Context: an optimization exercise on an open-source flow, tuned for small area, a short achievable clock period and few clock cycles. The choices shown serve that exercise and are no tape-out recipe. RTL that was checked went through simulation tests only; none was proved equivalent to the original. Some runs may be left out. An edit can pass the tests and still lose a function that they never use. The RTL of runs 6 and 7 was laid out without a check of its function. The clock cells of runs 6 to 13 come from the design's own scripts or RTL, not from TritonCTS. The clock input has no modelled driver; a real chip could not lean on it and would need a root buffer or a full tree.

==> design/flow/design.v <==
`timescale 1ns/10ps
module ELA(clk, rst, ready, in_data, data_rd, req, wen, addr, data_wr, done);
	input				clk;
	input				rst;
	input				ready;
	input		[7:0]	in_data;
	input		[7:0]	data_rd;
	output reg			req;
	output reg			wen;
	output reg	[12:0]	addr;
	output reg	[7:0]	data_wr;
	output reg			done;
localparam IDLE = 2'd0, STR = 2'd1, ODD = 2'd2, FIN = 2'd3;
reg [1:0] mode;
reg [7:0] k;		 
reg [1:0] p;		 
reg [4:0] cur;		 
reg       rdL;		 
reg [1:0] mode_n;
reg [7:0] k_n;
reg [1:0] p_n;
reg [4:0] cur_n;
always @(*) begin
	mode_n = mode;
	k_n = k;
	p_n = p;
	cur_n = cur;
	case(mode)
		IDLE: if(ready) begin
			mode_n = STR;
			k_n = 8'd0;
		end
		STR: begin
			k_n = k + 8'd1;
			if(k[6:0] == 7'd127) begin
				k_n = 8'd0;
				p_n = 2'd0;
				if(cur == 5'd0)
					cur_n = 5'd1;
				else
					mode_n = ODD;
			end
		end
		ODD: begin
			if(p == 2'd0)
				p_n = 2'd1;
			else if(p == 2'd1 && k[7:1] != 7'd0)
				p_n = 2'd2;
			else begin
				p_n = 2'd0;
				k_n = k + 8'd1;
				if(k == 8'd129) begin
					k_n = 8'd0;
					if(cur == 5'd31)
						mode_n = FIN;
					else begin
						mode_n = STR;
						cur_n = cur + 5'd1;
					end
				end
			end
		end
		default: ;
	endcase
end
always @(posedge clk or posedge rst) begin
	if(rst) begin
		mode <= IDLE;
		k <= 8'd0;
		p <= 2'd0;
		cur <= 5'd0;
		req <= 1'b0;
		wen <= 1'b0;
		done <= 1'b0;
		rdL <= 1'b0;
	end
	else begin
		mode <= mode_n;
		k <= k_n;
		p <= p_n;
		cur <= cur_n;
		req <= (mode_n == STR) && (k_n == 8'd0);
		wen <= (mode == STR) || (mode == ODD && p == 2'd2);
		done <= (mode == FIN);
		rdL <= (mode == ODD) && (p == 2'd1) && (k <= 8'd128);
	end
end
wire [4:0] prev = cur - 5'd1;
wire [6:0] wcol = k[6:0] - 7'd2;
always @(posedge clk) begin
	if(mode == STR)
		addr <= {cur, 1'b0, k[6:0]};
	else if(p == 2'd0)
		addr <= {prev, 1'b0, k[6:0]};
	else if(p == 2'd1)
		addr <= {cur, 1'b0, k[6:0]};
	else
		addr <= {prev, 1'b1, wcol};
end
function [7:0] avg;
	input [7:0] a, b;
	reg [8:0] s;
	begin
		s = {1'b0, a} + {1'b0, b};
		avg = s[8:1];
	end
endfunction
function [7:0] absd;
	input [7:0] a, b;
	begin
		absd = (a >= b) ? a - b : b - a;
	end
endfunction
reg [7:0] T;				 
reg [7:0] U0, U1, U2;		 
reg [7:0] L0, L1, L2;		 
reg [7:0] D1, D2, D3;
reg       xlty;
reg [7:0] m;
always @(posedge clk) begin
	T <= data_rd;
	if(rdL) begin
		U0 <= U1; U1 <= U2; U2 <= T;
		L0 <= L1; L1 <= L2; L2 <= data_rd;
	end
	D1 <= absd(U0, L2);
	D2 <= absd(U1, L1);
	D3 <= absd(U2, L0);
	xlty <= (U1 < L1);
end
wire edge_col = (k == 8'd2) || (k == 8'd129);
always @(posedge clk) begin
	if(edge_col || ((D2 <= D1) && (D2 <= D3)))
		m <= avg(U1, L1);
	else if(D1 <= D3)
		m <= avg(U0, L2);
	else
		m <= avg(U2, L0);
end
wire [7:0] x = U1, y = L1;
wire xgem = (x >= m);
wire ygem = (y >= m);
wire xeqy = (D2 == 8'd0);
wire yltx = !xlty && !xeqy;
reg [7:0] blue;
always @(*) begin
	if(xgem == xlty)
		blue = x;
	else if(ygem == yltx)
		blue = y;
	else
		blue = m;
end
always @(posedge clk) begin
	if(mode == STR)
		data_wr <= in_data;
	else
		data_wr <= blue;
end
endmodule
==> design/flow/run.sh <==
#!/bin/bash
# synth_recipe.tcl (not shown) runs the flow's synth.tcl, then flattens the netlist and writes it again
# the make line also repeats each setting of config.mk as NAME=value (left out here)
make -C /OpenROAD-flow-scripts/flow DESIGN_CONFIG=/design/flow/config.mk WORK_HOME=/design/flow/orfs CLKGATE_MAP_FILE= SYNTH_SCRIPT=/design/flow/synth_recipe.tcl finish
==> design/flow/config.mk <==
export PLATFORM = sky130hd
export DESIGN_NAME = ELA
export DESIGN_NICKNAME = ELA
export VERILOG_FILES = /design/flow/design.v
export SDC_FILE = /design/flow/constraint.sdc
export NUM_CORES = 4
export LEC_CHECK = 0
export CAP_MARGIN = 20
export CORE_MARGIN = 2
export CORE_UTILIZATION = 40
export SLEW_MARGIN = 20
==> design/flow/constraint.sdc <==
create_clock -name core_clock -period 8.5 [get_ports {clk}]
set_input_delay 1.7000 -clock core_clock [delete_from_list [all_inputs] [get_ports {clk}]]
set_output_delay 1.7000 -clock core_clock [all_outputs]
set_load 0.01 [all_outputs]
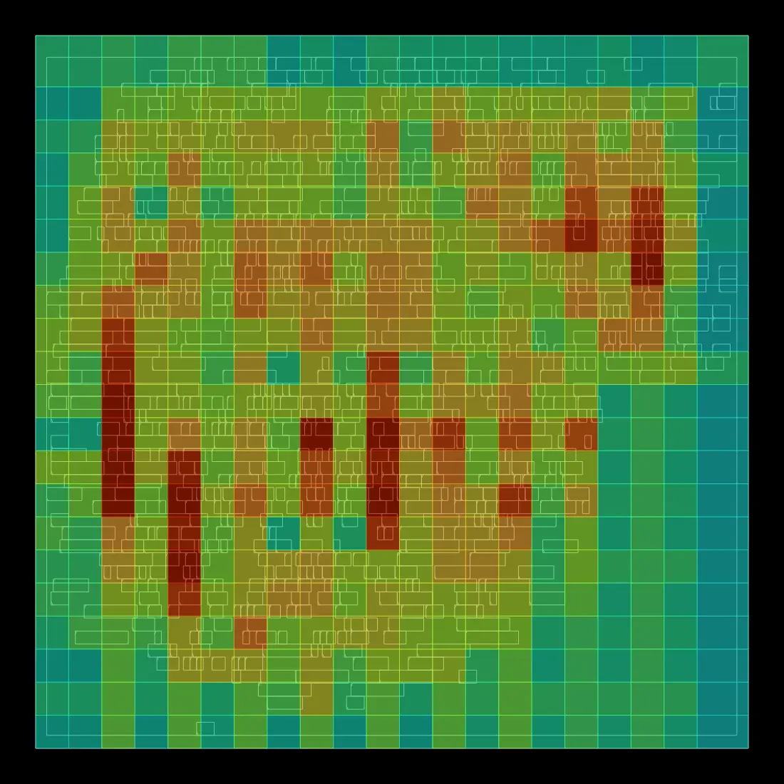
run_1/final_congestion.png
met2 usage: 0.288
busiest grt layer: met2
met1 GRT Util: 0.224
met3 GRT Util: 0.0328
Total GRT Usage: 0.172

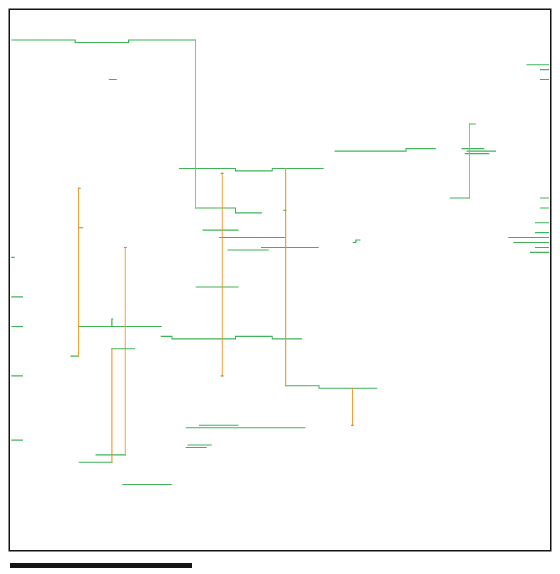
run_1/metal_stack.png
Scale bar: 50 µm. Only two layers are drawn.
met4: marked orange, wire length 327 µm. met3: marked green, wire length 490 µm.

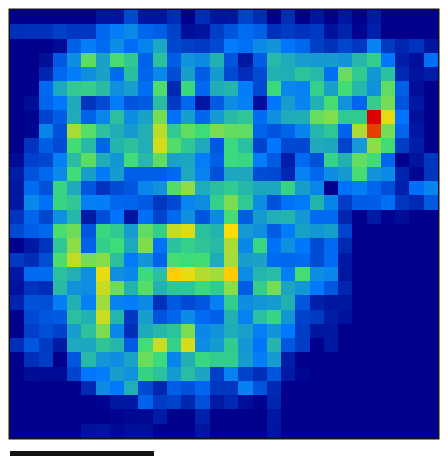
run_1/wire_density.png
Scale bar: 50 µm. 30 x 30 tiles, from dark blue (low) to red (high), scaled to the fullest tile. Values are wire area over tile area, all layers added.
The fullest tile reaches 0.58. The densest ninth of the die: center. 24% of the tiles are nearly empty.

==> results.toml, run 1 <==
[layout]
nets = 1016
regMostFlops = "addr"
fin_area_mm2 = 0.00960
largest_cell_class = "multi-input combinational cells"
multi_input_gates = 574
non_clock_inverter_count = 100
mostFrequentLayoutCells = "ha_1 (119), inv_1 (100), dfxtp_1 (62), edfxtp_1 (48), nand2_1 (47)"
multi_input_area_mm2 = 0.00467
sh_seq_area = 0.334
final_common_cell = "ha_1"
largest_reg_flops = 13
insertedDiodeCount = 0
regArea_mm2 = 0.00321
drive_above_1_share = 0.0646
nClkBuffers = 20
layout.cells.non_filler = 1152
buffers = 45
clock_area_frac = 0.0570
area_delta_synth_final_pct = 14.6

[setup_path]
critPathSlowestCell = "clkdlybuf4s50_1"
cp_max_fo = 4
cp-startpoint = "ready"
path_buf_inv = 1
endpoint = "req"
arrival_ns = 3.53
r2r_cells = 11
path_cells = "clkdlybuf4s50_1, nor3_1, or3_4, a22o_1, or3b_1, nor3_2, and4b_1"
endpoint_kind = "flop"
rrSetupSlack_ns = 5.33
worst-setup-path-type = "input pin to flop"
r2r-end = "D3[6]"
critPathMaxStageDelay_ns = 0.48
crit_cells = 7

[flow_run]
timing.max_cap.violations = 0

[grt]
grt_pass1_vias = 5764
overflow = 0
grt_max_degree = 49

[sta]
worst_pin_slew_ns = 1.02
worst_hold_slack_ns = 0.403
fmax_mhz = 315
fin_crit_sh = 0.374
setup_violations = 0
finalHoldViolCount = 0
slew_violations = 0
worst_slack_ns = 5.32
slew_headroom = 0.316

[clocking]
htree_levels = 4
cts_root_buffer = "clkbuf_16"
cts_hold_repair.buffers = 0
cts_buffers = 17
cts_sinks = 131
clk_path_buf_depth = 2
path_clk_slew_ns = 0.06
cts_resized = 0
cts_tree = "built"
clk_latency_ns = 0.42
cts_setup_buffers = 0

[placed_design]
io_buffers = 42
placed_area_mm2 = 0.00902
gp_congestion = 0.869
place_inst = 1119

[yosys]
yosysTopAreaCellShare = 0.178
syn_nets = 978
synth_seq_cells = 131
synth_most_common_cell = "ha_1"
ys_warn_count = 1
async_flop_share = 0.160
synth_fa_ha_area_frac = 0.199
synth_flop_cell = "dfxtp_1"
ys_types = 69
postSynthAreaPerCell_um2 = 10.1
synth_top_family_by_area = "adder cells"
synth-simple-area-share = 0.112

[routing]
ant_nets = 0
drcViolationCount = 0
wl_met1_mm = 8.60
dr.first_iter.drc_count = 309
wl_met3_um = 489
top_layer = "met4"
vias = 5814

[floorplan]
die_h_um = 149
core_area_mm2 = 0.0204
die_w_um = 149
start_util = 0.411
rows = 52
pin_count = 43
dieArea_mm2 = 0.0221

[run_status]
outcome = "complete, no violations"

[hold_path]
min_path_type = "flop to flop"
hp-start = "T[4]"
min_path_cells = 0
whs_endpoint = "U2[4]"
Testbench counts for the RTL of run 1, summed over its fixed seeds: cycles 258,032.
==> run 1 -> run 2 <==
==> design/flow/design.v (replaced) <==
`timescale 1ns/10ps
module ELA(clk, rst, ready, in_data, data_rd, req, wen, addr, data_wr, done);
	input				clk;
	input				rst;
	input				ready;
	input		[7:0]	in_data;
	input		[7:0]	data_rd;
	output reg			req;
	output reg			wen;
	output reg	[12:0]	addr;
	output reg	[7:0]	data_wr;
	output reg			done;
localparam IDLE = 2'd0, STR = 2'd1, ODD = 2'd2, FIN = 2'd3;
localparam [11:0] LAST_GROUP = 12'd3970;	 
reg [1:0]  mode;
reg [11:0] n;		 
reg [1:0]  s;		 
wire str_row_end = (n[6:0] == 7'd127);
wire odd_end     = (n == LAST_GROUP) && (s == 2'd1);
always @(posedge clk or posedge rst) begin
	if(rst) begin
		mode <= IDLE;
		n <= 12'd0;
		s <= 2'd0;
		req <= 1'b0;
		wen <= 1'b0;
		done <= 1'b0;
	end
	else begin
		req <= 1'b0;
		wen <= 1'b0;
		done <= 1'b0;
		case(mode)
			IDLE: if(ready) begin
				mode <= STR;
				req <= 1'b1;
			end
			STR: begin
				wen <= 1'b1;
				n <= n + 12'd1;
				if(str_row_end && n[11:7] != 5'd31)
					req <= 1'b1;
				if(n == 12'd4095)
					mode <= ODD;
			end
			ODD: begin
				wen <= (s == 2'd1) && (n >= 12'd3);
				if(odd_end)
					mode <= FIN;
				if(s == 2'd2) begin
					s <= 2'd0;
					n <= n + 12'd1;
				end
				else
					s <= s + 2'd1;
			end
			default: done <= 1'b1;
		endcase
	end
end
wire [11:0] w = n - 12'd3;
wire [4:0]  lrow = n[11:7] + 5'd1;
always @(posedge clk) begin
	if(mode == STR || s == 2'd0)
		addr <= {n[11:7], 1'b0, n[6:0]};
	else if(s == 2'd1)
		addr <= {w[11:7], 1'b1, w[6:0]};
	else
		addr <= {lrow, 1'b0, n[6:0]};
end
reg       pu, pw, pl;	 
reg       ed1;		 
always @(posedge clk) begin
	pu <= (mode == ODD) && (s == 2'd0);
	pw <= (mode == ODD) && (s == 2'd1);
	pl <= (mode == ODD) && (s == 2'd2);
	ed1  <= (n[6:0] == 7'd2) || (n[6:0] == 7'd3);
end
function [7:0] avg;
	input [7:0] a, b;
	reg [8:0] t;
	begin
		t = {1'b0, a} + {1'b0, b};
		avg = t[8:1];
	end
endfunction
reg [7:0] T;			 
reg [7:0] A, B, C;		 
reg [7:0] X, Y, Z;		 
always @(posedge clk) begin
	if(pu)
		T <= data_rd;
	if(pl) begin
		A <= T; B <= A; C <= B;
		Y <= data_rd;
	end
	else begin
		A <= B; B <= C; C <= A;
		X <= Y; Y <= Z; Z <= X;
	end
end
wire [8:0] sd = {1'b0, A} - {1'b0, X};
wire [7:0] ad = sd[8] ? (8'd0 - sd[7:0]) : sd[7:0];
reg [7:0] Dp, Mp;		 
reg [7:0] Dmin, M;		 
reg       xlty, xeqy;	 
always @(posedge clk) begin
	Dp <= ad;
	Mp <= avg(A, X);
	xlty <= sd[8];
	xeqy <= (sd == 9'd0);
end
always @(posedge clk) begin
	if(pw || (pl && (Dp <= Dmin))) begin
		Dmin <= Dp;
		M <= Mp;
	end
end
wire vert = ed1 || (Dp <= Dmin);
wire [7:0] x = B, y = X;
wire yltx = !xlty && !xeqy;
reg [7:0] med;
always @(*) begin
	if((x >= M) == xlty)
		med = x;
	else if((y >= M) == yltx)
		med = y;
	else
		med = M;
end
wire [7:0] blue = vert ? Mp : med;
always @(posedge clk) begin
	if(mode == STR)
		data_wr <= in_data;
	else
		data_wr <= blue;
end
endmodule
==> design/flow/flow/run.sh (new file) <==
#!/bin/bash
# Layout flow: the standard flow (standard synthesis unchanged), with
# small port buffers and a small clock tree. Each step's output goes to a
# log file of its own in this folder; ORFS keeps its own logs under orfs/logs.
set -euo pipefail
bash standard.sh synth > synth.log 2>&1
bash standard.sh \
  BUFFER_PORTS_ARGS="-buffer_cell sky130_fd_sc_hd__buf_2" \
  CTS_ARGS="-sink_clustering_enable -repair_clock_nets -buf_list sky130_fd_sc_hd__clkbuf_8 -dont_use_dummy_load" \
  finish > layout.log 2>&1
==> design/flow/standard.sh (new file) <==
#!/bin/bash
# synth_recipe.tcl (not shown) runs the flow's synth.tcl, then flattens the netlist and writes it again
# the make line also repeats each setting of config.mk as NAME=value (left out here)
make -C /OpenROAD-flow-scripts/flow DESIGN_CONFIG=/design/flow/config.mk WORK_HOME=/design/flow/orfs CLKGATE_MAP_FILE= SYNTH_SCRIPT=/design/flow/synth_recipe.tcl "${@:-finish}"
removed: design/flow/run.sh
==> run 2 against run 1 <==
Net effect:
- fmax up 15%
- first-iteration DRC count down 42%
- design area decreased by 30%
- clock skew rose by 0.021 ns
- worst hold slack worse by 0.0035 ns
==> results.toml, run 2 <==
[run_status]
outcome = "complete, no violations"

[sta]
worst_slack_ns = 5.75
worst_hold_slack_ns = 0.400
fin_crit_sh = 0.324
worst_pin_slew_ns = 0.791
slew_violations = 0
finalHoldViolCount = 0
setup_violations = 0
slew_headroom = 0.473
fmax_mhz = 363

[routing]
ant_nets = 0
dr.first_iter.drc_count = 180
drcViolationCount = 0
wl_met3_um = 517
top_layer = "met4"
vias = 3959
wl_met1_mm = 5.50

[yosys]
yosysTopAreaCellShare = 0.245
synth_most_common_cell = "dfxtp_1"
ys_warn_count = 1
postSynthAreaPerCell_um2 = 11.4
async_flop_share = 0.142
ys_types = 59
synth_top_family_by_area = "adder cells"
synth_seq_cells = 134
syn_nets = 608
synth_fa_ha_area_frac = 0.111

[placed_design]
placed_area_mm2 = 0.00649
gp_congestion = 0.839
io_buffers = 42
place_inst = 750

[floorplan]
dieArea_mm2 = 0.0163
core_area_mm2 = 0.0151
die_w_um = 128
pin_count = 43
die_h_um = 128
start_util = 0.405
rows = 45

[setup_path]
path_buf_inv = 1
critPathSlowestCell = "xor2_2"
endpoint = "data_wr[7]"
path_cells = "inv_1, ha_1, nand2b_1, a2111oi_0, o31ai_2, xor2_2, mux2i_1, a221oi_1"
critPathMaxStageDelay_ns = 0.55
r2r-end = "data_wr[7]"
rrSetupSlack_ns = 5.75
endpoint_kind = "flop"
crit_cells = 8
arrival_ns = 3.08

[layout]
final_common_cell = "dfxtp_1"
buf_share = 0.0324
largest_cell_class = "registers"
non_clock_inverter_count = 53
mostFrequentLayoutCells = "dfxtp_1 (75), inv_1 (53), ha_1 (51), buf_2 (42), edfxtp_1 (40)"
multi_input_area_mm2 = 0.00266
buffers = 43
layout.cells.non_filler = 767
regArea_mm2 = 0.00318
nClkBuffers = 17
multi_input_gates = 332
clock_area_frac = 0.0348
nets = 653
drive_above_1_share = 0.199
regMostFlops = "addr"
fin_area_mm2 = 0.00673
area_delta_synth_final_pct = 9.94
sh_seq_area = 0.473

[clocking]
cts_sinks = 134
clk_path_buf_depth = 2
clk_latency_ns = 0.44
path_clk_slew_ns = 0.07
cts_resized = 0
cts_root_buffer = "clkbuf_8"
cts_setup_buffers = 0
htree_levels = 4
cts_hold_repair.buffers = 0
cts_buffers = 17

[flow_run]
timing.max_cap.violations = 0

[grt]
grtUsageMet2 = 0.261
grt_max_degree = 38
gr-max-usage-layer = "met2"
grt_pass1_vias = 4064
overflow = 0
met3_usage = 0.0568

[hold_path]
min_path_type = "flop to flop"
hp-start = "Y[1]"
whs_endpoint = "X[1]"
min_path_cells = 0
Testbench counts for the RTL of run 2, summed over its fixed seeds: cycles 256,176.
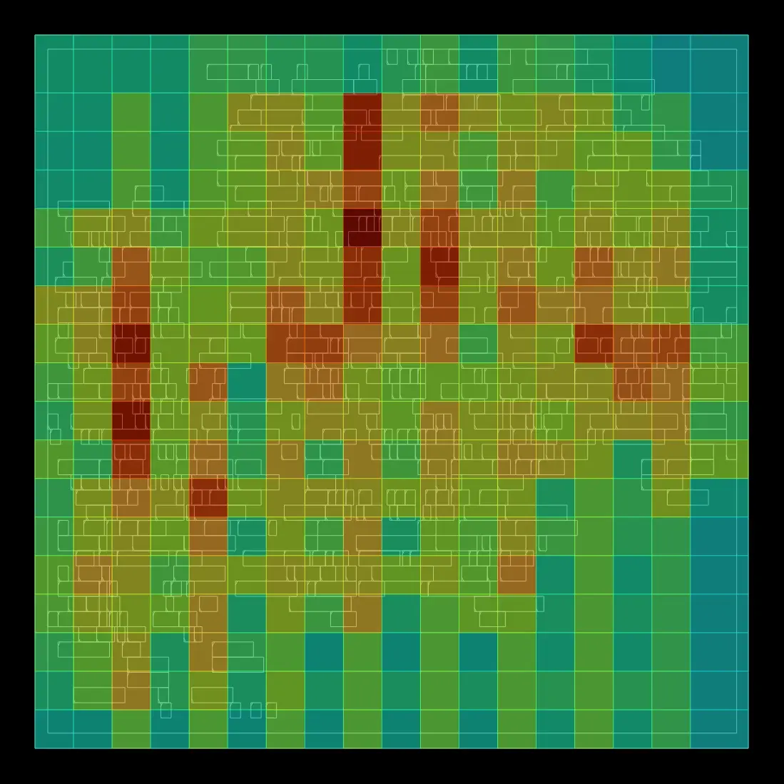
run_2/final_congestion.png
Total GRT Usage: 0.159
met1 GRT Util: 0.197

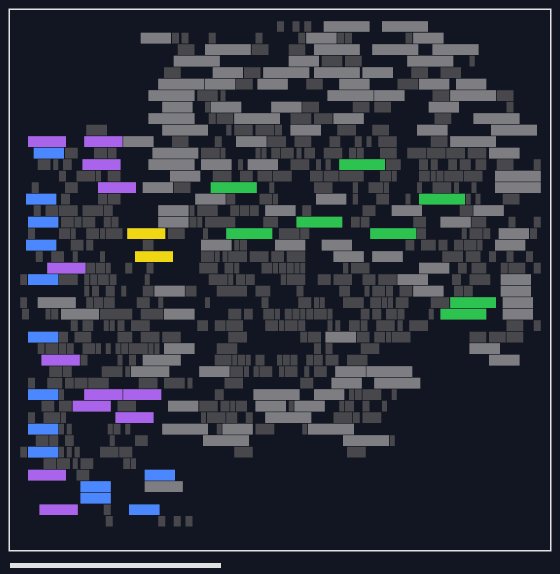
run_2/registers.png
Scale bar: 50 µm. Other sequential cells in the stronger gray, the rest of the logic in the fainter gray.
addr: marked blue, sequential cells 13. s: marked yellow, sequential cells 2. n: marked purple, sequential cells 12. M: marked green, sequential cells 8.
Another 99 sequential cells are not colored.

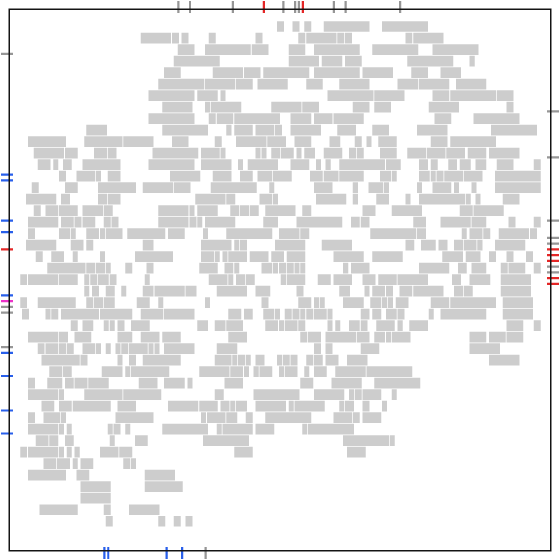
run_2/pins.png
Pins as bars across the die edge, other pins in gray.
addr: marked blue, pins 13, direction output, edge 9 west, 4 south. in_data: marked red, pins 8, direction input, edge 5 east, 2 north, 1 west. wen: marked magenta, pins 1, direction output, edge west.
All pins by edge: 15 west, 12 east, 11 north, 5 south.

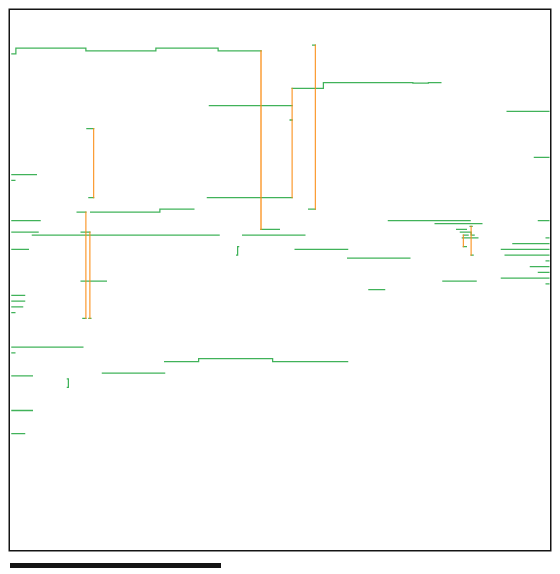
run_2/metal_stack.png
Scale bar: 50 µm. Only two layers are drawn.
met3: marked green, wire length 518 µm. met4: marked orange, wire length 178 µm.

==> run 2 -> run 3 <==
==> design/flow/flow/run.sh (replaced) <==
#!/bin/bash
# Layout flow: the standard flow (standard synthesis unchanged), with
# small port buffers, a small clock tree and timing repair aimed below the
# clock period. Each step's output goes to a log file of its own in this
# folder; ORFS keeps its own logs under orfs/logs.
set -euo pipefail
bash standard.sh synth > synth.log 2>&1
bash standard.sh \
  BUFFER_PORTS_ARGS="-buffer_cell sky130_fd_sc_hd__buf_2" \
  CTS_ARGS="-sink_clustering_enable -repair_clock_nets -buf_list sky130_fd_sc_hd__clkbuf_8 -dont_use_dummy_load" \
  SETUP_SLACK_MARGIN=6.1 \
  finish > layout.log 2>&1
==> run 3 against run 2 <==
Net effect:
- worst setup slack improved by 0.094 ns
- fmax rose by 3.5%
- synthesized cell count did not move
- highest routed layer unchanged
==> results.toml, run 3 <==
[run_status]
outcome = "complete, no violations"

[layout]
multi_input_gates = 332
non_clock_inverter_count = 53
nets = 664
largest_cell_class = "registers"
drive_above_1_share = 0.258
insertedDiodeCount = 0
buf_share = 0.0507
final_common_cell = "dfxtp_1"
layout.cells.non_filler = 778
regArea_mm2 = 0.00319
regMostFlops = "addr"
largest_reg_flops = 13

[routing]
wl_met1_mm = 5.45
top_layer = "met4"
drcViolationCount = 0

[placed_design]
place_inst = 751
gp_congestion = 0.817
io_buffers = 42

[yosys]
postSynthAreaPerCell_um2 = 11.4
syn_nets = 608
synth_top_family_by_area = "adder cells"
async_flop_share = 0.142
synth_seq_cells = 134
ys_types = 59

[setup_path]
endpoint = "done"
cp-startpoint = "done"
critPathMaxStageDelay_ns = 0.37
crit_cells = 1
arrival_ns = 0.96
r2r_cells = 8
endpoint_kind = "output pin"

[hold_path]
whs_endpoint = "X[0]"

[clocking]
clk_latency_ns = 0.45
cts_setup_buffers = 5
path_clk_slew_ns = 0.08
cts_buffers = 17
cts_sinks = 134
cts_hold_repair.buffers = 0

[grt]
grt_usage = 0.159
overflow = 0
gr-max-usage-layer = "met2"
grt_pass1_vias = 4099
met3_usage = 0.0476
grt_max_degree = 37

[sta]
fin_crit_sh = 0.313
slew_violations = 0
setup_violations = 0
worst_hold_slack_ns = 0.403
slew_headroom = 0.479

[floorplan]
rows = 45
core_area_mm2 = 0.0151

[flow_run]
timing.max_cap.violations = 0
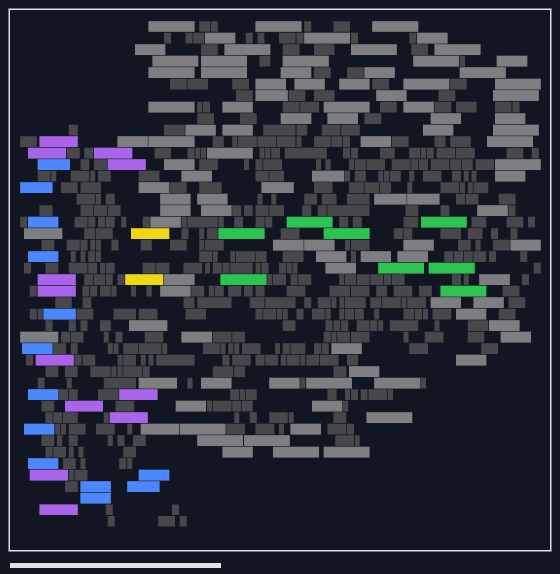
run_3/registers.png
Scale bar: 50 µm. Other sequential cells in the stronger gray, the rest of the logic in the fainter gray.
addr: marked blue, sequential cells 13. s: marked yellow, sequential cells 2. n: marked purple, sequential cells 12. M: marked green, sequential cells 8.

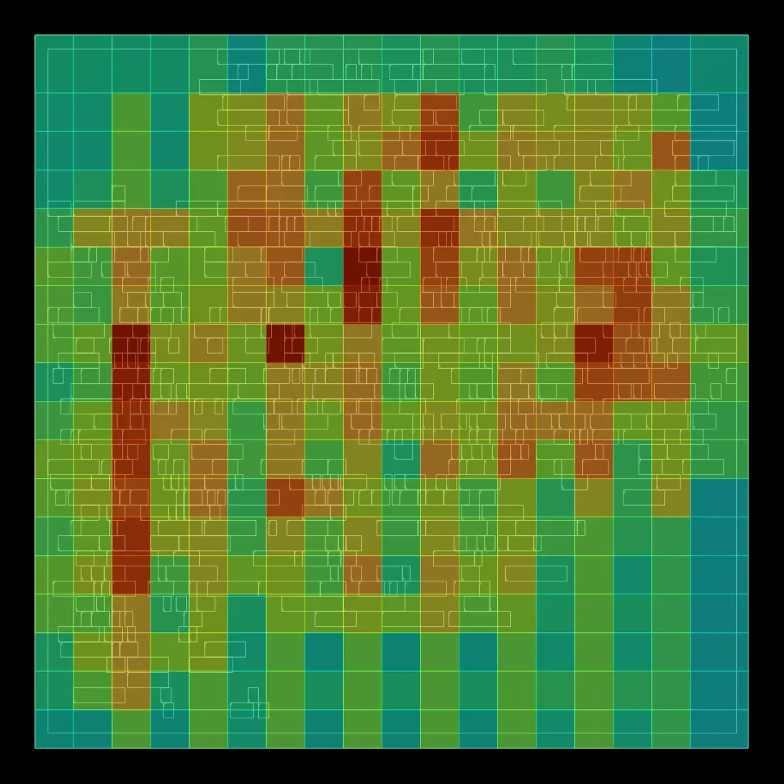
run_3/final_congestion.png
met1 GRT Util: 0.188
final core utilization: 0.463

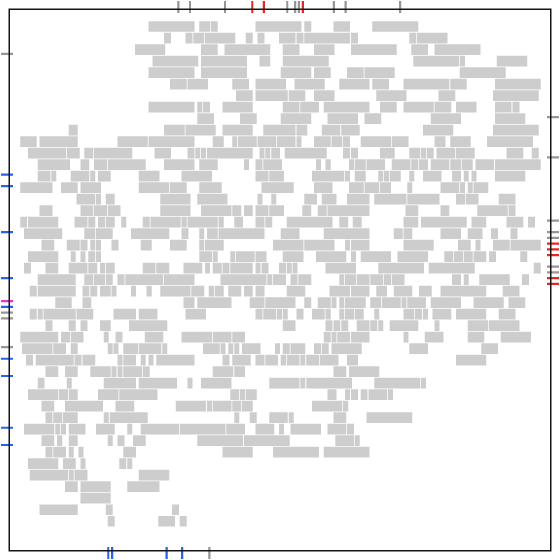
run_3/pins.png
Pins as bars across the die edge, other pins in gray.
wen: marked magenta, pins 1, direction output, edge west. in_data: marked red, pins 8, direction input, edge 5 east, 3 north. addr: marked blue, pins 13, direction output, edge 9 west, 4 south.

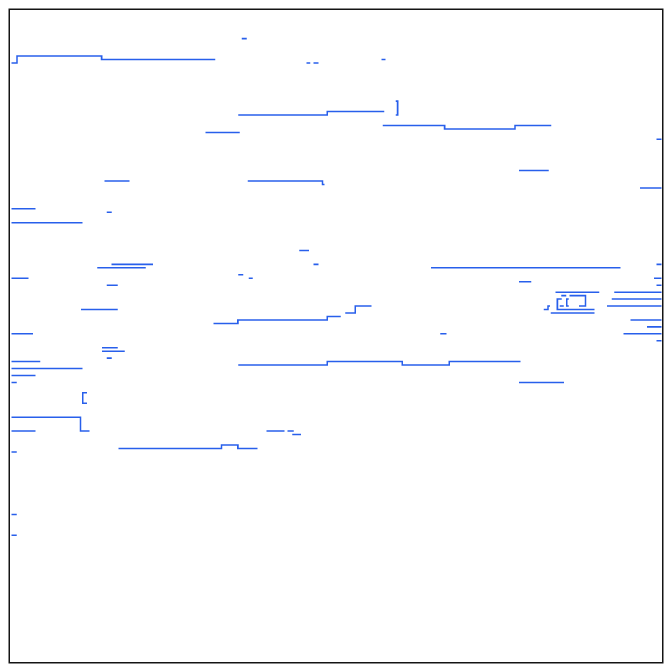
run_3/met3.png
The longest straight run is 36.8 µm. 52 nets have wire on it. The layer holds 4.1% of the routed length. The layer carries 515 µm of wire.

==> run 3 -> run 4 <==
--- a/design/flow/flow/run.sh
+++ b/design/flow/flow/run.sh
@@ -7,6 +7,6 @@
 bash standard.sh synth > synth.log 2>&1
 bash standard.sh \
   BUFFER_PORTS_ARGS="-buffer_cell sky130_fd_sc_hd__buf_2" \
-  CTS_ARGS="-sink_clustering_enable -repair_clock_nets -buf_list sky130_fd_sc_hd__clkbuf_8 -dont_use_dummy_load" \
+  CTS_ARGS="-sink_clustering_enable -repair_clock_nets -buf_list sky130_fd_sc_hd__clkbuf_8 -dont_use_dummy_load -sink_clustering_size 40 -sink_clustering_max_diameter 200" \
   SETUP_SLACK_MARGIN=6.1 \
   finish > layout.log 2>&1
==> run 4 against run 3 <==
Net effect:
- still clean
- worst hold slack unchanged
- clock-buffer cell count unchanged
- synthesized cell count unchanged
- worst setup slack unchanged
- utilization did not move
- largest cell class unchanged
==> results.toml, run 4 <==
[floorplan]
start_util = 0.405
core_area_mm2 = 0.0151
dieArea_mm2 = 0.0163

[clocking]
cts_root_buffer = "clkbuf_8"
htree_levels = 4
cts_buffers = 17
cts_setup_buffers = 5

[layout]
non_clock_inverter_count = 53
multi_input_area_mm2 = 0.00277
multi_input_gates = 332
nets = 664
largest_cell_class = "registers"
final_common_cell = "dfxtp_1"
final_core_util = 0.463
buffers = 54
regArea_mm2 = 0.00319
nClkBuffers = 17

[placed_design]
io_buffers = 42

[sta]
setup_violations = 0
worst_slack_ns = 5.84
slew_headroom = 0.479
worst_pin_slew_ns = 0.781
fmax_mhz = 376

[yosys]
synth_flop_cell = "dfxtp_1"
ys_warn_count = 1
synth_most_common_cell = "dfxtp_1"
synth_seq_cells = 134
async_flop_share = 0.142

[setup_path]
r2r-end = "Dp[6]"
arrival_ns = 0.96
path_cells = "buf_2"
endpoint = "done"
worst-setup-path-type = "flop to output pin"

[routing]
drcViolationCount = 0
dr.first_iter.drc_count = 207
wl_met1_mm = 5.45

[run_status]
outcome = "complete, no violations"

[grt]
grt_pass1_vias = 4099
grtUsageMet2 = 0.268
grt_usage = 0.159
met1_usage = 0.188

[hold_path]
min_path_cells = 0
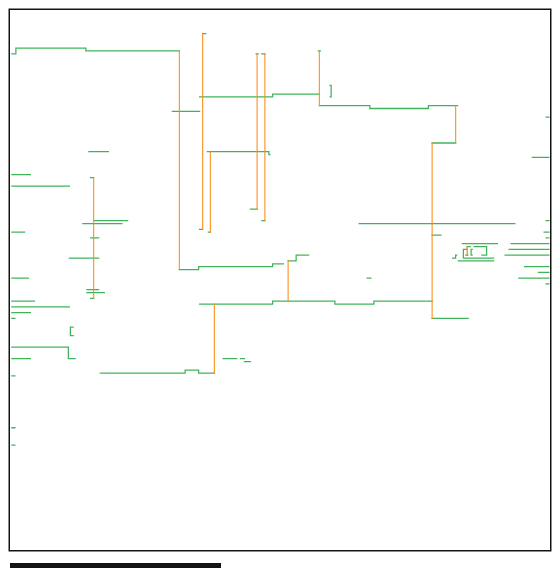
run_4/metal_stack.png
Scale bar: 50 µm. Only two layers are drawn.
met4: marked orange, wire length 313 µm. met3: marked green, wire length 515 µm.

==> run 4 -> run 5 <==
==> design/flow/run.sh (new file) <==
#!/bin/bash
# synth_recipe.tcl (not shown) runs the flow's synth.tcl, then flattens the netlist and writes it again
# the make line also repeats each setting of config.mk as NAME=value (left out here)
make -C /OpenROAD-flow-scripts/flow DESIGN_CONFIG=/design/flow/config.mk WORK_HOME=/design/flow/orfs CLKGATE_MAP_FILE= SYNTH_SCRIPT=/design/flow/synth_recipe.tcl finish
removed: design/flow/flow/run.sh
removed: design/flow/standard.sh
==> run 5 against run 4 <==
Net effect:
- die area unchanged
- fmax down 11%
- wire length down 2.2%
- worst hold slack worse by 0.0054 ns
- critical path type unchanged
- critical endpoint is now data_wr[3]
- synthesized cell count unchanged
- clock-buffer cell count unchanged
==> results.toml, run 5 <==
[clocking]
cts_buffers = 17
cts_resized = 0
cts_sinks = 134
clk_latency_ns = 0.42
htree_levels = 4
path_clk_slew_ns = 0.06
cts_root_buffer = "clkbuf_16"

[layout]
mostFrequentLayoutCells = "dfxtp_1 (75), inv_1 (53), ha_1 (51), clkdlybuf4s50_1 (42), edfxtp_1 (40)"
regArea_mm2 = 0.00318
buf_share = 0.0600
buffers = 44
non_clock_inverter_count = 53
largest_cell_class = "registers"
layout.cells.non_filler = 783
sh_seq_area = 0.438
area_delta_synth_final_pct = 18.7
multi_input_area_mm2 = 0.00266
drive_above_1_share = 0.146
nets = 654
final_common_cell = "dfxtp_1"
clock_area_frac = 0.0764
largest_reg_flops = 13
multi_input_gates = 332
final_core_util = 0.481
fin_area_mm2 = 0.00726
insertedDiodeCount = 0
regMostFlops = "addr"

[setup_path]
rrSetupSlack_ns = 5.78
r2r_cells = 8
r2r-end = "data_wr[7]"
critPathSlowestCell = "clkdlybuf4s50_1"
arrival_ns = 1.30
path_cells = "clkdlybuf4s50_1"
cp-startpoint = "data_wr[3]"
r2r-start = "X[0]"
endpoint = "data_wr[3]"
endpoint_kind = "output pin"
crit_cells = 1
critPathMaxStageDelay_ns = 0.54

[sta]
slew_violations = 0
fmax_mhz = 334
finalHoldViolCount = 0
worst_hold_slack_ns = 0.398
slew_headroom = 0.485
worst_slack_ns = 5.50
setup_violations = 0
fin_crit_sh = 0.352
worst_pin_slew_ns = 0.773

[grt]
overflow = 0
grtUsageMet2 = 0.269
gr-max-usage-layer = "met2"
met1_usage = 0.199
grt_max_degree = 37
grt_pass1_vias = 4166

[routing]
dr.first_iter.drc_count = 247
wl_met3_um = 474
ant_nets = 0
wl_met1_mm = 5.58
vias = 3964
top_layer = "met4"

[yosys]
synth_seq_cells = 134
postSynthAreaPerCell_um2 = 11.4
synth_flop_cell = "dfxtp_1"
ys_warn_count = 1
synth_top_family_by_area = "adder cells"
syn_nets = 608
async_flop_share = 0.142
synth_fa_ha_area_frac = 0.111
synth-simple-area-share = 0.0920
ys_types = 59

[hold_path]
min_path_type = "flop to flop"
whs_endpoint = "X[0]"
min_path_cells = 0
hp-start = "Y[0]"

[floorplan]
start_util = 0.405
die_h_um = 128
rows = 45
core_area_mm2 = 0.0151
pin_count = 43

[run_status]
outcome = "complete, no violations"

[placed_design]
gp_congestion = 0.827
place_inst = 751

[flow_run]
timing.max_cap.violations = 0
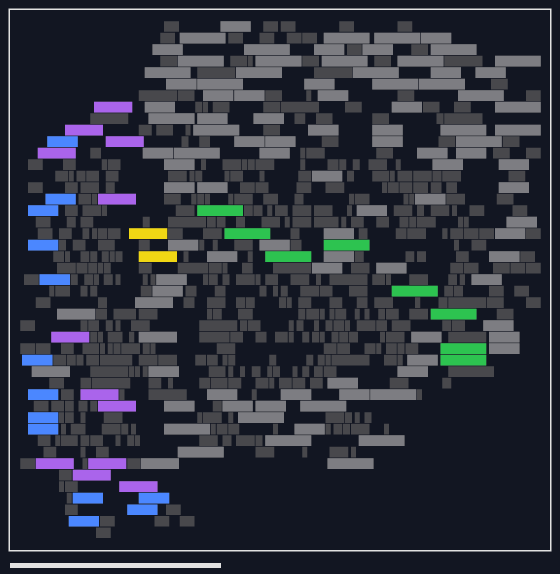
run_5/registers.png
Scale bar: 50 µm. Other sequential cells in the stronger gray, the rest of the logic in the fainter gray.
n: marked purple, sequential cells 12. M: marked green, sequential cells 8. s: marked yellow, sequential cells 2. addr: marked blue, sequential cells 13.
Another 99 sequential cells are not colored.

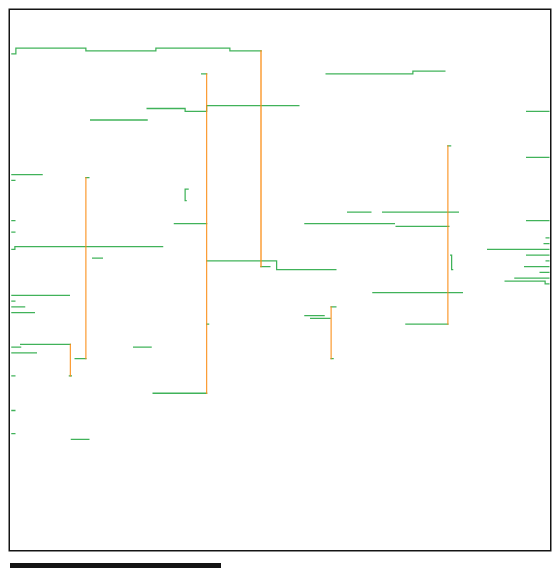
run_5/metal_stack.png
Scale bar: 50 µm. Only two layers are drawn.
met3: marked green, wire length 474 µm. met4: marked orange, wire length 231 µm.

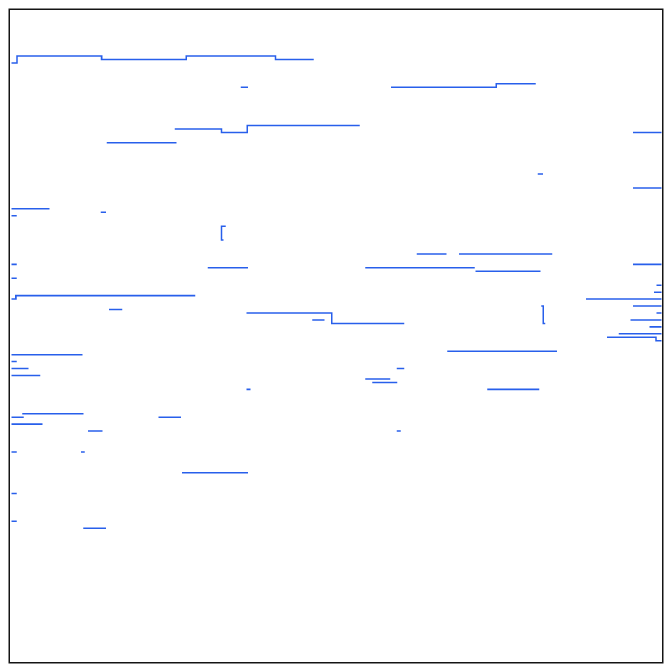
run_5/met3.png
The layer holds 3.9% of the routed length. The layer carries 474 µm of wire. The longest straight run is 35.0 µm.

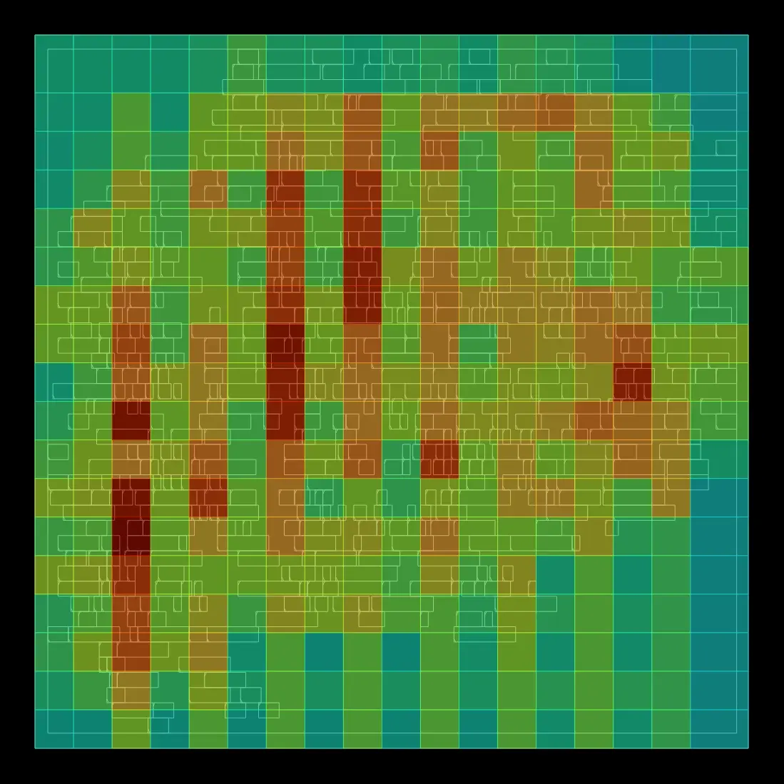
run_5/final_congestion.png
DR WL/cell: 15.6 µm
Total GRT Usage: 0.163
met3 GRT Util: 0.0497

--- run 6 (changed files replaced; the others as in run 5) ---
removed: design/flow/run.sh
==> design/flow/design.v <==
`timescale 1ns/10ps
module ELA(clk, rst, ready, in_data, data_rd, req, wen, addr, data_wr, done);
	input				clk;
	input				rst;
	input				ready;
	input		[7:0]	in_data;
	input		[7:0]	data_rd;
	output reg			req;
	output reg			wen;
	output reg	[12:0]	addr;
	output reg	[7:0]	data_wr;
	output reg			done;
localparam IDLE = 2'd0, STR = 2'd1, ODD = 2'd2, FIN = 2'd3;
localparam [11:0] LAST_GROUP = 12'd3970;	 
reg [1:0]  mode;
reg [11:0] n;		 
reg [1:0]  s;		 
always @(posedge clk or posedge rst) begin
	if(rst) begin
		mode <= IDLE;
		req <= 1'b0;
		wen <= 1'b0;
		done <= 1'b0;
	end
	else begin
		req <= 1'b0;
		wen <= 1'b0;
		done <= 1'b0;
		case(mode)
			IDLE: if(ready) begin
				mode <= STR;
				req <= 1'b1;
			end
			STR: begin
				wen <= 1'b1;
				if(n[6:0] == 7'd127 && n[11:7] != 5'd31)
					req <= 1'b1;
				if(n == 12'd4095)
					mode <= ODD;
			end
			ODD: begin
				wen <= (s == 2'd1) && (n >= 12'd3);
				if(n == LAST_GROUP && s == 2'd1)
					mode <= FIN;
			end
			default: done <= 1'b1;
		endcase
	end
end
always @(posedge clk) begin
	if(mode == IDLE) begin
		n <= 12'd0;
		s <= 2'd0;
	end
	else if(mode == STR || s == 2'd2) begin
		n <= n + 12'd1;
		s <= 2'd0;
	end
	else
		s <= s + 2'd1;
end
wire [11:0] w = n - 12'd3;
wire [4:0]  lrow = n[11:7] + 5'd1;
always @(posedge clk) begin
	if(mode == STR || s == 2'd0)
		addr <= {n[11:7], 1'b0, n[6:0]};
	else if(s == 2'd1)
		addr <= {w[11:7], 1'b1, w[6:0]};
	else
		addr <= {lrow, 1'b0, n[6:0]};
end
reg pu, pw, pl;		 
always @(posedge clk) begin
	pu <= (mode == ODD) && (s == 2'd0);
	pw <= (mode == ODD) && (s == 2'd1);
	pl <= (mode == ODD) && (s == 2'd2);
end
wire edge_col = (n[6:1] == 6'd1);
function [7:0] avg;
	input [7:0] a, b;
	reg [8:0] t;
	begin
		t = {1'b0, a} + {1'b0, b};
		avg = t[8:1];
	end
endfunction
reg [7:0] T;			 
reg [7:0] A, B, C;		 
reg [7:0] X, Y, Z;		 
always @(posedge clk) begin
	if(pu)
		T <= data_rd;
	if(pl) begin
		A <= T; B <= A; C <= B;
		Y <= data_rd;
	end
	else begin
		A <= B; B <= C; C <= A;
		X <= Y; Y <= Z; Z <= X;
	end
end
wire [8:0] sd = {1'b0, A} - {1'b0, X};
wire [7:0] ad = sd[8] ? (8'd0 - sd[7:0]) : sd[7:0];
reg [7:0] Dp, Mp;		 
reg [7:0] Dmin, M;		 
reg       xlty;			 
always @(posedge clk) begin
	Dp <= ad;
	Mp <= avg(A, X);
	xlty <= sd[8];
end
wire vle = (Dp <= Dmin);
always @(posedge clk) begin
	if(pw || (pl && vle)) begin
		Dmin <= Dp;
		M <= Mp;
	end
end
wire vert = edge_col || vle;
wire [7:0] x = B, y = X;
wire gx = (x >= M);
wire gy = (y >= M);
wire pick_x = xlty ? gx : !(gx || gy);
wire pick_y = xlty ? !(gx || gy) : gy;
wire [7:0] med = pick_x ? x : pick_y ? y : M;
wire [7:0] blue = vert ? Mp : med;
always @(posedge clk) begin
	if(mode == STR)
		data_wr <= in_data;
	else
		data_wr <= blue;
end
endmodule
==> design/flow/flow/run.sh <==
#!/bin/bash
# Layout flow: the standard flow with the standard synthesis unchanged,
# small port buffers, a one-level clock tree (flow/post_cts.tcl) and timing
# repair aimed below the clock period. Each step's output goes to a log file
# of its own in this folder; ORFS keeps its own logs under orfs/logs.
set -euo pipefail
here=$(pwd)
bash standard.sh synth > synth.log 2>&1
bash standard.sh \
  BUFFER_PORTS_ARGS="-buffer_cell sky130_fd_sc_hd__buf_2" \
  CTS_ARGS="-sink_clustering_enable -repair_clock_nets -buf_list sky130_fd_sc_hd__clkbuf_16 -dont_use_dummy_load" \
  POST_CTS_TCL="$here/flow/post_cts.tcl" \
  SETUP_SLACK_MARGIN=0 SKIP_CTS_REPAIR_TIMING=1 \
  finish > layout.log 2>&1
==> design/flow/flow/clocktree.tcl <==
# Replace the clock tree with one level of buffers driven by the clock port:
# the clock's register pins are split into NBUF groups by position, each
# driven by its own buffer placed at the group's centre.
proc my_flat_clock_tree { nbuf bufname } {
  set db [ord::get_db]
  set block [ord::get_db_block]
  set master [$db findMaster $bufname]
  set clkport [$block findBTerm clk]
  set clknet [$clkport getNet]
  # clock sinks: every register clock pin reached from the port through buffers
  set sinks {}
  set bufs {}
  set todo [list $clknet]
  while {[llength $todo]} {
    set net [lindex $todo 0]
    set todo [lrange $todo 1 end]
    foreach it [$net getITerms] {
      if {[$it isOutputSignal]} { continue }
      set inst [$it getInst]
      set mname [[$inst getMaster] getName]
      if {[string match "*clkbuf*" $mname] || [string match "*clkinv*" $mname] || [string match "sky130_fd_sc_hd__buf_*" $mname]} {
        lappend bufs $inst
        foreach o [$inst getITerms] {
          if {[$o isOutputSignal] && [$o getNet] ne "NULL"} { lappend todo [$o getNet] }
        }
      } else {
        lappend sinks $it
      }
    }
  }
  puts "flat clock tree: [llength $sinks] sinks, removing [llength $bufs] buffers"
  foreach it $sinks { $it disconnect }
  foreach inst $bufs {
    foreach o [$inst getITerms] {
      if {[$o isOutputSignal] && [$o getNet] ne "NULL"} {
        set n [$o getNet]
        $o disconnect
        if {[llength [$n getITerms]] == 0} { odb::dbNet_destroy $n }
      }
    }
    odb::dbInst_destroy $inst
  }
  set pts {}
  foreach it $sinks {
    set b [[$it getInst] getBBox]
    lappend pts [list $it [expr {([$b xMin]+[$b xMax])/2}] [expr {([$b yMin]+[$b yMax])/2}]]
  }
  # split sinks into nbuf groups of equal size by recursive bisection,
  # alternating x and y, larger spread first
  set groups [list $pts]
  while {[llength $groups] < $nbuf} {
    set g [lindex $groups 0]
    set groups [lrange $groups 1 end]
    set xs [lsort -real [lmap p $g {lindex $p 1}]]
    set ys [lsort -real [lmap p $g {lindex $p 2}]]
    set ax [expr {[lindex $xs end] - [lindex $xs 0] >= [lindex $ys end] - [lindex $ys 0] ? 1 : 2}]
    set g [lsort -real -index $ax $g]
    set h [expr {[llength $g] / 2}]
    lappend groups [lrange $g 0 [expr {$h - 1}]] [lrange $g $h end]
  }
  set cs {}
  set asg {}
  set k 0
  foreach g $groups {
    set sx 0.0; set sy 0.0
    foreach p $g { set sx [expr {$sx + [lindex $p 1]}]; set sy [expr {$sy + [lindex $p 2]}] }
    set sc($k) [llength $g]
    lappend cs [list [expr {$sx / $sc($k)}] [expr {$sy / $sc($k)}]]
    incr k
  }
  set pts {}
  set k 0
  foreach g $groups { foreach p $g { lappend pts $p; lappend asg $k }; incr k }
  for {set k 0} {$k < $nbuf} {incr k} {
    set inst [odb::dbInst_create $block $master "clkbuf_flat_$k"]
    set net [odb::dbNet_create $block "clknet_flat_$k"]
    $net setSigType CLOCK
    foreach it [$inst getITerms] {
      set mt [[$it getMTerm] getName]
      if {$mt eq "A"} { $it connect $clknet }
      if {$mt eq "X"} { $it connect $net; set out($k) $net }
    }
    set c [lindex $cs $k]
    $inst setLocation [expr {int([lindex $c 0])}] [expr {int([lindex $c 1])}]
    $inst setPlacementStatus PLACED
    puts "buffer $k: $sc($k) sinks at $c"
  }
  foreach p $pts k $asg { [lindex $p 0] connect $out($k) }
}
==> design/flow/flow/post_cts.tcl <==
# After CTS: replace the clock tree with one level of four buffers driven by
# the clock port, then legalize.
source [file join [file dirname [info script]] clocktree.tcl]
my_flat_clock_tree 4 sky130_fd_sc_hd__clkbuf_16
detailed_placement
check_placement -verbose
estimate_parasitics -placement
report_clock_latency
==> design/flow/standard.sh <==
#!/bin/bash
# synth_recipe.tcl (not shown) runs the flow's synth.tcl, then flattens the netlist and writes it again
# the make line also repeats each setting of config.mk as NAME=value (left out here)
make -C /OpenROAD-flow-scripts/flow DESIGN_CONFIG=/design/flow/config.mk WORK_HOME=/design/flow/orfs CLKGATE_MAP_FILE= SYNTH_SCRIPT=/design/flow/synth_recipe.tcl "${@:-finish}"
==> run 6 against run 5 <==
Net effect:
- utilization is 4.5 points lower
- clock skew is 0.0040 ns higher
- synthesized cell count is 5.6% higher
- via count is 0.50% higher
- critical endpoint is now Dp[1]
==> results.toml, run 6 <==
[run_status]
outcome = "complete, no violations"

[yosys]
synth_fa_ha_area_frac = 0.117
ys_warn_count = 1
ys_types = 58
postSynthAreaPerCell_um2 = 10.8
async_flop_share = 0.0379
syn_nets = 641
synth_most_common_cell = "dfxtp_1"
synth_seq_cells = 132
yosysTopAreaCellShare = 0.286

[setup_path]
cp_max_fo = 6
r2r-end = "Dp[1]"
critPathMaxStageDelay_ns = 0.47
arrival_ns = 2.69
critPathSlowestCell = "edfxtp_1"
path_buf_inv = 2
crit_cells = 10
path_cells = "ha_1, inv_1, fa_1, a211oi_1, o21ai_1, o211a_1, o21ai_1, nand2b_1, inv_1, mux2_1"
rrSetupSlack_ns = 5.89
endpoint = "Dp[1]"

[hold_path]
whs_endpoint = "X[5]"
hp-start = "Y[5]"

[layout]
non_clock_inverter_count = 52
largest_reg_flops = 13
multi_input_area_mm2 = 0.00275
layout.cells.non_filler = 782
nets = 672
drive_above_1_share = 0.155
regMostFlops = "addr"
mostFrequentLayoutCells = "dfxtp_1 (87), ha_1 (54), inv_1 (52), buf_2 (42), edfxtp_1 (40)"
multi_input_gates = 363

[sta]
slew_headroom = 0.468
worst_pin_slew_ns = 0.799
finalHoldViolCount = 0

[clocking]
path_clk_slew_ns = 0.12

[grt]
grtUsageMet2 = 0.260
grt_max_degree = 37
grt_pass1_vias = 4072

[routing]
top_layer = "met4"
wl_met1_mm = 5.65
vias = 3984

[floorplan]
start_util = 0.405
die_w_um = 127
dieArea_mm2 = 0.0162

[placed_design]
placed_area_mm2 = 0.00646
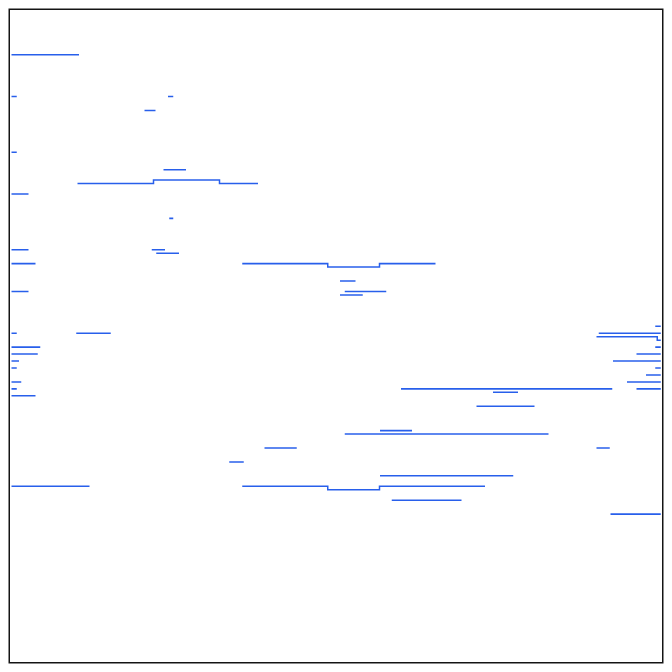
run_6/met3.png
45 nets have wire on it. The layer carries 435 µm of wire. The longest straight run is 40.9 µm. The layer holds 3.7% of the routed length.

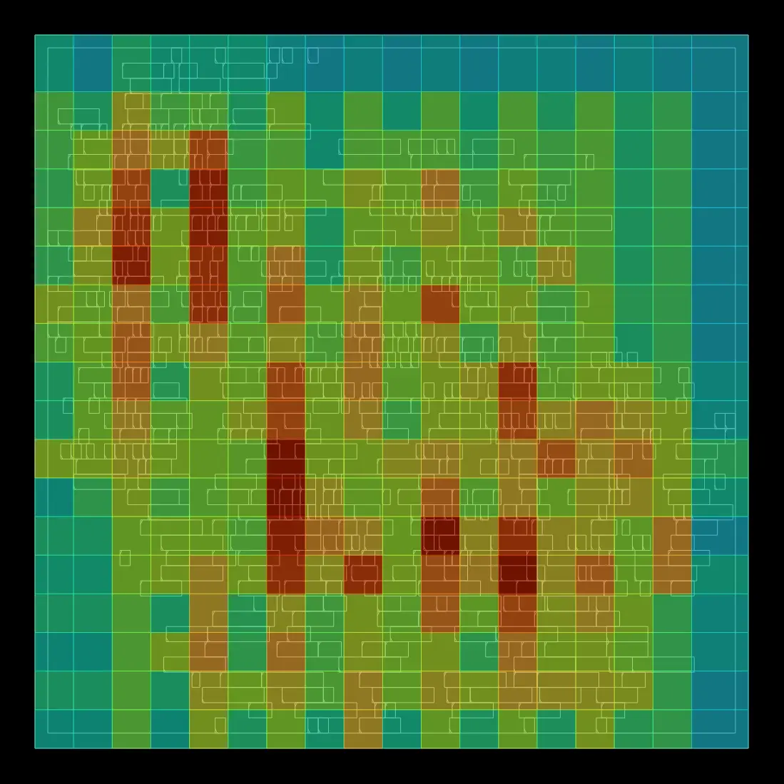
run_6/final_congestion.png
met1 GRT Util: 0.205
met3 GRT Util: 0.0268
Total GRT Usage: 0.153

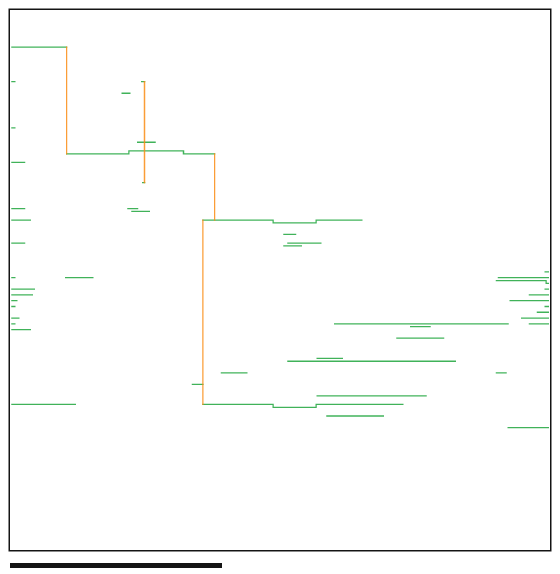
run_6/metal_stack.png
Scale bar: 50 µm. Only two layers are drawn.
met3: marked green, wire length 435 µm. met4: marked orange, wire length 108 µm.

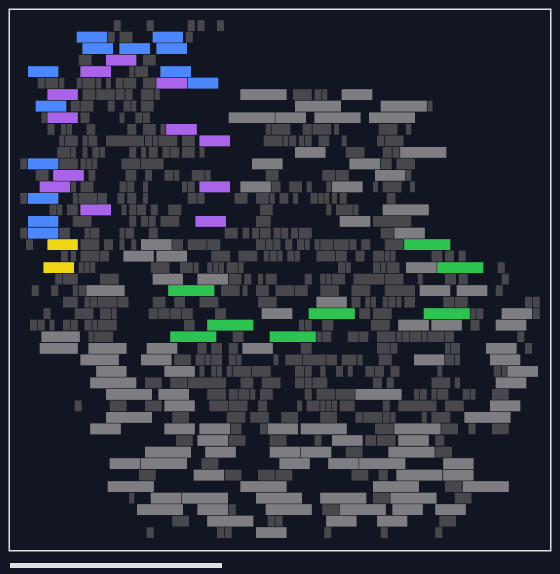
run_6/registers.png
Scale bar: 50 µm. Other sequential cells in the stronger gray, the rest of the logic in the fainter gray.
addr: marked blue, sequential cells 13, where north-west. n: marked purple, sequential cells 12, where north-west. M: marked green, sequential cells 8. s: marked yellow, sequential cells 2.
Another 97 sequential cells are not colored.

==> run 6 -> run 7 <==
--- a/design/flow/flow/run.sh
+++ b/design/flow/flow/run.sh
@@ -10,5 +10,5 @@
   BUFFER_PORTS_ARGS="-buffer_cell sky130_fd_sc_hd__buf_2" \
   CTS_ARGS="-sink_clustering_enable -repair_clock_nets -buf_list sky130_fd_sc_hd__clkbuf_16 -dont_use_dummy_load" \
   POST_CTS_TCL="$here/flow/post_cts.tcl" \
-  SETUP_SLACK_MARGIN=0 SKIP_CTS_REPAIR_TIMING=1 \
+  SETUP_SLACK_MARGIN=6.0 SKIP_CTS_REPAIR_TIMING=1 \
   finish > layout.log 2>&1
==> run 7 against run 6 <==
Net effect:
- die area stayed put
- synthesized cell count unchanged
- sequential share of layout area is 0.47 points lower
- first-iteration DRC count up 15%
- still clean on timing, DRC and antenna
- via count grew 1.4%
- largest cell class unchanged
==> results.toml, run 7 <==
[yosys]
synth_most_common_cell = "dfxtp_1"
synth_top_family_by_area = "adder cells"
ys_top_cells_by_count = "dfxtp_1 (87), ha_1 (54), inv_1 (52), edfxtp_1 (40), nor2_1 (38)"
async_flop_share = 0.0379
synth_area_leader_cell = "dfxtp_1"
synth_fa_ha_area_frac = 0.117
syn_nets = 641
ys_warn_count = 1
synth_seq_cells = 132
ys_types = 58
postSynthAreaPerCell_um2 = 10.8
yosysTopAreaCellShare = 0.286
synth_flop_cell = "dfxtp_1"

[hold_path]
hp-start = "Y[5]"
whs_endpoint = "X[5]"
min_path_type = "flop to flop"
min_path_cells = 0

[grt]
grt_pass1_vias = 4072
grt_max_degree = 37
met3_usage = 0.0268
gr-max-usage-layer = "met2"
overflow = 0
grt_usage = 0.153
grtUsageMet2 = 0.260

[floorplan]
die_h_um = 127
dieArea_mm2 = 0.0162
rows = 45
core_area_mm2 = 0.0150
start_util = 0.405
die_w_um = 127

[layout]
largest_cell_class = "registers"
mostFrequentLayoutCells = "dfxtp_1 (87), ha_1 (52), inv_1 (50), buf_2 (42), edfxtp_1 (40)"
layout.cells.non_filler = 785
regArea_mm2 = 0.00307
final_core_util = 0.441
fin_area_mm2 = 0.00663
final_common_cell = "dfxtp_1"
area_delta_synth_final_pct = 8.77
multi_input_area_share = 0.421
non_clock_inverter_count = 52
largest_reg_flops = 13
multi_input_gates = 363
sh_seq_area = 0.463
insertedDiodeCount = 0
nets = 675
multi_input_area_mm2 = 0.00279
regMostFlops = "addr"
design.seq.count = 132

[clocking]
cts_sinks = 132
clk_latency_ns = 0.18

[setup_path]
r2r-start = "M[2]"
cp_max_fo = 7
path_cells = "inv_1, ha_1, a211oi_1, o21ai_0, a21o_2, nor3_2, mux2_2, nand2_1, a31oi_1"
endpoint_kind = "flop"
crit_cells = 9
cp-startpoint = "M[2]"
r2r_cells = 9
worst-setup-path-type = "flop to flop"
endpoint = "data_wr[3]"
critPathSlowestCell = "edfxtp_1"
arrival_ns = 2.60
critPathMaxStageDelay_ns = 0.44
rrSetupSlack_ns = 5.99

[sta]
slew_violations = 0
finalHoldViolCount = 0
worst_pin_slew_ns = 0.740
fin_crit_sh = 0.295
worst_hold_slack_ns = 0.417
slew_headroom = 0.506
worst_slack_ns = 5.99
setup_violations = 0
fmax_mhz = 399

[routing]
wl_per_cell_um = 15.3
ant_nets = 0
dr.first_iter.drc_count = 244
wl_met3_um = 378
top_layer = "met4"
drcViolationCount = 0
vias = 4041
wl_met1_mm = 5.75

[placed_design]
place_inst = 778
dp_hpwl_mm = 9.06
gp_congestion = 0.854
io_buffers = 42
placed_area_mm2 = 0.00646

[flow_run]
timing.max_cap.violations = 0

[run_status]
outcome = "complete, no violations"
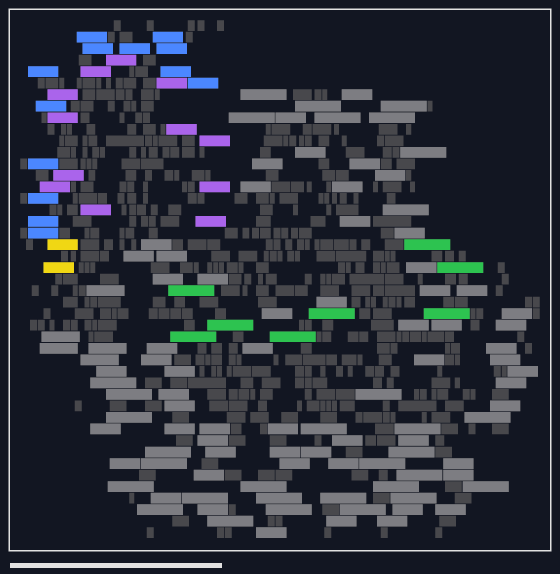
run_7/registers.png
Scale bar: 50 µm. Other sequential cells in the stronger gray, the rest of the logic in the fainter gray.
s: marked yellow, sequential cells 2. n: marked purple, sequential cells 12, where north-west. M: marked green, sequential cells 8. addr: marked blue, sequential cells 13, where north-west.
Another 97 sequential cells are not colored.

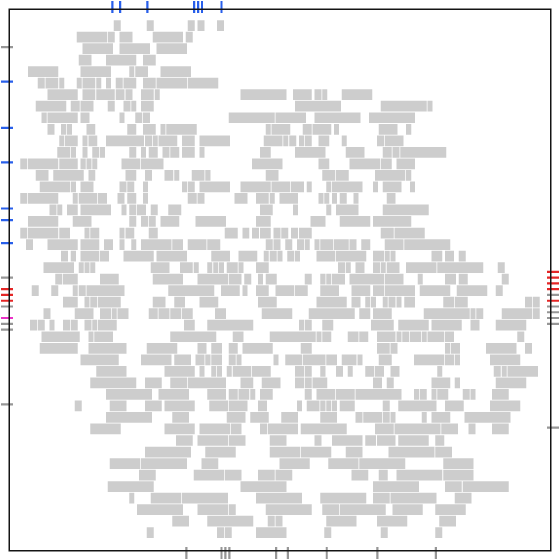
run_7/pins.png
Pins as bars across the die edge, other pins in gray.
addr: marked blue, pins 13, direction output, edge 7 north, 6 west. in_data: marked red, pins 8, direction input, edge 5 east, 3 west. wen: marked magenta, pins 1, direction output, edge west.

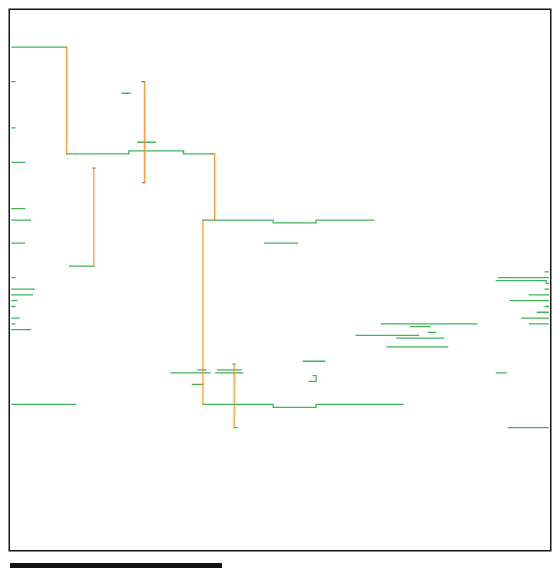
run_7/metal_stack.png
Scale bar: 50 µm. Only two layers are drawn.
met3: marked green, wire length 379 µm. met4: marked orange, wire length 146 µm.

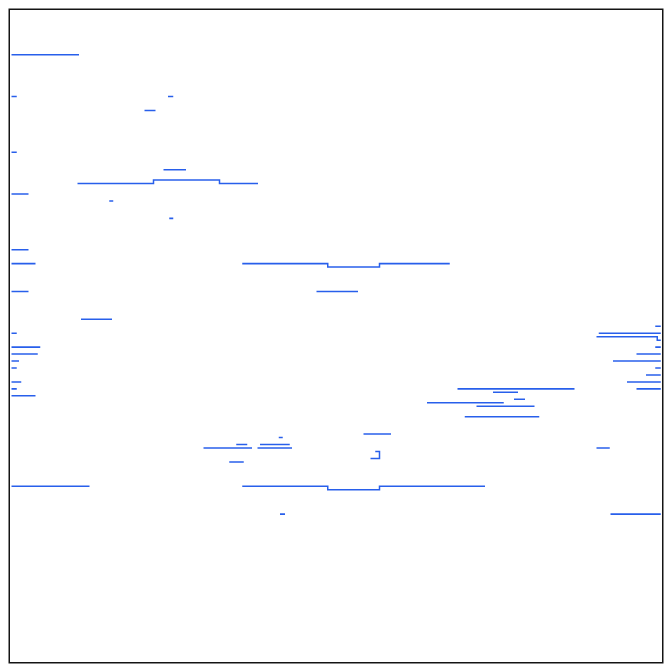
run_7/met3.png
The layer carries 379 µm of wire. The wires run mostly horizontal. The longest straight run is 22.5 µm. The layer holds 3.2% of the routed length. 45 nets have wire on it.

==> run 7 -> run 8 <==
==> design/flow/design.v (replaced) <==
`timescale 1ns/10ps
module ELA(clk, rst, ready, in_data, data_rd, req, wen, addr, data_wr, done);
	input				clk;
	input				rst;
	input				ready;
	input		[7:0]	in_data;
	input		[7:0]	data_rd;
	output reg			req;
	output reg			wen;
	output reg	[12:0]	addr;
	output reg	[7:0]	data_wr;
	output reg			done;
localparam IDLE = 2'd0, STR = 2'd1, ODD = 2'd2, FIN = 2'd3;
localparam [11:0] LAST_GROUP = 12'd3970;	 
reg [1:0]  mode;
reg [11:0] n;		 
reg        pu, pw, pl;
always @(posedge clk or posedge rst) begin
	if(rst) begin
		mode <= IDLE;
		req <= 1'b0;
		wen <= 1'b0;
		done <= 1'b0;
	end
	else begin
		req <= 1'b0;
		wen <= 1'b0;
		done <= 1'b0;
		case(mode)
			IDLE: if(ready) begin
				mode <= STR;
				req <= 1'b1;
			end
			STR: begin
				wen <= 1'b1;
				if(n[6:0] == 7'd127 && n[11:7] != 5'd31)
					req <= 1'b1;
				if(n == 12'd4095)
					mode <= ODD;
			end
			ODD: begin
				wen <= pu && (n >= 12'd3);
				if(n == LAST_GROUP && pu)
					mode <= FIN;
			end
			default: done <= 1'b1;
		endcase
	end
end
always @(posedge clk) begin
	if(mode == ODD) begin
		pu <= pl;
		pw <= pu;
		pl <= pw;
	end
	else begin
		pu <= 1'b0;
		pw <= 1'b0;
		pl <= 1'b1;
	end
end
always @(posedge clk) begin
	if(mode == IDLE)
		n <= 12'd0;
	else if(mode == STR || pw)
		n <= n + 12'd1;
end
wire [6:0]  wc = n[6:0] - 7'd3;
wire [4:0]  wr = n[11:7] - {4'd0, (n[6:2] == 5'd0) && (n[1:0] != 2'd3)};
wire [11:0] w = {wr, wc};
wire [4:0]  lrow = n[11:7] + 5'd1;
always @(posedge clk) begin
	if(mode != ODD || pl)
		addr <= {n[11:7], 1'b0, n[6:0]};
	else if(pu)
		addr <= {w[11:7], 1'b1, w[6:0]};
	else
		addr <= {lrow, 1'b0, n[6:0]};
end
wire edge_col = (n[6:1] == 6'd1);
function [7:0] avg;
	input [7:0] a, b;
	reg [8:0] t;
	begin
		t = {1'b0, a} + {1'b0, b};
		avg = t[8:1];
	end
endfunction
reg [7:0] U0, U1, U2;
reg [7:0] L0, L1, L2;
always @(posedge clk) begin
	U0 <= pu ? U1 : U0;
	U1 <= U2;
	U2 <= pu ? data_rd : U1;
	L0 <= L1;
	L1 <= pu ? L2 : L0;
	L2 <= pl ? data_rd : L0;
end
wire [7:0] ut = pw ? U1 : U0;
wire [8:0] sd = {1'b0, ut} - {1'b0, L2};
wire [7:0] ad = sd[8] ? (8'd0 - sd[7:0]) : sd[7:0];
reg [7:0] Dp, Mp;		 
reg [7:0] Dmin, M;		 
reg       xlty;			 
always @(posedge clk) begin
	Dp <= ad;
	Mp <= avg(ut, L2);
	xlty <= sd[8];
end
wire [8:0] cmp = {1'b0, Dmin} + {1'b0, ~Dp} + {8'd0, !pl};
wire better = cmp[8];
always @(posedge clk) begin
	if(pw || (pl && better)) begin
		Dmin <= Dp;
		M <= Mp;
	end
end
wire vert = edge_col || better;
wire [7:0] x = U0, y = L0;
wire gx = (x >= M);
wire gy = (y >= M);
wire pick_x = xlty ? gx : !(gx || gy);
wire pick_y = xlty ? !(gx || gy) : gy;
wire [7:0] med = pick_x ? x : pick_y ? y : M;
wire [7:0] blue = vert ? Mp : med;
always @(posedge clk) begin
	if(mode == STR)
		data_wr <= in_data;
	else
		data_wr <= blue;
end
endmodule
--- a/design/flow/flow/run.sh
+++ b/design/flow/flow/run.sh
@@ -10,5 +10,5 @@
   BUFFER_PORTS_ARGS="-buffer_cell sky130_fd_sc_hd__buf_2" \
   CTS_ARGS="-sink_clustering_enable -repair_clock_nets -buf_list sky130_fd_sc_hd__clkbuf_16 -dont_use_dummy_load" \
   POST_CTS_TCL="$here/flow/post_cts.tcl" \
-  SETUP_SLACK_MARGIN=6.0 SKIP_CTS_REPAIR_TIMING=1 \
+  SETUP_SLACK_MARGIN=6.25 SKIP_CTS_REPAIR_TIMING=1 \
   finish > layout.log 2>&1
==> run 8 against run 7 <==
Net effect:
- sequential cell count fell by 10
==> results.toml, run 8 <==
[sta]
fin_crit_sh = 0.285
worst_hold_slack_ns = 0.335
worst_slack_ns = 6.08
setup_violations = 0
slew_violations = 0
worst_pin_slew_ns = 0.782
slew_headroom = 0.478
fmax_mhz = 413

[yosys]
yosysTopAreaCellShare = 0.328
synth_flop_cell = "dfxtp_1"
async_flop_share = 0.0410
synth_seq_cells = 122
ys_types = 52
ys_top_cells_by_count = "dfxtp_1 (93), inv_1 (53), ha_1 (52), nor2_1 (40), mux2_2 (30)"
syn_inst = 542
synth-simple-area-share = 0.115
postSynthAreaPerCell_um2 = 10.5
synth_fa_ha_area_frac = 0.125
synth_most_common_cell = "dfxtp_1"
syn_nets = 616
synth_area_leader_cell = "dfxtp_1"

[placed_design]
placed_area_mm2 = 0.00611
dp_hpwl_mm = 8.95
place_inst = 746
gp_congestion = 0.840
io_buffers = 42

[setup_path]
cp-startpoint = "wen"
critPathMaxStageDelay_ns = 0.41
r2r_cells = 11
arrival_ns = 0.72
rrSetupSlack_ns = 6.09
worst-setup-path-type = "flop to output pin"
path_cells = "buf_2"
crit_cells = 1
required_ns = 6.80
cp_max_fo = 1
critPathSlowestCell = "dfrtp_1"
r2r-start = "U0[0]"
r2r-end = "Dp[7]"
endpoint = "wen"

[layout]
non_clock_inverter_count = 53
multi_input_area_share = 0.462
fin_area_mm2 = 0.00696
largest_reg_flops = 13
mostFrequentLayoutCells = "dfxtp_1 (79), inv_1 (46), ha_1 (39), nor2_1 (36), buf_2 (35)"
fillers = 1244
area_delta_synth_final_pct = 22.8
regArea_mm2 = 0.00273
design.seq.count = 122
multi_input_gates = 348
sh_seq_area = 0.392
final_common_cell = "dfxtp_1"
insertedDiodeCount = 0
regMostFlops = "addr"
drive_above_1_share = 0.342
multi_input_area_mm2 = 0.00322
nets = 673
largest_cell_class = "multi-input combinational cells"

[hold_path]
min_path_cells = 0
whs_endpoint = "L0[4]"
min_path_type = "flop to flop"

[floorplan]
core_area_mm2 = 0.0139
dieArea_mm2 = 0.0151
die_w_um = 123
rows = 43
die_h_um = 123
start_util = 0.409

[clocking]
cts_sinks = 122
clk_latency_ns = 0.18
path_clk_slew_ns = 0.11

[grt]
met3_usage = 0.0268
grt_usage = 0.161
overflow = 0
met1_usage = 0.227
grt_max_degree = 34
grt_pass1_vias = 3771

[routing]
ant_nets = 0
wl_met1_mm = 6.03
drcViolationCount = 0
wl_met3_um = 346
top_layer = "met4"
dr.first_iter.drc_count = 168

[run_status]
outcome = "complete, no violations"

[flow_run]
timing.max_cap.violations = 0
Testbench counts for the RTL of run 8, summed over its fixed seeds: cycles 256,176.
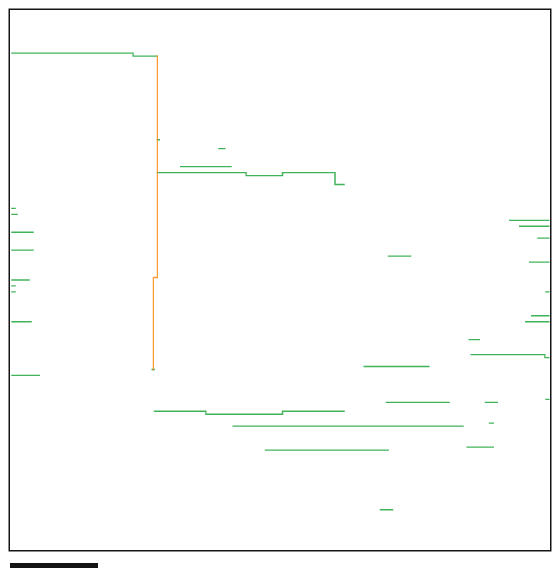
run_8/metal_stack.png
Scale bar: 20 µm. Only two layers are drawn.
met3: marked green, wire length 347 µm. met4: marked orange, wire length 72.3 µm.

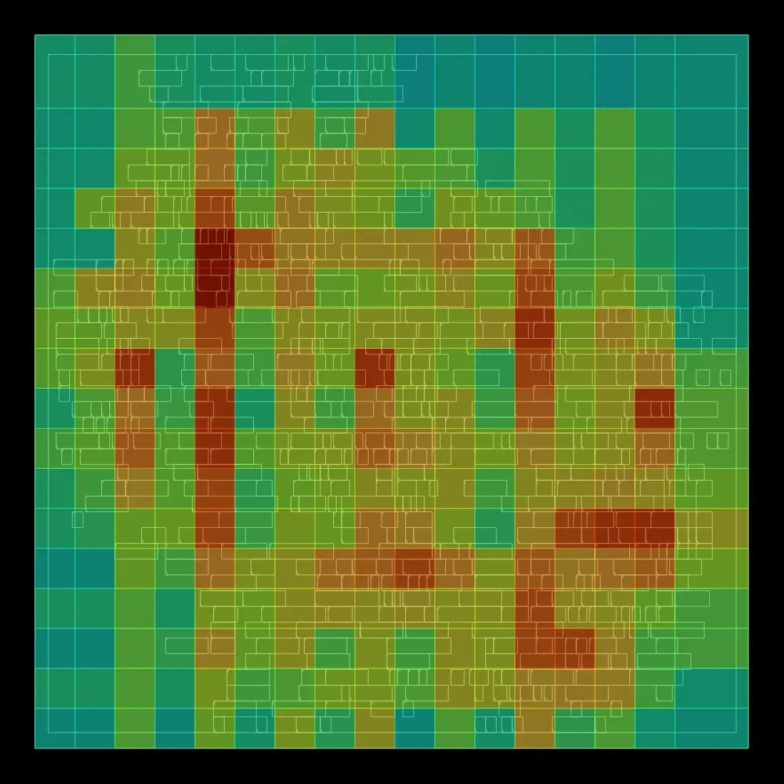
run_8/final_congestion.png
met2 usage: 0.263
final core utilization: 0.502

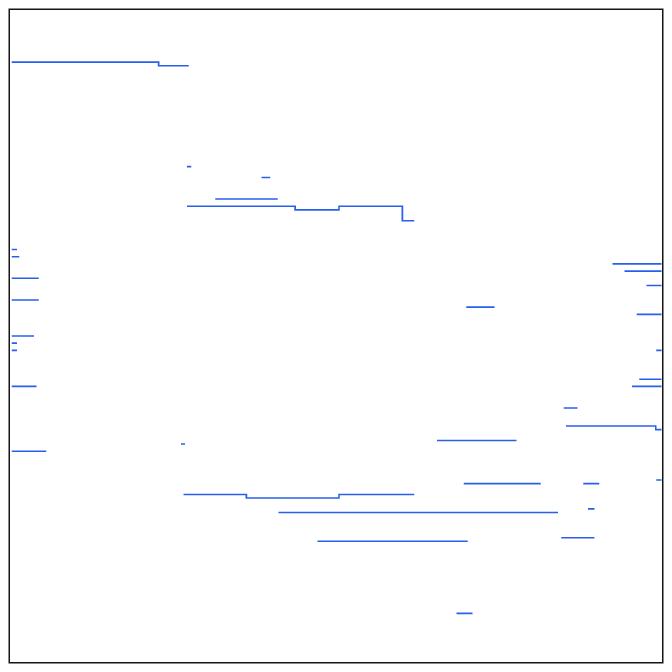
run_8/met3.png
The layer holds 2.8% of the routed length. 30 nets have wire on it. The longest straight run is 52.4 µm. The wires run mostly horizontal.

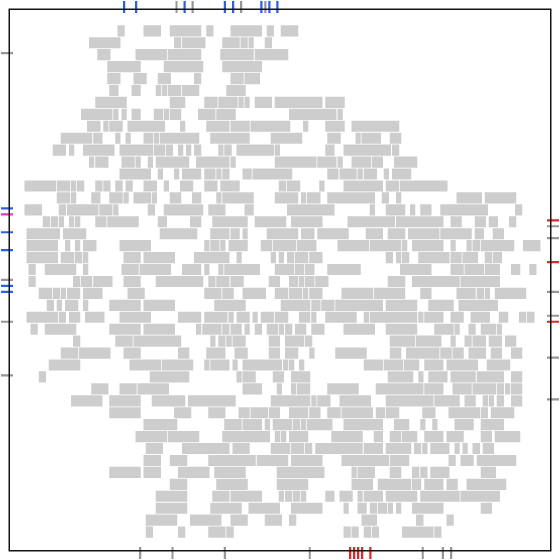
run_8/pins.png
Pins as bars across the die edge, other pins in gray.
addr: marked blue, pins 13, direction output, edge 8 north, 5 west. wen: marked magenta, pins 1, direction output, edge west. in_data: marked red, pins 8, direction input, edge 5 south, 3 east.
All pins by edge: 12 north, 12 south, 10 west, 9 east.

==> run 8 -> run 9 <==
--- a/design/flow/flow/run.sh
+++ b/design/flow/flow/run.sh
@@ -10,5 +10,5 @@
   BUFFER_PORTS_ARGS="-buffer_cell sky130_fd_sc_hd__buf_2" \
   CTS_ARGS="-sink_clustering_enable -repair_clock_nets -buf_list sky130_fd_sc_hd__clkbuf_16 -dont_use_dummy_load" \
   POST_CTS_TCL="$here/flow/post_cts.tcl" \
-  SETUP_SLACK_MARGIN=6.25 SKIP_CTS_REPAIR_TIMING=1 \
+  SETUP_SLACK_MARGIN=6.1 SKIP_CTS_REPAIR_TIMING=1 \
   finish > layout.log 2>&1
==> run 9 against run 8 <==
Net effect:
- sequential cell count did not move
- utilization decreased by 3.8 points
- clock skew is 0.0011 ns lower
- fmax down 0.72%
- still clean on timing, DRC and antenna
- die area unchanged
- global-route usage up 0.087 points
- critical path depth is 10 higher
- critical endpoint is now Dp[7]
- first-iteration DRC count up 1.8%
==> results.toml, run 9 <==
[yosys]
synth-simple-area-share = 0.115
ys_warn_count = 1
postSynthAreaPerCell_um2 = 10.5
ys_types = 52
ys_top_cells_by_count = "dfxtp_1 (93), inv_1 (53), ha_1 (52), nor2_1 (40), mux2_2 (30)"
yosysTopAreaCellShare = 0.328
synth_most_common_cell = "dfxtp_1"
synth_flop_cell = "dfxtp_1"
syn_inst = 542
synth_fa_ha_area_frac = 0.125
synth_top_family_by_area = "adder cells"
syn_nets = 616
synth_area_leader_cell = "dfxtp_1"
async_flop_share = 0.0410
synth_seq_cells = 122

[placed_design]
dp_hpwl_mm = 8.92
place_inst = 746
io_buffers = 42
gp_congestion = 0.870

[setup_path]
r2r_cells = 11
critPathMaxStageDelay_ns = 0.42
arrival_ns = 2.52
endpoint_kind = "flop"
cp-startpoint = "U0[0]"
crit_cells = 11
critPathSlowestCell = "edfxtp_1"
r2r-end = "Dp[7]"
path_buf_inv = 2
worst-setup-path-type = "flop to flop"
cp_max_fo = 3
endpoint = "Dp[7]"
path_cells = "inv_2, o21a_1, ha_2, inv_2, fa_2, a211oi_4, nor2_1, xor2_1, nor3b_2, a31oi_1, xnor2_1"

[sta]
fmax_mhz = 410
worst_pin_slew_ns = 0.736
worst_slack_ns = 6.06
setup_violations = 0
slew_headroom = 0.508
finalHoldViolCount = 0
slew_violations = 0
fin_crit_sh = 0.287
worst_hold_slack_ns = 0.336

[floorplan]
die_w_um = 123
core_area_mm2 = 0.0139
start_util = 0.409
pin_count = 43
dieArea_mm2 = 0.0151
rows = 43

[layout]
multi_input_gates = 348
drive_above_1_share = 0.225
layout.cells.non_filler = 763
regArea_mm2 = 0.00272
multi_input_area_share = 0.444
insertedDiodeCount = 0
fin_area_mm2 = 0.00644
mostFrequentLayoutCells = "dfxtp_1 (88), inv_1 (50), ha_1 (47), buf_2 (42), nor2_1 (37)"
largest_cell_class = "multi-input combinational cells"
largest_reg_flops = 13
design.seq.count = 122
regMostFlops = "addr"
nets = 660

[grt]
grt_max_degree = 34
met3_usage = 0.0175
overflow = 0
grt_pass1_vias = 3929
grtUsageMet2 = 0.278
gr-max-usage-layer = "met2"
grt_usage = 0.162

[hold_path]
min_path_type = "flop to flop"
whs_endpoint = "U1[2]"
hp-start = "U2[2]"

[routing]
dr.first_iter.drc_count = 171
wl_met3_um = 302
drcViolationCount = 0
wl_met1_mm = 5.83
ant_nets = 0

[flow_run]
timing.max_cap.violations = 0

[clocking]
cts_sinks = 122
path_clk_slew_ns = 0.12

[run_status]
outcome = "complete, no violations"
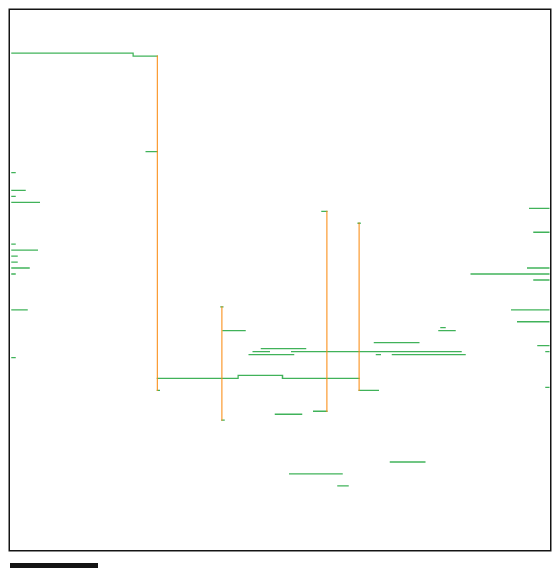
run_9/metal_stack.png
Scale bar: 20 µm. Only two layers are drawn.
met3: marked green, wire length 302 µm. met4: marked orange, wire length 186 µm.

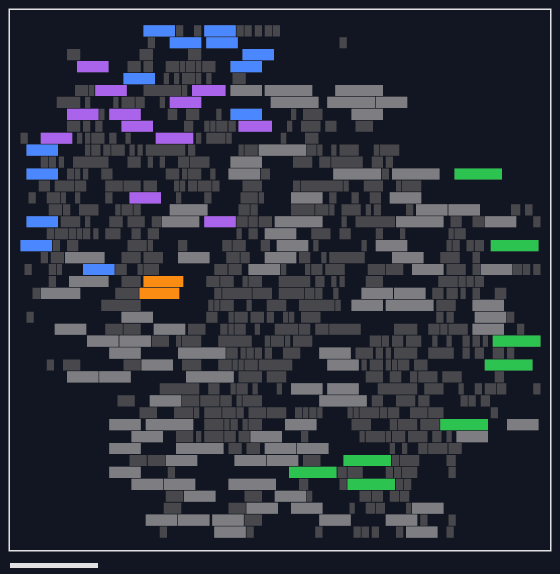
run_9/registers.png
Scale bar: 20 µm. Other sequential cells in the stronger gray, the rest of the logic in the fainter gray.
mode: marked orange, sequential cells 2. M: marked green, sequential cells 8. n: marked purple, sequential cells 12, where north-west. addr: marked blue, sequential cells 13.

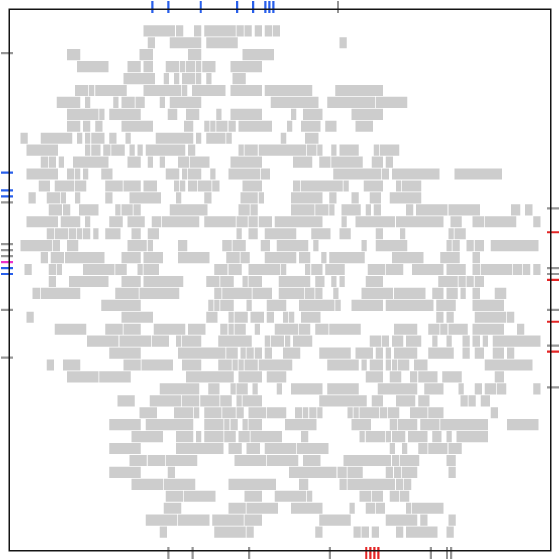
run_9/pins.png
Pins as bars across the die edge, other pins in gray.
addr: marked blue, pins 13, direction output, edge 8 north, 5 west. wen: marked magenta, pins 1, direction output, edge west. in_data: marked red, pins 8, direction input, edge 4 east, 4 south.
All pins by edge: 13 west, 11 south, 10 east, 9 north.

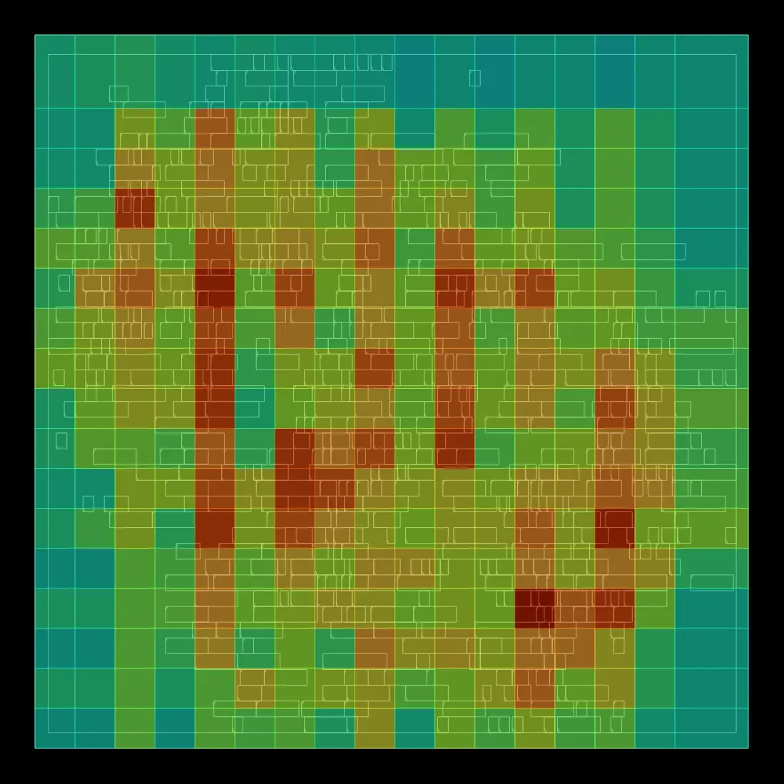
run_9/final_congestion.png
DR WL/cell: 15.9 µm
met1 GRT Util: 0.218
final core utilization: 0.464

==> run 9 -> run 10 <==
--- a/design/flow/flow/run.sh
+++ b/design/flow/flow/run.sh
@@ -10,5 +10,5 @@
   BUFFER_PORTS_ARGS="-buffer_cell sky130_fd_sc_hd__buf_2" \
   CTS_ARGS="-sink_clustering_enable -repair_clock_nets -buf_list sky130_fd_sc_hd__clkbuf_16 -dont_use_dummy_load" \
   POST_CTS_TCL="$here/flow/post_cts.tcl" \
-  SETUP_SLACK_MARGIN=6.1 SKIP_CTS_REPAIR_TIMING=1 \
+  SETUP_SLACK_MARGIN=6.0 SKIP_CTS_REPAIR_TIMING=1 \
   finish > layout.log 2>&1
--- a/design/flow/config.mk
+++ b/design/flow/config.mk
@@ -5,6 +5,7 @@
 export SDC_FILE = /design/flow/constraint.sdc
 export NUM_CORES = 4
 export LEC_CHECK = 0
+export ABC_AREA = 1
 export CAP_MARGIN = 20
 export CORE_MARGIN = 2
 export CORE_UTILIZATION = 40
==> run 10 against run 9 <==
Net effect:
- critical path type is now flop to output pin
- die area up 2.3%
- still clean
- synthesized area is 2.4% higher
- critical path depth decreased by 10
- design area is 1.1% lower
- clock skew grew 0.0034 ns
==> results.toml, run 10 <==
[placed_design]
gp_congestion = 0.905
place_inst = 901
placed_area_mm2 = 0.00619

[setup_path]
r2r-start = "pw"
path_buf_inv = 1
endpoint = "done"
path_cells = "buf_2"
r2r_cells = 10
r2r-end = "Mp[7]"
crit_cells = 1
required_ns = 6.80
rrSetupSlack_ns = 6.18
endpoint_kind = "output pin"

[yosys]
synth_most_common_cell = "nand2_1"
ys_types = 39
synth_top_family_by_area = "simple AND/OR/NAND/NOR gates"
yosysTopAreaCellShare = 0.321
async_flop_share = 0.0410
syn_nets = 761
synth_flop_cell = "dfxtp_1"
syn_inst = 687
ys_warn_count = 1

[routing]
dr.first_iter.drc_count = 276
top_layer = "met4"
wl_met1_mm = 5.81
drcViolationCount = 0
vias = 4449
wl_met3_um = 496
wl_per_cell_um = 14.0

[layout]
insertedDiodeCount = 0
area_delta_synth_final_pct = 9.65
sh_seq_area = 0.425
largest_reg_flops = 13
largest_cell_class = "registers"
regArea_mm2 = 0.00271
regMostFlops = "addr"
final_core_util = 0.443
design.seq.count = 122
layout.cells.non_filler = 909
nets = 802
mostFrequentLayoutCells = "nand2_1 (160), inv_1 (99), dfxtp_1 (92), ha_1 (49), o21ai_0 (48)"
multi_input_area_mm2 = 0.00269
drive_above_1_share = 0.120
multi_input_gates = 447

[sta]
fmax_mhz = 412
worst_hold_slack_ns = 0.324
slew_violations = 0
worst_slack_ns = 6.07
fin_crit_sh = 0.285

[clocking]
path_clk_slew_ns = 0.12
clk_latency_ns = 0.18
cts_sinks = 122

[grt]
gr-max-usage-layer = "met2"
overflow = 0
met3_usage = 0.0262
met1_usage = 0.209
grtUsageMet2 = 0.292
grt_usage = 0.165

[hold_path]
hp-start = "U2[5]"

[floorplan]
dieArea_mm2 = 0.0155
rows = 44
die_h_um = 125
core_area_mm2 = 0.0144
die_w_um = 125

[run_status]
outcome = "complete, no violations"

[flow_run]
timing.max_cap.violations = 0
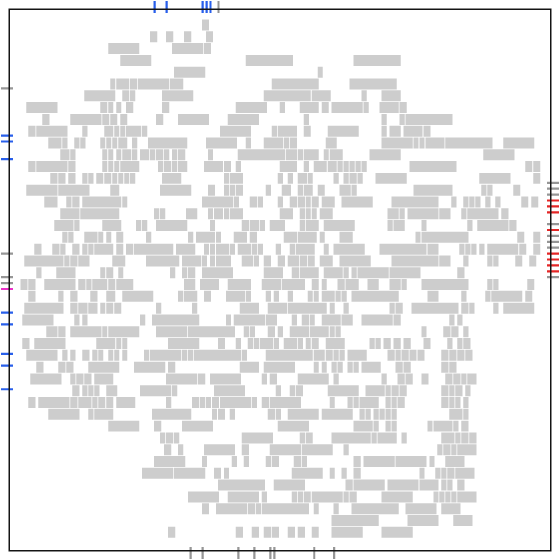
run_10/pins.png
Pins as bars across the die edge, other pins in gray.
in_data: marked red, pins 8, direction input, edge east. addr: marked blue, pins 13, direction output, edge 8 west, 5 north. wen: marked magenta, pins 1, direction output, edge west.

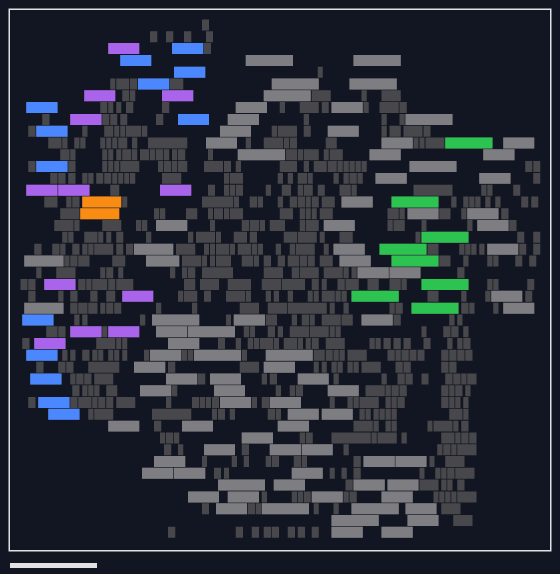
run_10/registers.png
Scale bar: 20 µm. Other sequential cells in the stronger gray, the rest of the logic in the fainter gray.
mode: marked orange, sequential cells 2. n: marked purple, sequential cells 12. addr: marked blue, sequential cells 13. M: marked green, sequential cells 8, where east.
Another 87 sequential cells are not colored.

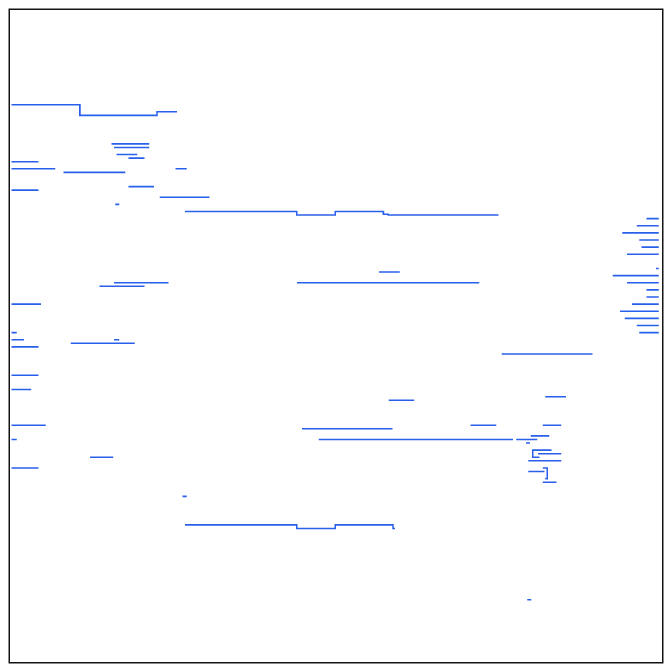
run_10/met3.png
56 nets have wire on it. The layer holds 3.9% of the routed length. The longest straight run is 36.8 µm. The layer carries 496 µm of wire. The wires run mostly horizontal.

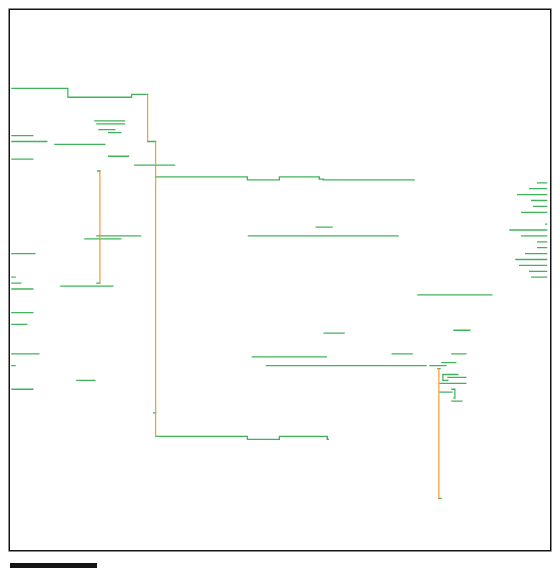
run_10/metal_stack.png
Scale bar: 20 µm. Only two layers are drawn.
met4: marked orange, wire length 135 µm. met3: marked green, wire length 496 µm.

==> run 10 -> run 11 <==
--- a/design/flow/config.mk
+++ b/design/flow/config.mk
@@ -5,7 +5,6 @@
 export SDC_FILE = /design/flow/constraint.sdc
 export NUM_CORES = 4
 export LEC_CHECK = 0
-export ABC_AREA = 1
 export CAP_MARGIN = 20
 export CORE_MARGIN = 2
 export CORE_UTILIZATION = 40
==> run 11 against run 10 <==
Net effect:
- sequential cell count did not move
- critical path depth rose by 4
- via count fell by 14%
- first-iteration DRC count is 37% lower
- worst hold slack about the same
- global-route usage shrank 0.48 points
- die area shrank 2.3%
==> results.toml, run 11 <==
[run_status]
outcome = "complete, no violations"

[routing]
top_layer = "met4"
vias = 3821
dr.first_iter.drc_count = 174
wl_met1_mm = 5.82
drcViolationCount = 0
ant_nets = 0
wl_met3_um = 501

[floorplan]
dieArea_mm2 = 0.0151
start_util = 0.409
die_w_um = 123
pin_count = 43

[placed_design]
gp_congestion = 0.882
placed_area_mm2 = 0.00605
dp_hpwl_mm = 8.70

[yosys]
postSynthAreaPerCell_um2 = 10.5
syn_nets = 616
synth-simple-area-share = 0.115
synth_area_leader_cell = "dfxtp_1"
synth_most_common_cell = "dfxtp_1"
synth_seq_cells = 122
ys_warn_count = 1
yosysTopAreaCellShare = 0.328
syn_inst = 542
ys_types = 52
synth_top_family_by_area = "adder cells"
async_flop_share = 0.0410
synth_fa_ha_area_frac = 0.125

[layout]
multi_input_gates = 348
non_clock_inverter_count = 53
regMostFlops = "addr"
final_common_cell = "dfxtp_1"
regArea_mm2 = 0.00272
mostFrequentLayoutCells = "dfxtp_1 (88), inv_1 (52), ha_1 (51), buf_2 (43), nor2_1 (40)"
fillers = 1294
largest_cell_class = "multi-input combinational cells"
drive_above_1_share = 0.190
design.seq.count = 122
sh_seq_area = 0.432
largest_reg_flops = 13
area_delta_synth_final_pct = 10.9
layout.cells.non_filler = 759
fin_area_mm2 = 0.00629

[clocking]
path_clk_slew_ns = 0.12
clk_latency_ns = 0.18

[setup_path]
crit_cells = 5
r2r-end = "Dp[7]"
critPathMaxStageDelay_ns = 0.32
cp_max_fo = 2
path_cells = "buf_2, inv_1, a21oi_1, and3_4, mux2_2"
rrSetupSlack_ns = 6.04
r2r-start = "U0[0]"
worst-setup-path-type = "input pin to flop"
endpoint_kind = "flop"
r2r_cells = 11
endpoint = "mode[1]"
cp-startpoint = "ready"

[sta]
slew_violations = 0
setup_violations = 0
finalHoldViolCount = 0
fin_crit_sh = 0.291
worst_hold_slack_ns = 0.325
fmax_mhz = 405
slew_headroom = 0.511

[hold_path]
whs_endpoint = "L0[4]"
hp-start = "L1[4]"
min_path_cells = 0
min_path_type = "flop to flop"

[grt]
met3_usage = 0.0268
grt_max_degree = 34
overflow = 0
gr-max-usage-layer = "met2"

[flow_run]
timing.max_cap.violations = 0
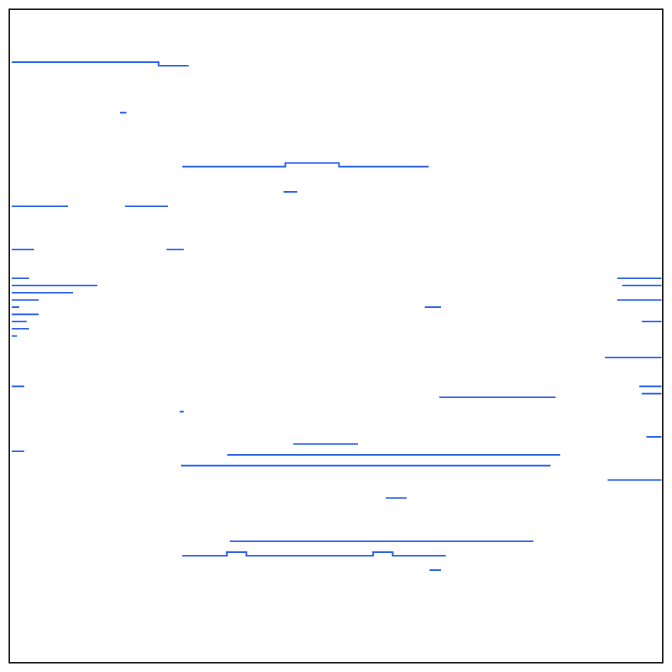
run_11/met3.png
34 nets have wire on it. The wires run mostly horizontal. The layer holds 4.3% of the routed length.

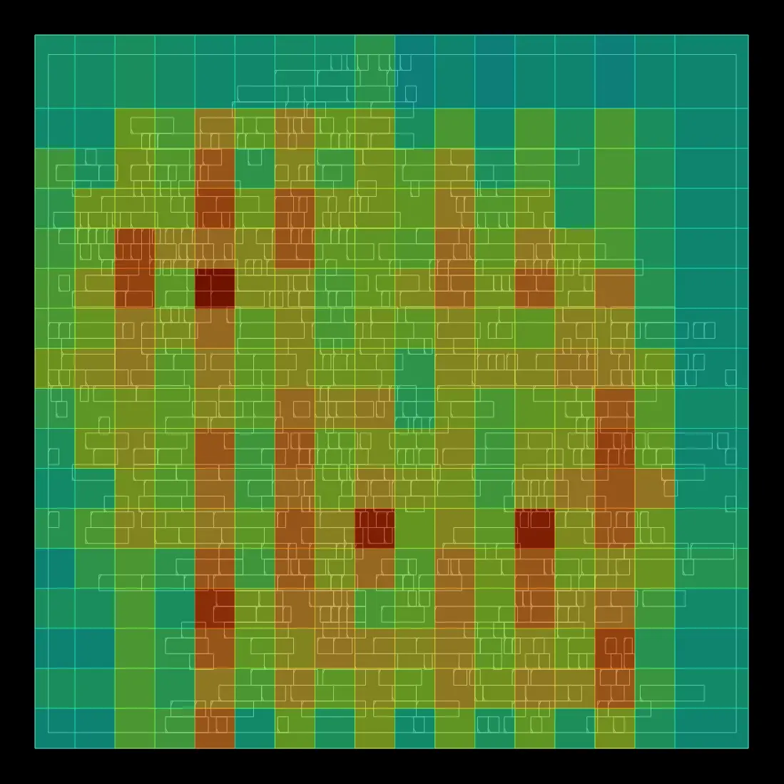
run_11/final_congestion.png
final core utilization: 0.453
met1 GRT Util: 0.229
met2 usage: 0.254
DR WL/cell: 15.2 µm

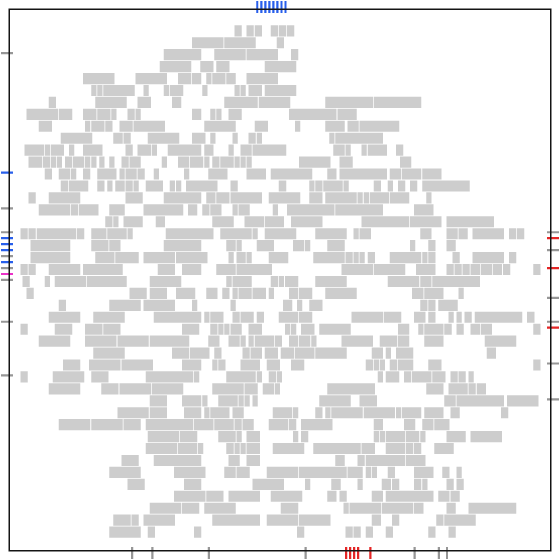
run_11/pins.png
Pins as bars across the die edge, other pins in gray.
wen: marked magenta, pins 1, direction output, edge west. in_data: marked red, pins 8, direction input, edge 5 south, 3 east. addr: marked blue, pins 13, direction output, edge 8 north, 5 west.
All pins by edge: 14 west, 12 south, 9 east, 8 north.

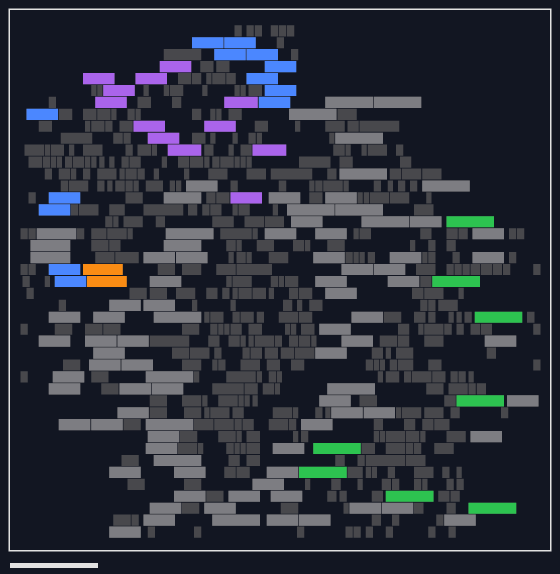
run_11/registers.png
Scale bar: 20 µm. Other sequential cells in the stronger gray, the rest of the logic in the fainter gray.
mode: marked orange, sequential cells 2. n: marked purple, sequential cells 12. addr: marked blue, sequential cells 13. M: marked green, sequential cells 8.
Another 87 sequential cells are not colored.

==> run 11 -> run 12 <==
--- a/design/flow/config.mk
+++ b/design/flow/config.mk
@@ -7,5 +7,5 @@
 export LEC_CHECK = 0
 export CAP_MARGIN = 20
 export CORE_MARGIN = 2
-export CORE_UTILIZATION = 40
+export CORE_UTILIZATION = 65
 export SLEW_MARGIN = 20
==> run 12 against run 11 <==
Net effect:
- sequential cell count is the same
- sequential share of layout area grew 0.35 points
- fmax grew 1.2%
- design area shrank 0.89%
- synthesized area is the same
- critical path depth grew 6
- worst setup slack gained 0.030 ns
- worst hold slack gained 0.0018 ns
- synthesized cell count is the same
==> results.toml, run 12 <==
[grt]
gr-max-usage-layer = "met2"
grtUsageMet2 = 0.414
overflow = 0
grt_max_degree = 34
met3_usage = 0.0266
antenna_found_initial = 0
grt_pass1_vias = 4079
met1_usage = 0.325

[setup_path]
required_ns = 8.57
cp-startpoint = "U0[0]"
critPathMaxStageDelay_ns = 0.43
r2r-end = "Dp[7]"
r2r-start = "U0[0]"
endpoint_kind = "flop"
rrSetupSlack_ns = 6.06
cp_max_fo = 3
path_cells = "inv_2, o21a_1, ha_1, inv_1, fa_2, a211oi_4, o21bai_1, a21oi_1, xor2_1, a31oi_1, xnor2_1"
endpoint = "Dp[7]"
r2r_cells = 11
arrival_ns = 2.51
path_buf_inv = 2
worst-setup-path-type = "flop to flop"

[routing]
wl_met3_um = 337
dr.first_iter.drc_count = 170
drcViolationCount = 0
drt_wl_total_mm = 11.7
avgViaCountPerCell = 5.69
ant_nets = 0
top_layer = "met4"
vias = 3899

[floorplan]
start_util = 0.660
die_w_um = 97.4
rows = 34
pin_count = 43
dieArea_mm2 = 0.00949
core_area_mm2 = 0.00859
die_h_um = 97.4

[clocking]
cts_sinks = 122
clk_latency_ns = 0.17
path_clk_slew_ns = 0.11

[sta]
worst_slack_ns = 6.06
fmax_mhz = 410
finalHoldViolCount = 0
worst_hold_slack_ns = 0.326
setup_violations = 0
worst_pin_slew_ns = 0.659
slew_headroom = 0.560
slew_violations = 0

[layout]
area_delta_synth_final_pct = 9.95
regMostFlops = "addr"
nets = 654
fin_area_mm2 = 0.00623
design.seq.count = 122
final_core_util = 0.726
regArea_mm2 = 0.00272
layout.cells.non_filler = 685
multi_input_gates = 348
drive_above_1_share = 0.196
largest_reg_flops = 13
multi_input_area_share = 0.450
final_common_cell = "dfxtp_1"
multi_input_area_mm2 = 0.00280
mostFrequentLayoutCells = "dfxtp_1 (90), inv_1 (52), ha_1 (49), buf_2 (43), nor2_1 (39)"
sh_seq_area = 0.436
fillers = 642
non_clock_inverter_count = 53
largest_cell_class = "multi-input combinational cells"
insertedDiodeCount = 0

[yosys]
synth-simple-area-share = 0.115
ys_warn_count = 1
synth_top_family_by_area = "adder cells"
synth_most_common_cell = "dfxtp_1"
yosysTopAreaCellShare = 0.328
synth_flop_cell = "dfxtp_1"
syn_inst = 542
postSynthAreaPerCell_um2 = 10.5
ys_top_cells_by_count = "dfxtp_1 (93), inv_1 (53), ha_1 (52), nor2_1 (40), mux2_2 (30)"
synth_seq_cells = 122
async_flop_share = 0.0410
synth_area_leader_cell = "dfxtp_1"
synth_fa_ha_area_frac = 0.125
syn_nets = 616
ys_types = 52

[flow_run]
timing.max_cap.violations = 0

[hold_path]
hp-start = "L1[4]"
min_path_cells = 0
whs_endpoint = "L0[4]"

[placed_design]
place_inst = 674
dp_hpwl_mm = 8.49
io_buffers = 42
placed_area_mm2 = 0.00596

[run_status]
outcome = "complete, no violations"
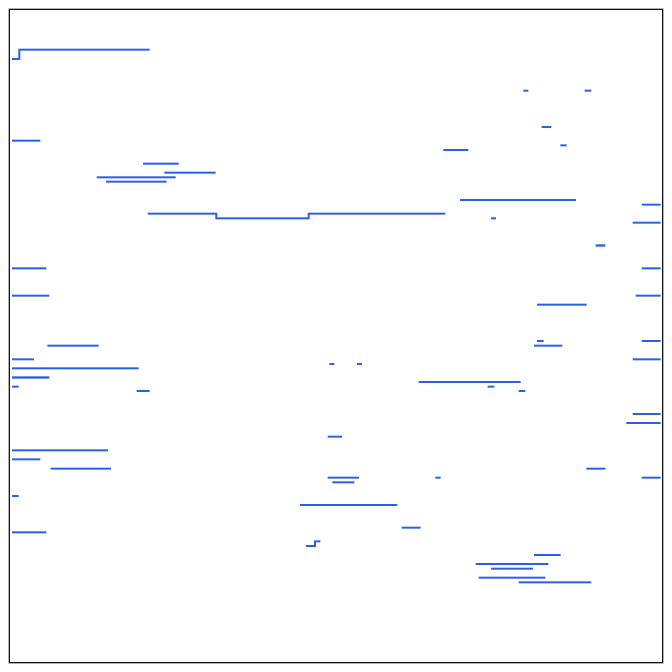
run_12/met3.png
The layer carries 338 µm of wire. The longest straight run is 20.2 µm.

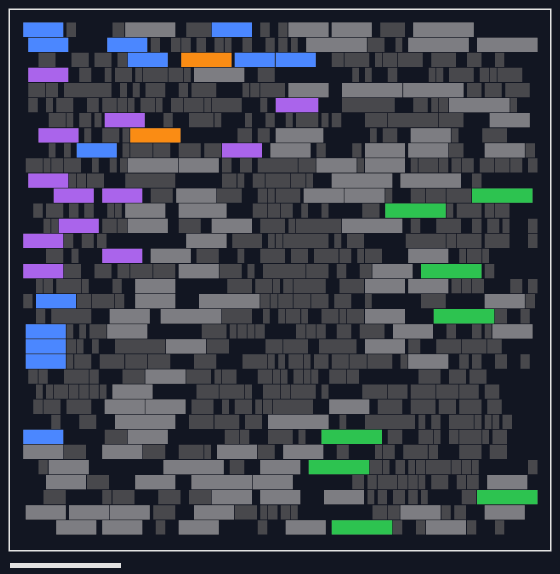
run_12/registers.png
Scale bar: 20 µm. Other sequential cells in the stronger gray, the rest of the logic in the fainter gray.
addr: marked blue, sequential cells 13. n: marked purple, sequential cells 12. M: marked green, sequential cells 8. mode: marked orange, sequential cells 2.
Another 87 sequential cells are not colored.

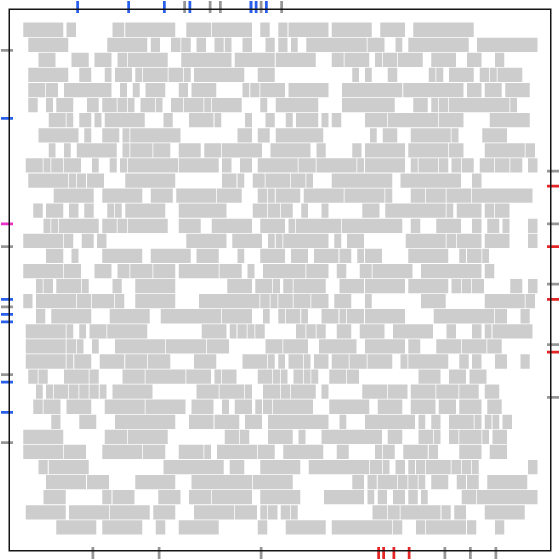
run_12/pins.png
Pins as bars across the die edge, other pins in gray.
addr: marked blue, pins 13, direction output, edge 7 north, 6 west. in_data: marked red, pins 8, direction input, edge 4 east, 4 south. wen: marked magenta, pins 1, direction output, edge west.
All pins by edge: 12 north, 12 west, 10 south, 9 east.

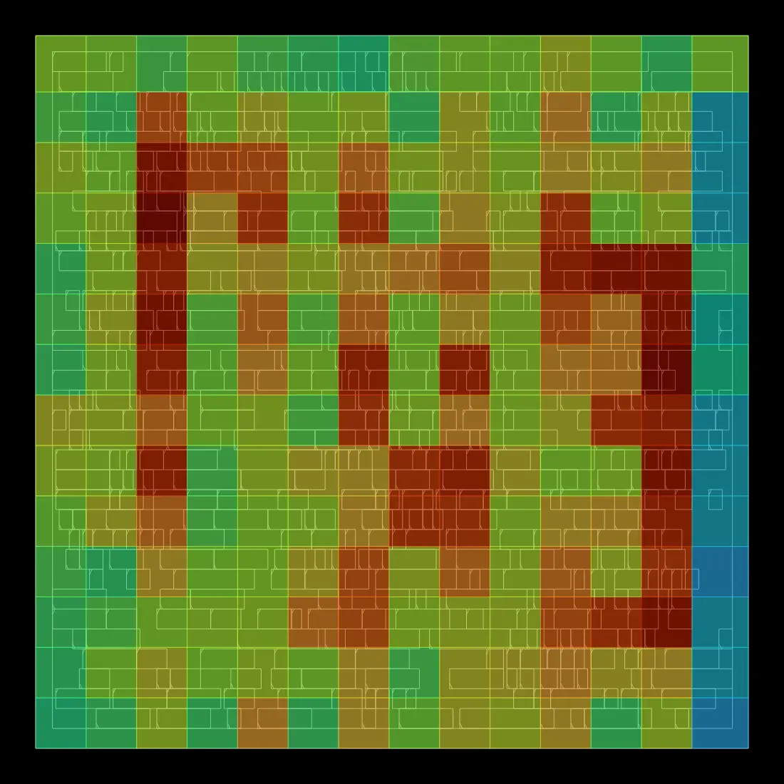
run_12/final_congestion.png
Total GRT Usage: 0.248
DR WL/cell: 17.0 µm

==> run 12 -> run 13 <==
--- a/design/flow/design.v
+++ b/design/flow/design.v
@@ -15,19 +15,22 @@
 reg [1:0]  mode;
 reg [11:0] n;		 
 reg        pu, pw, pl;
+reg        rdy;		 
 always @(posedge clk or posedge rst) begin
 	if(rst) begin
 		mode <= IDLE;
+		rdy <= 1'b0;
 		req <= 1'b0;
 		wen <= 1'b0;
 		done <= 1'b0;
 	end
 	else begin
+		rdy <= ready;
 		req <= 1'b0;
 		wen <= 1'b0;
 		done <= 1'b0;
 		case(mode)
-			IDLE: if(ready) begin
+			IDLE: if(rdy) begin
 				mode <= STR;
 				req <= 1'b1;
 			end
--- a/design/flow/config.mk
+++ b/design/flow/config.mk
@@ -7,5 +7,5 @@
 export LEC_CHECK = 0
 export CAP_MARGIN = 20
 export CORE_MARGIN = 2
-export CORE_UTILIZATION = 65
+export CORE_UTILIZATION = 40
 export SLEW_MARGIN = 20
==> run 13 against run 12 <==
Net effect:
- die area grew 60%
- final cell count grew 11%
- critical path type is now flop to output pin
- worst hold slack gained 0.0035 ns
- highest routed layer unchanged
- largest cell class unchanged
==> results.toml, run 13 <==
[run_status]
outcome = "complete, no violations"

[grt]
grt_pass1_wl_mm = 18.6
overflow = 0
grtUsageMet2 = 0.242
antenna_found_initial = 0
grt_max_degree = 34
grt_pass1_vias = 3643
gr-max-usage-layer = "met2"

[layout]
design.seq.count = 123
insertedDiodeCount = 0
regArea_mm2 = 0.00275
multi_input_area_mm2 = 0.00283
sh_seq_area = 0.431
area_delta_synth_final_pct = 11.8
final_core_util = 0.459
fin_area_mm2 = 0.00636
drive_above_1_share = 0.193
multi_input_area_share = 0.444
regMostFlops = "addr"
mostFrequentLayoutCells = "dfxtp_1 (87), inv_1 (52), ha_1 (50), buf_2 (43), nor2_1 (39)"
layout.cells.non_filler = 759
fillers = 1309
final_common_cell = "dfxtp_1"
largest_reg_flops = 13
nets = 656

[hold_path]
min_path_type = "flop to flop"
hp-start = "L1[4]"
min_path_cells = 0
whs_endpoint = "L0[4]"

[yosys]
synth-simple-area-share = 0.115
ys_warn_count = 1
ys_types = 52
synth_enable_flop_cells = 24
synth_top_family_by_area = "adder cells"
synth_fa_ha_area_frac = 0.125
synth_area_leader_cell = "dfxtp_1"
async_flop_share = 0.0488
postSynthAreaPerCell_um2 = 10.5
synth_flop_cell = "dfxtp_1"
ys_top_cells_by_count = "dfxtp_1 (93), inv_1 (53), ha_1 (52), nor2_1 (40), mux2_2 (30)"
synth_seq_cells = 123
syn_nets = 617
synth_most_common_cell = "dfxtp_1"

[setup_path]
crit_cells = 1
path_cells = "buf_2"
cp_max_fo = 1
critPathSlowestCell = "dfrtp_1"
rrSetupSlack_ns = 6.10
arrival_ns = 0.70
r2r_cells = 11
critPathMaxStageDelay_ns = 0.39
path_buf_inv = 1
worst-setup-path-type = "flop to output pin"
endpoint_kind = "output pin"
r2r-end = "Dp[7]"
worstSetupStartpointType = "flop"
cp-startpoint = "wen"

[placed_design]
placed_area_mm2 = 0.00607
gp_congestion = 0.839
io_buffers = 42
place_inst = 747

[routing]
vias = 3817
drt_wl_total_mm = 11.9
ant_nets = 0
drcViolationCount = 0
wl_met3_um = 385
dr.first_iter.drc_count = 168
avgViaCountPerCell = 5.03
top_layer = "met4"

[sta]
setup_violations = 0
worst_pin_slew_ns = 0.692
fin_tns_setup_ns = 0
fin_crit_sh = 0.282
slew_headroom = 0.538
fmax_mhz = 417
worst_slack_ns = 6.10
worst_hold_slack_ns = 0.330
slew_violations = 0

[floorplan]
die_w_um = 123
dieArea_mm2 = 0.0152
core_area_mm2 = 0.0139
die_h_um = 123
rows = 43
pin_count = 43
start_util = 0.410

[flow_run]
timing.max_cap.violations = 0

[clocking]
path_clk_slew_ns = 0.11
cts_sinks = 123
Testbench counts for the RTL of run 13, summed over its fixed seeds: cycles 256,192.
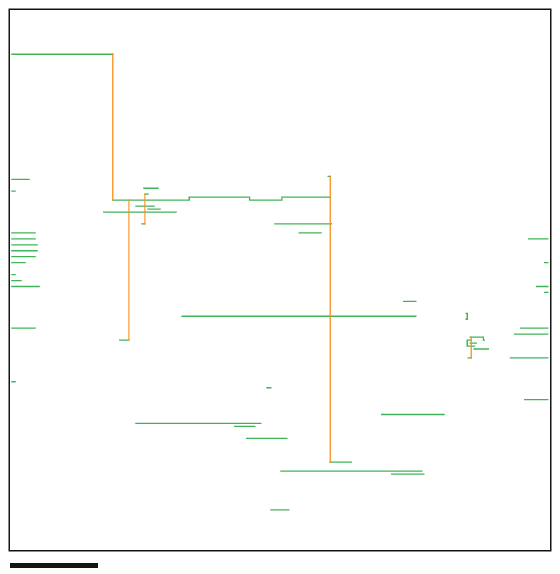
run_13/metal_stack.png
Scale bar: 20 µm. Only two layers are drawn.
met4: marked orange, wire length 142 µm. met3: marked green, wire length 385 µm.

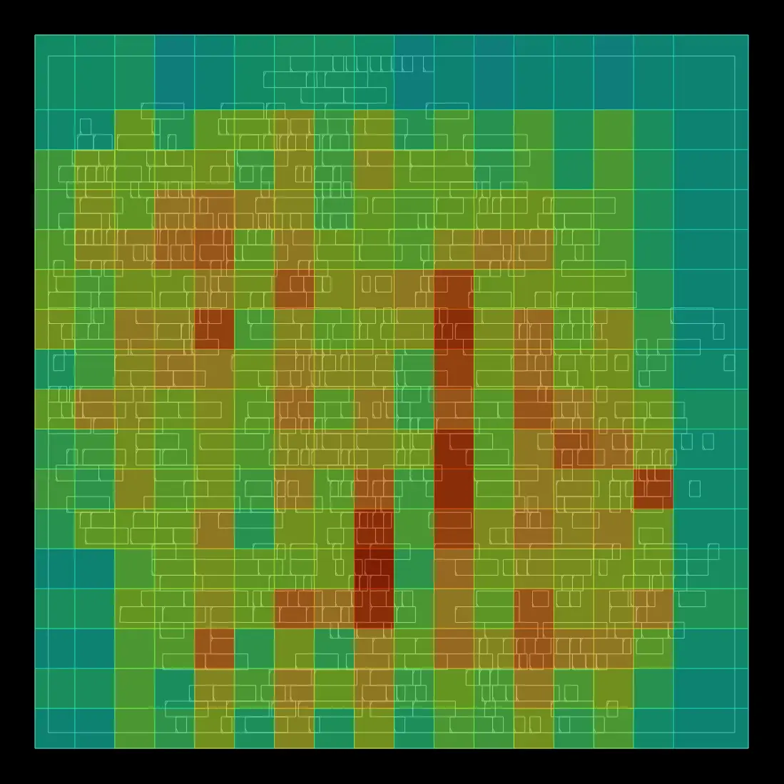
run_13/final_congestion.png
Total GRT Usage: 0.157
met3 GRT Util: 0.0161
DR WL/cell: 15.6 µm
met1 GRT Util: 0.233

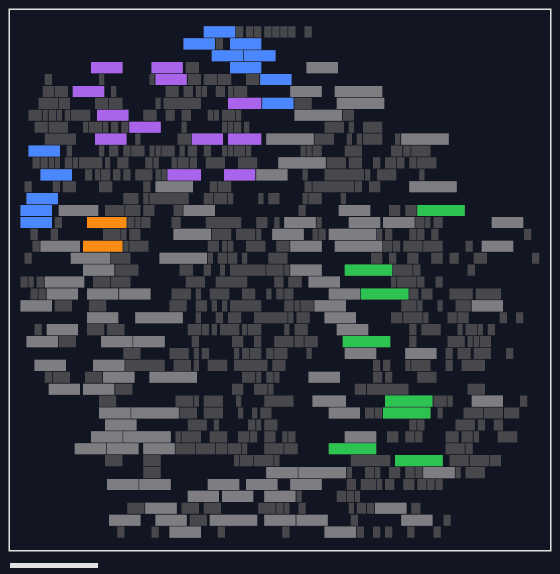
run_13/registers.png
Scale bar: 20 µm. Other sequential cells in the stronger gray, the rest of the logic in the fainter gray.
addr: marked blue, sequential cells 13. mode: marked orange, sequential cells 2. n: marked purple, sequential cells 12. M: marked green, sequential cells 8.
Another 88 sequential cells are not colored.

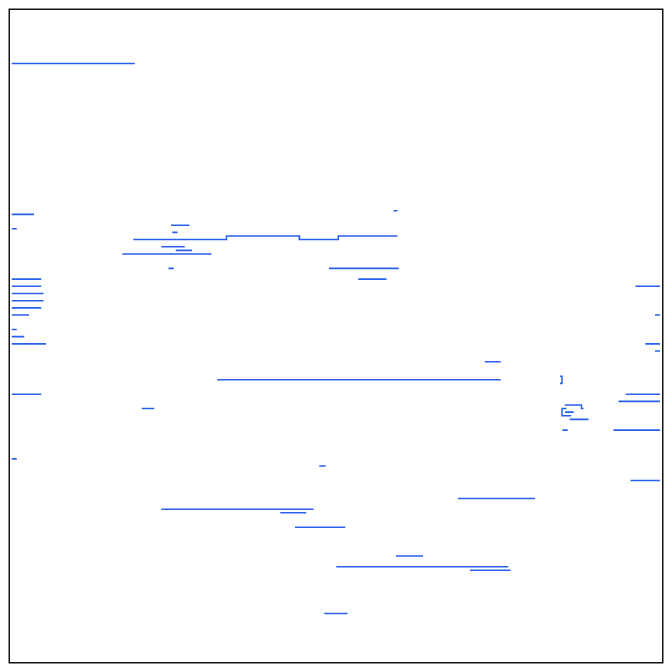
run_13/met3.png
The longest straight run is 53.4 µm. The layer holds 3.3% of the routed length. The wires run mostly horizontal. 43 nets have wire on it. The layer carries 385 µm of wire.

==> static timing again, ports no longer ideal <==
Ports are ideal in the flow. The routed layouts listed here were re-timed in OpenROAD.
Step 1 assumes that a clkbuf_16 drives the clock port and a buf_2 every other input.
Step 2, shift: input delay + t, output delay - t, t = (earliest + latest rising clock arrival at the registers) / 2. This alone moves slack from input paths to output paths.
a / b / c = ideal / step 1 / step 2; a / b = the first two.
run | shift t [ns] | setup slack, ns | worst setup path at the end | latest minus earliest clock arrival (ns)
run 1 | 0.460 | 5.325 / 5.326 / 4.883 | input to register | 0.010 / 0.010
run 2 | 0.460 | 5.747 / 5.747 / 5.747 | register to register | 0.030 / 0.030
run 3 | 0.469 | 5.841 / 5.805 / 5.965 | input to register | 0.034 / 0.034
run 4 | 0.469 | 5.841 / 5.805 / 5.965 | input to register | 0.034 / 0.034
run 5 | 0.457 | 5.504 / 5.463 / 5.524 | input to register | 0.011 / 0.011
run 6 | 0.260 | 5.889 / 5.889 / 5.848 | input to register | 0.014 / 0.014
run 7 | 0.261 | 5.993 / 5.993 / 5.837 | input to register | 0.011 / 0.011
run 8 | 0.252 | 6.076 / 5.991 / 5.938 | input to register | 0.016 / 0.016
run 9 | 0.248 | 6.058 / 6.012 / 5.933 | input to register | 0.016 / 0.017
run 10 | 0.257 | 6.074 / 5.988 / 6.069 | input to register | 0.019 / 0.019
run 11 | 0.256 | 6.029 / 6.026 / 5.838 | input to register | 0.018 / 0.017
run 12 | 0.246 | 6.059 / 6.007 / 5.885 | input to register | 0.017 / 0.017
run 13 | 0.252 | 6.100 / 6.014 / 6.097 | input to register | 0.014 / 0.013
After both steps setup and hold are still met in every run listed. The setup slack of run 1, which loses most, moves by +0.001 ns with the drivers and by -0.442 ns with both steps.
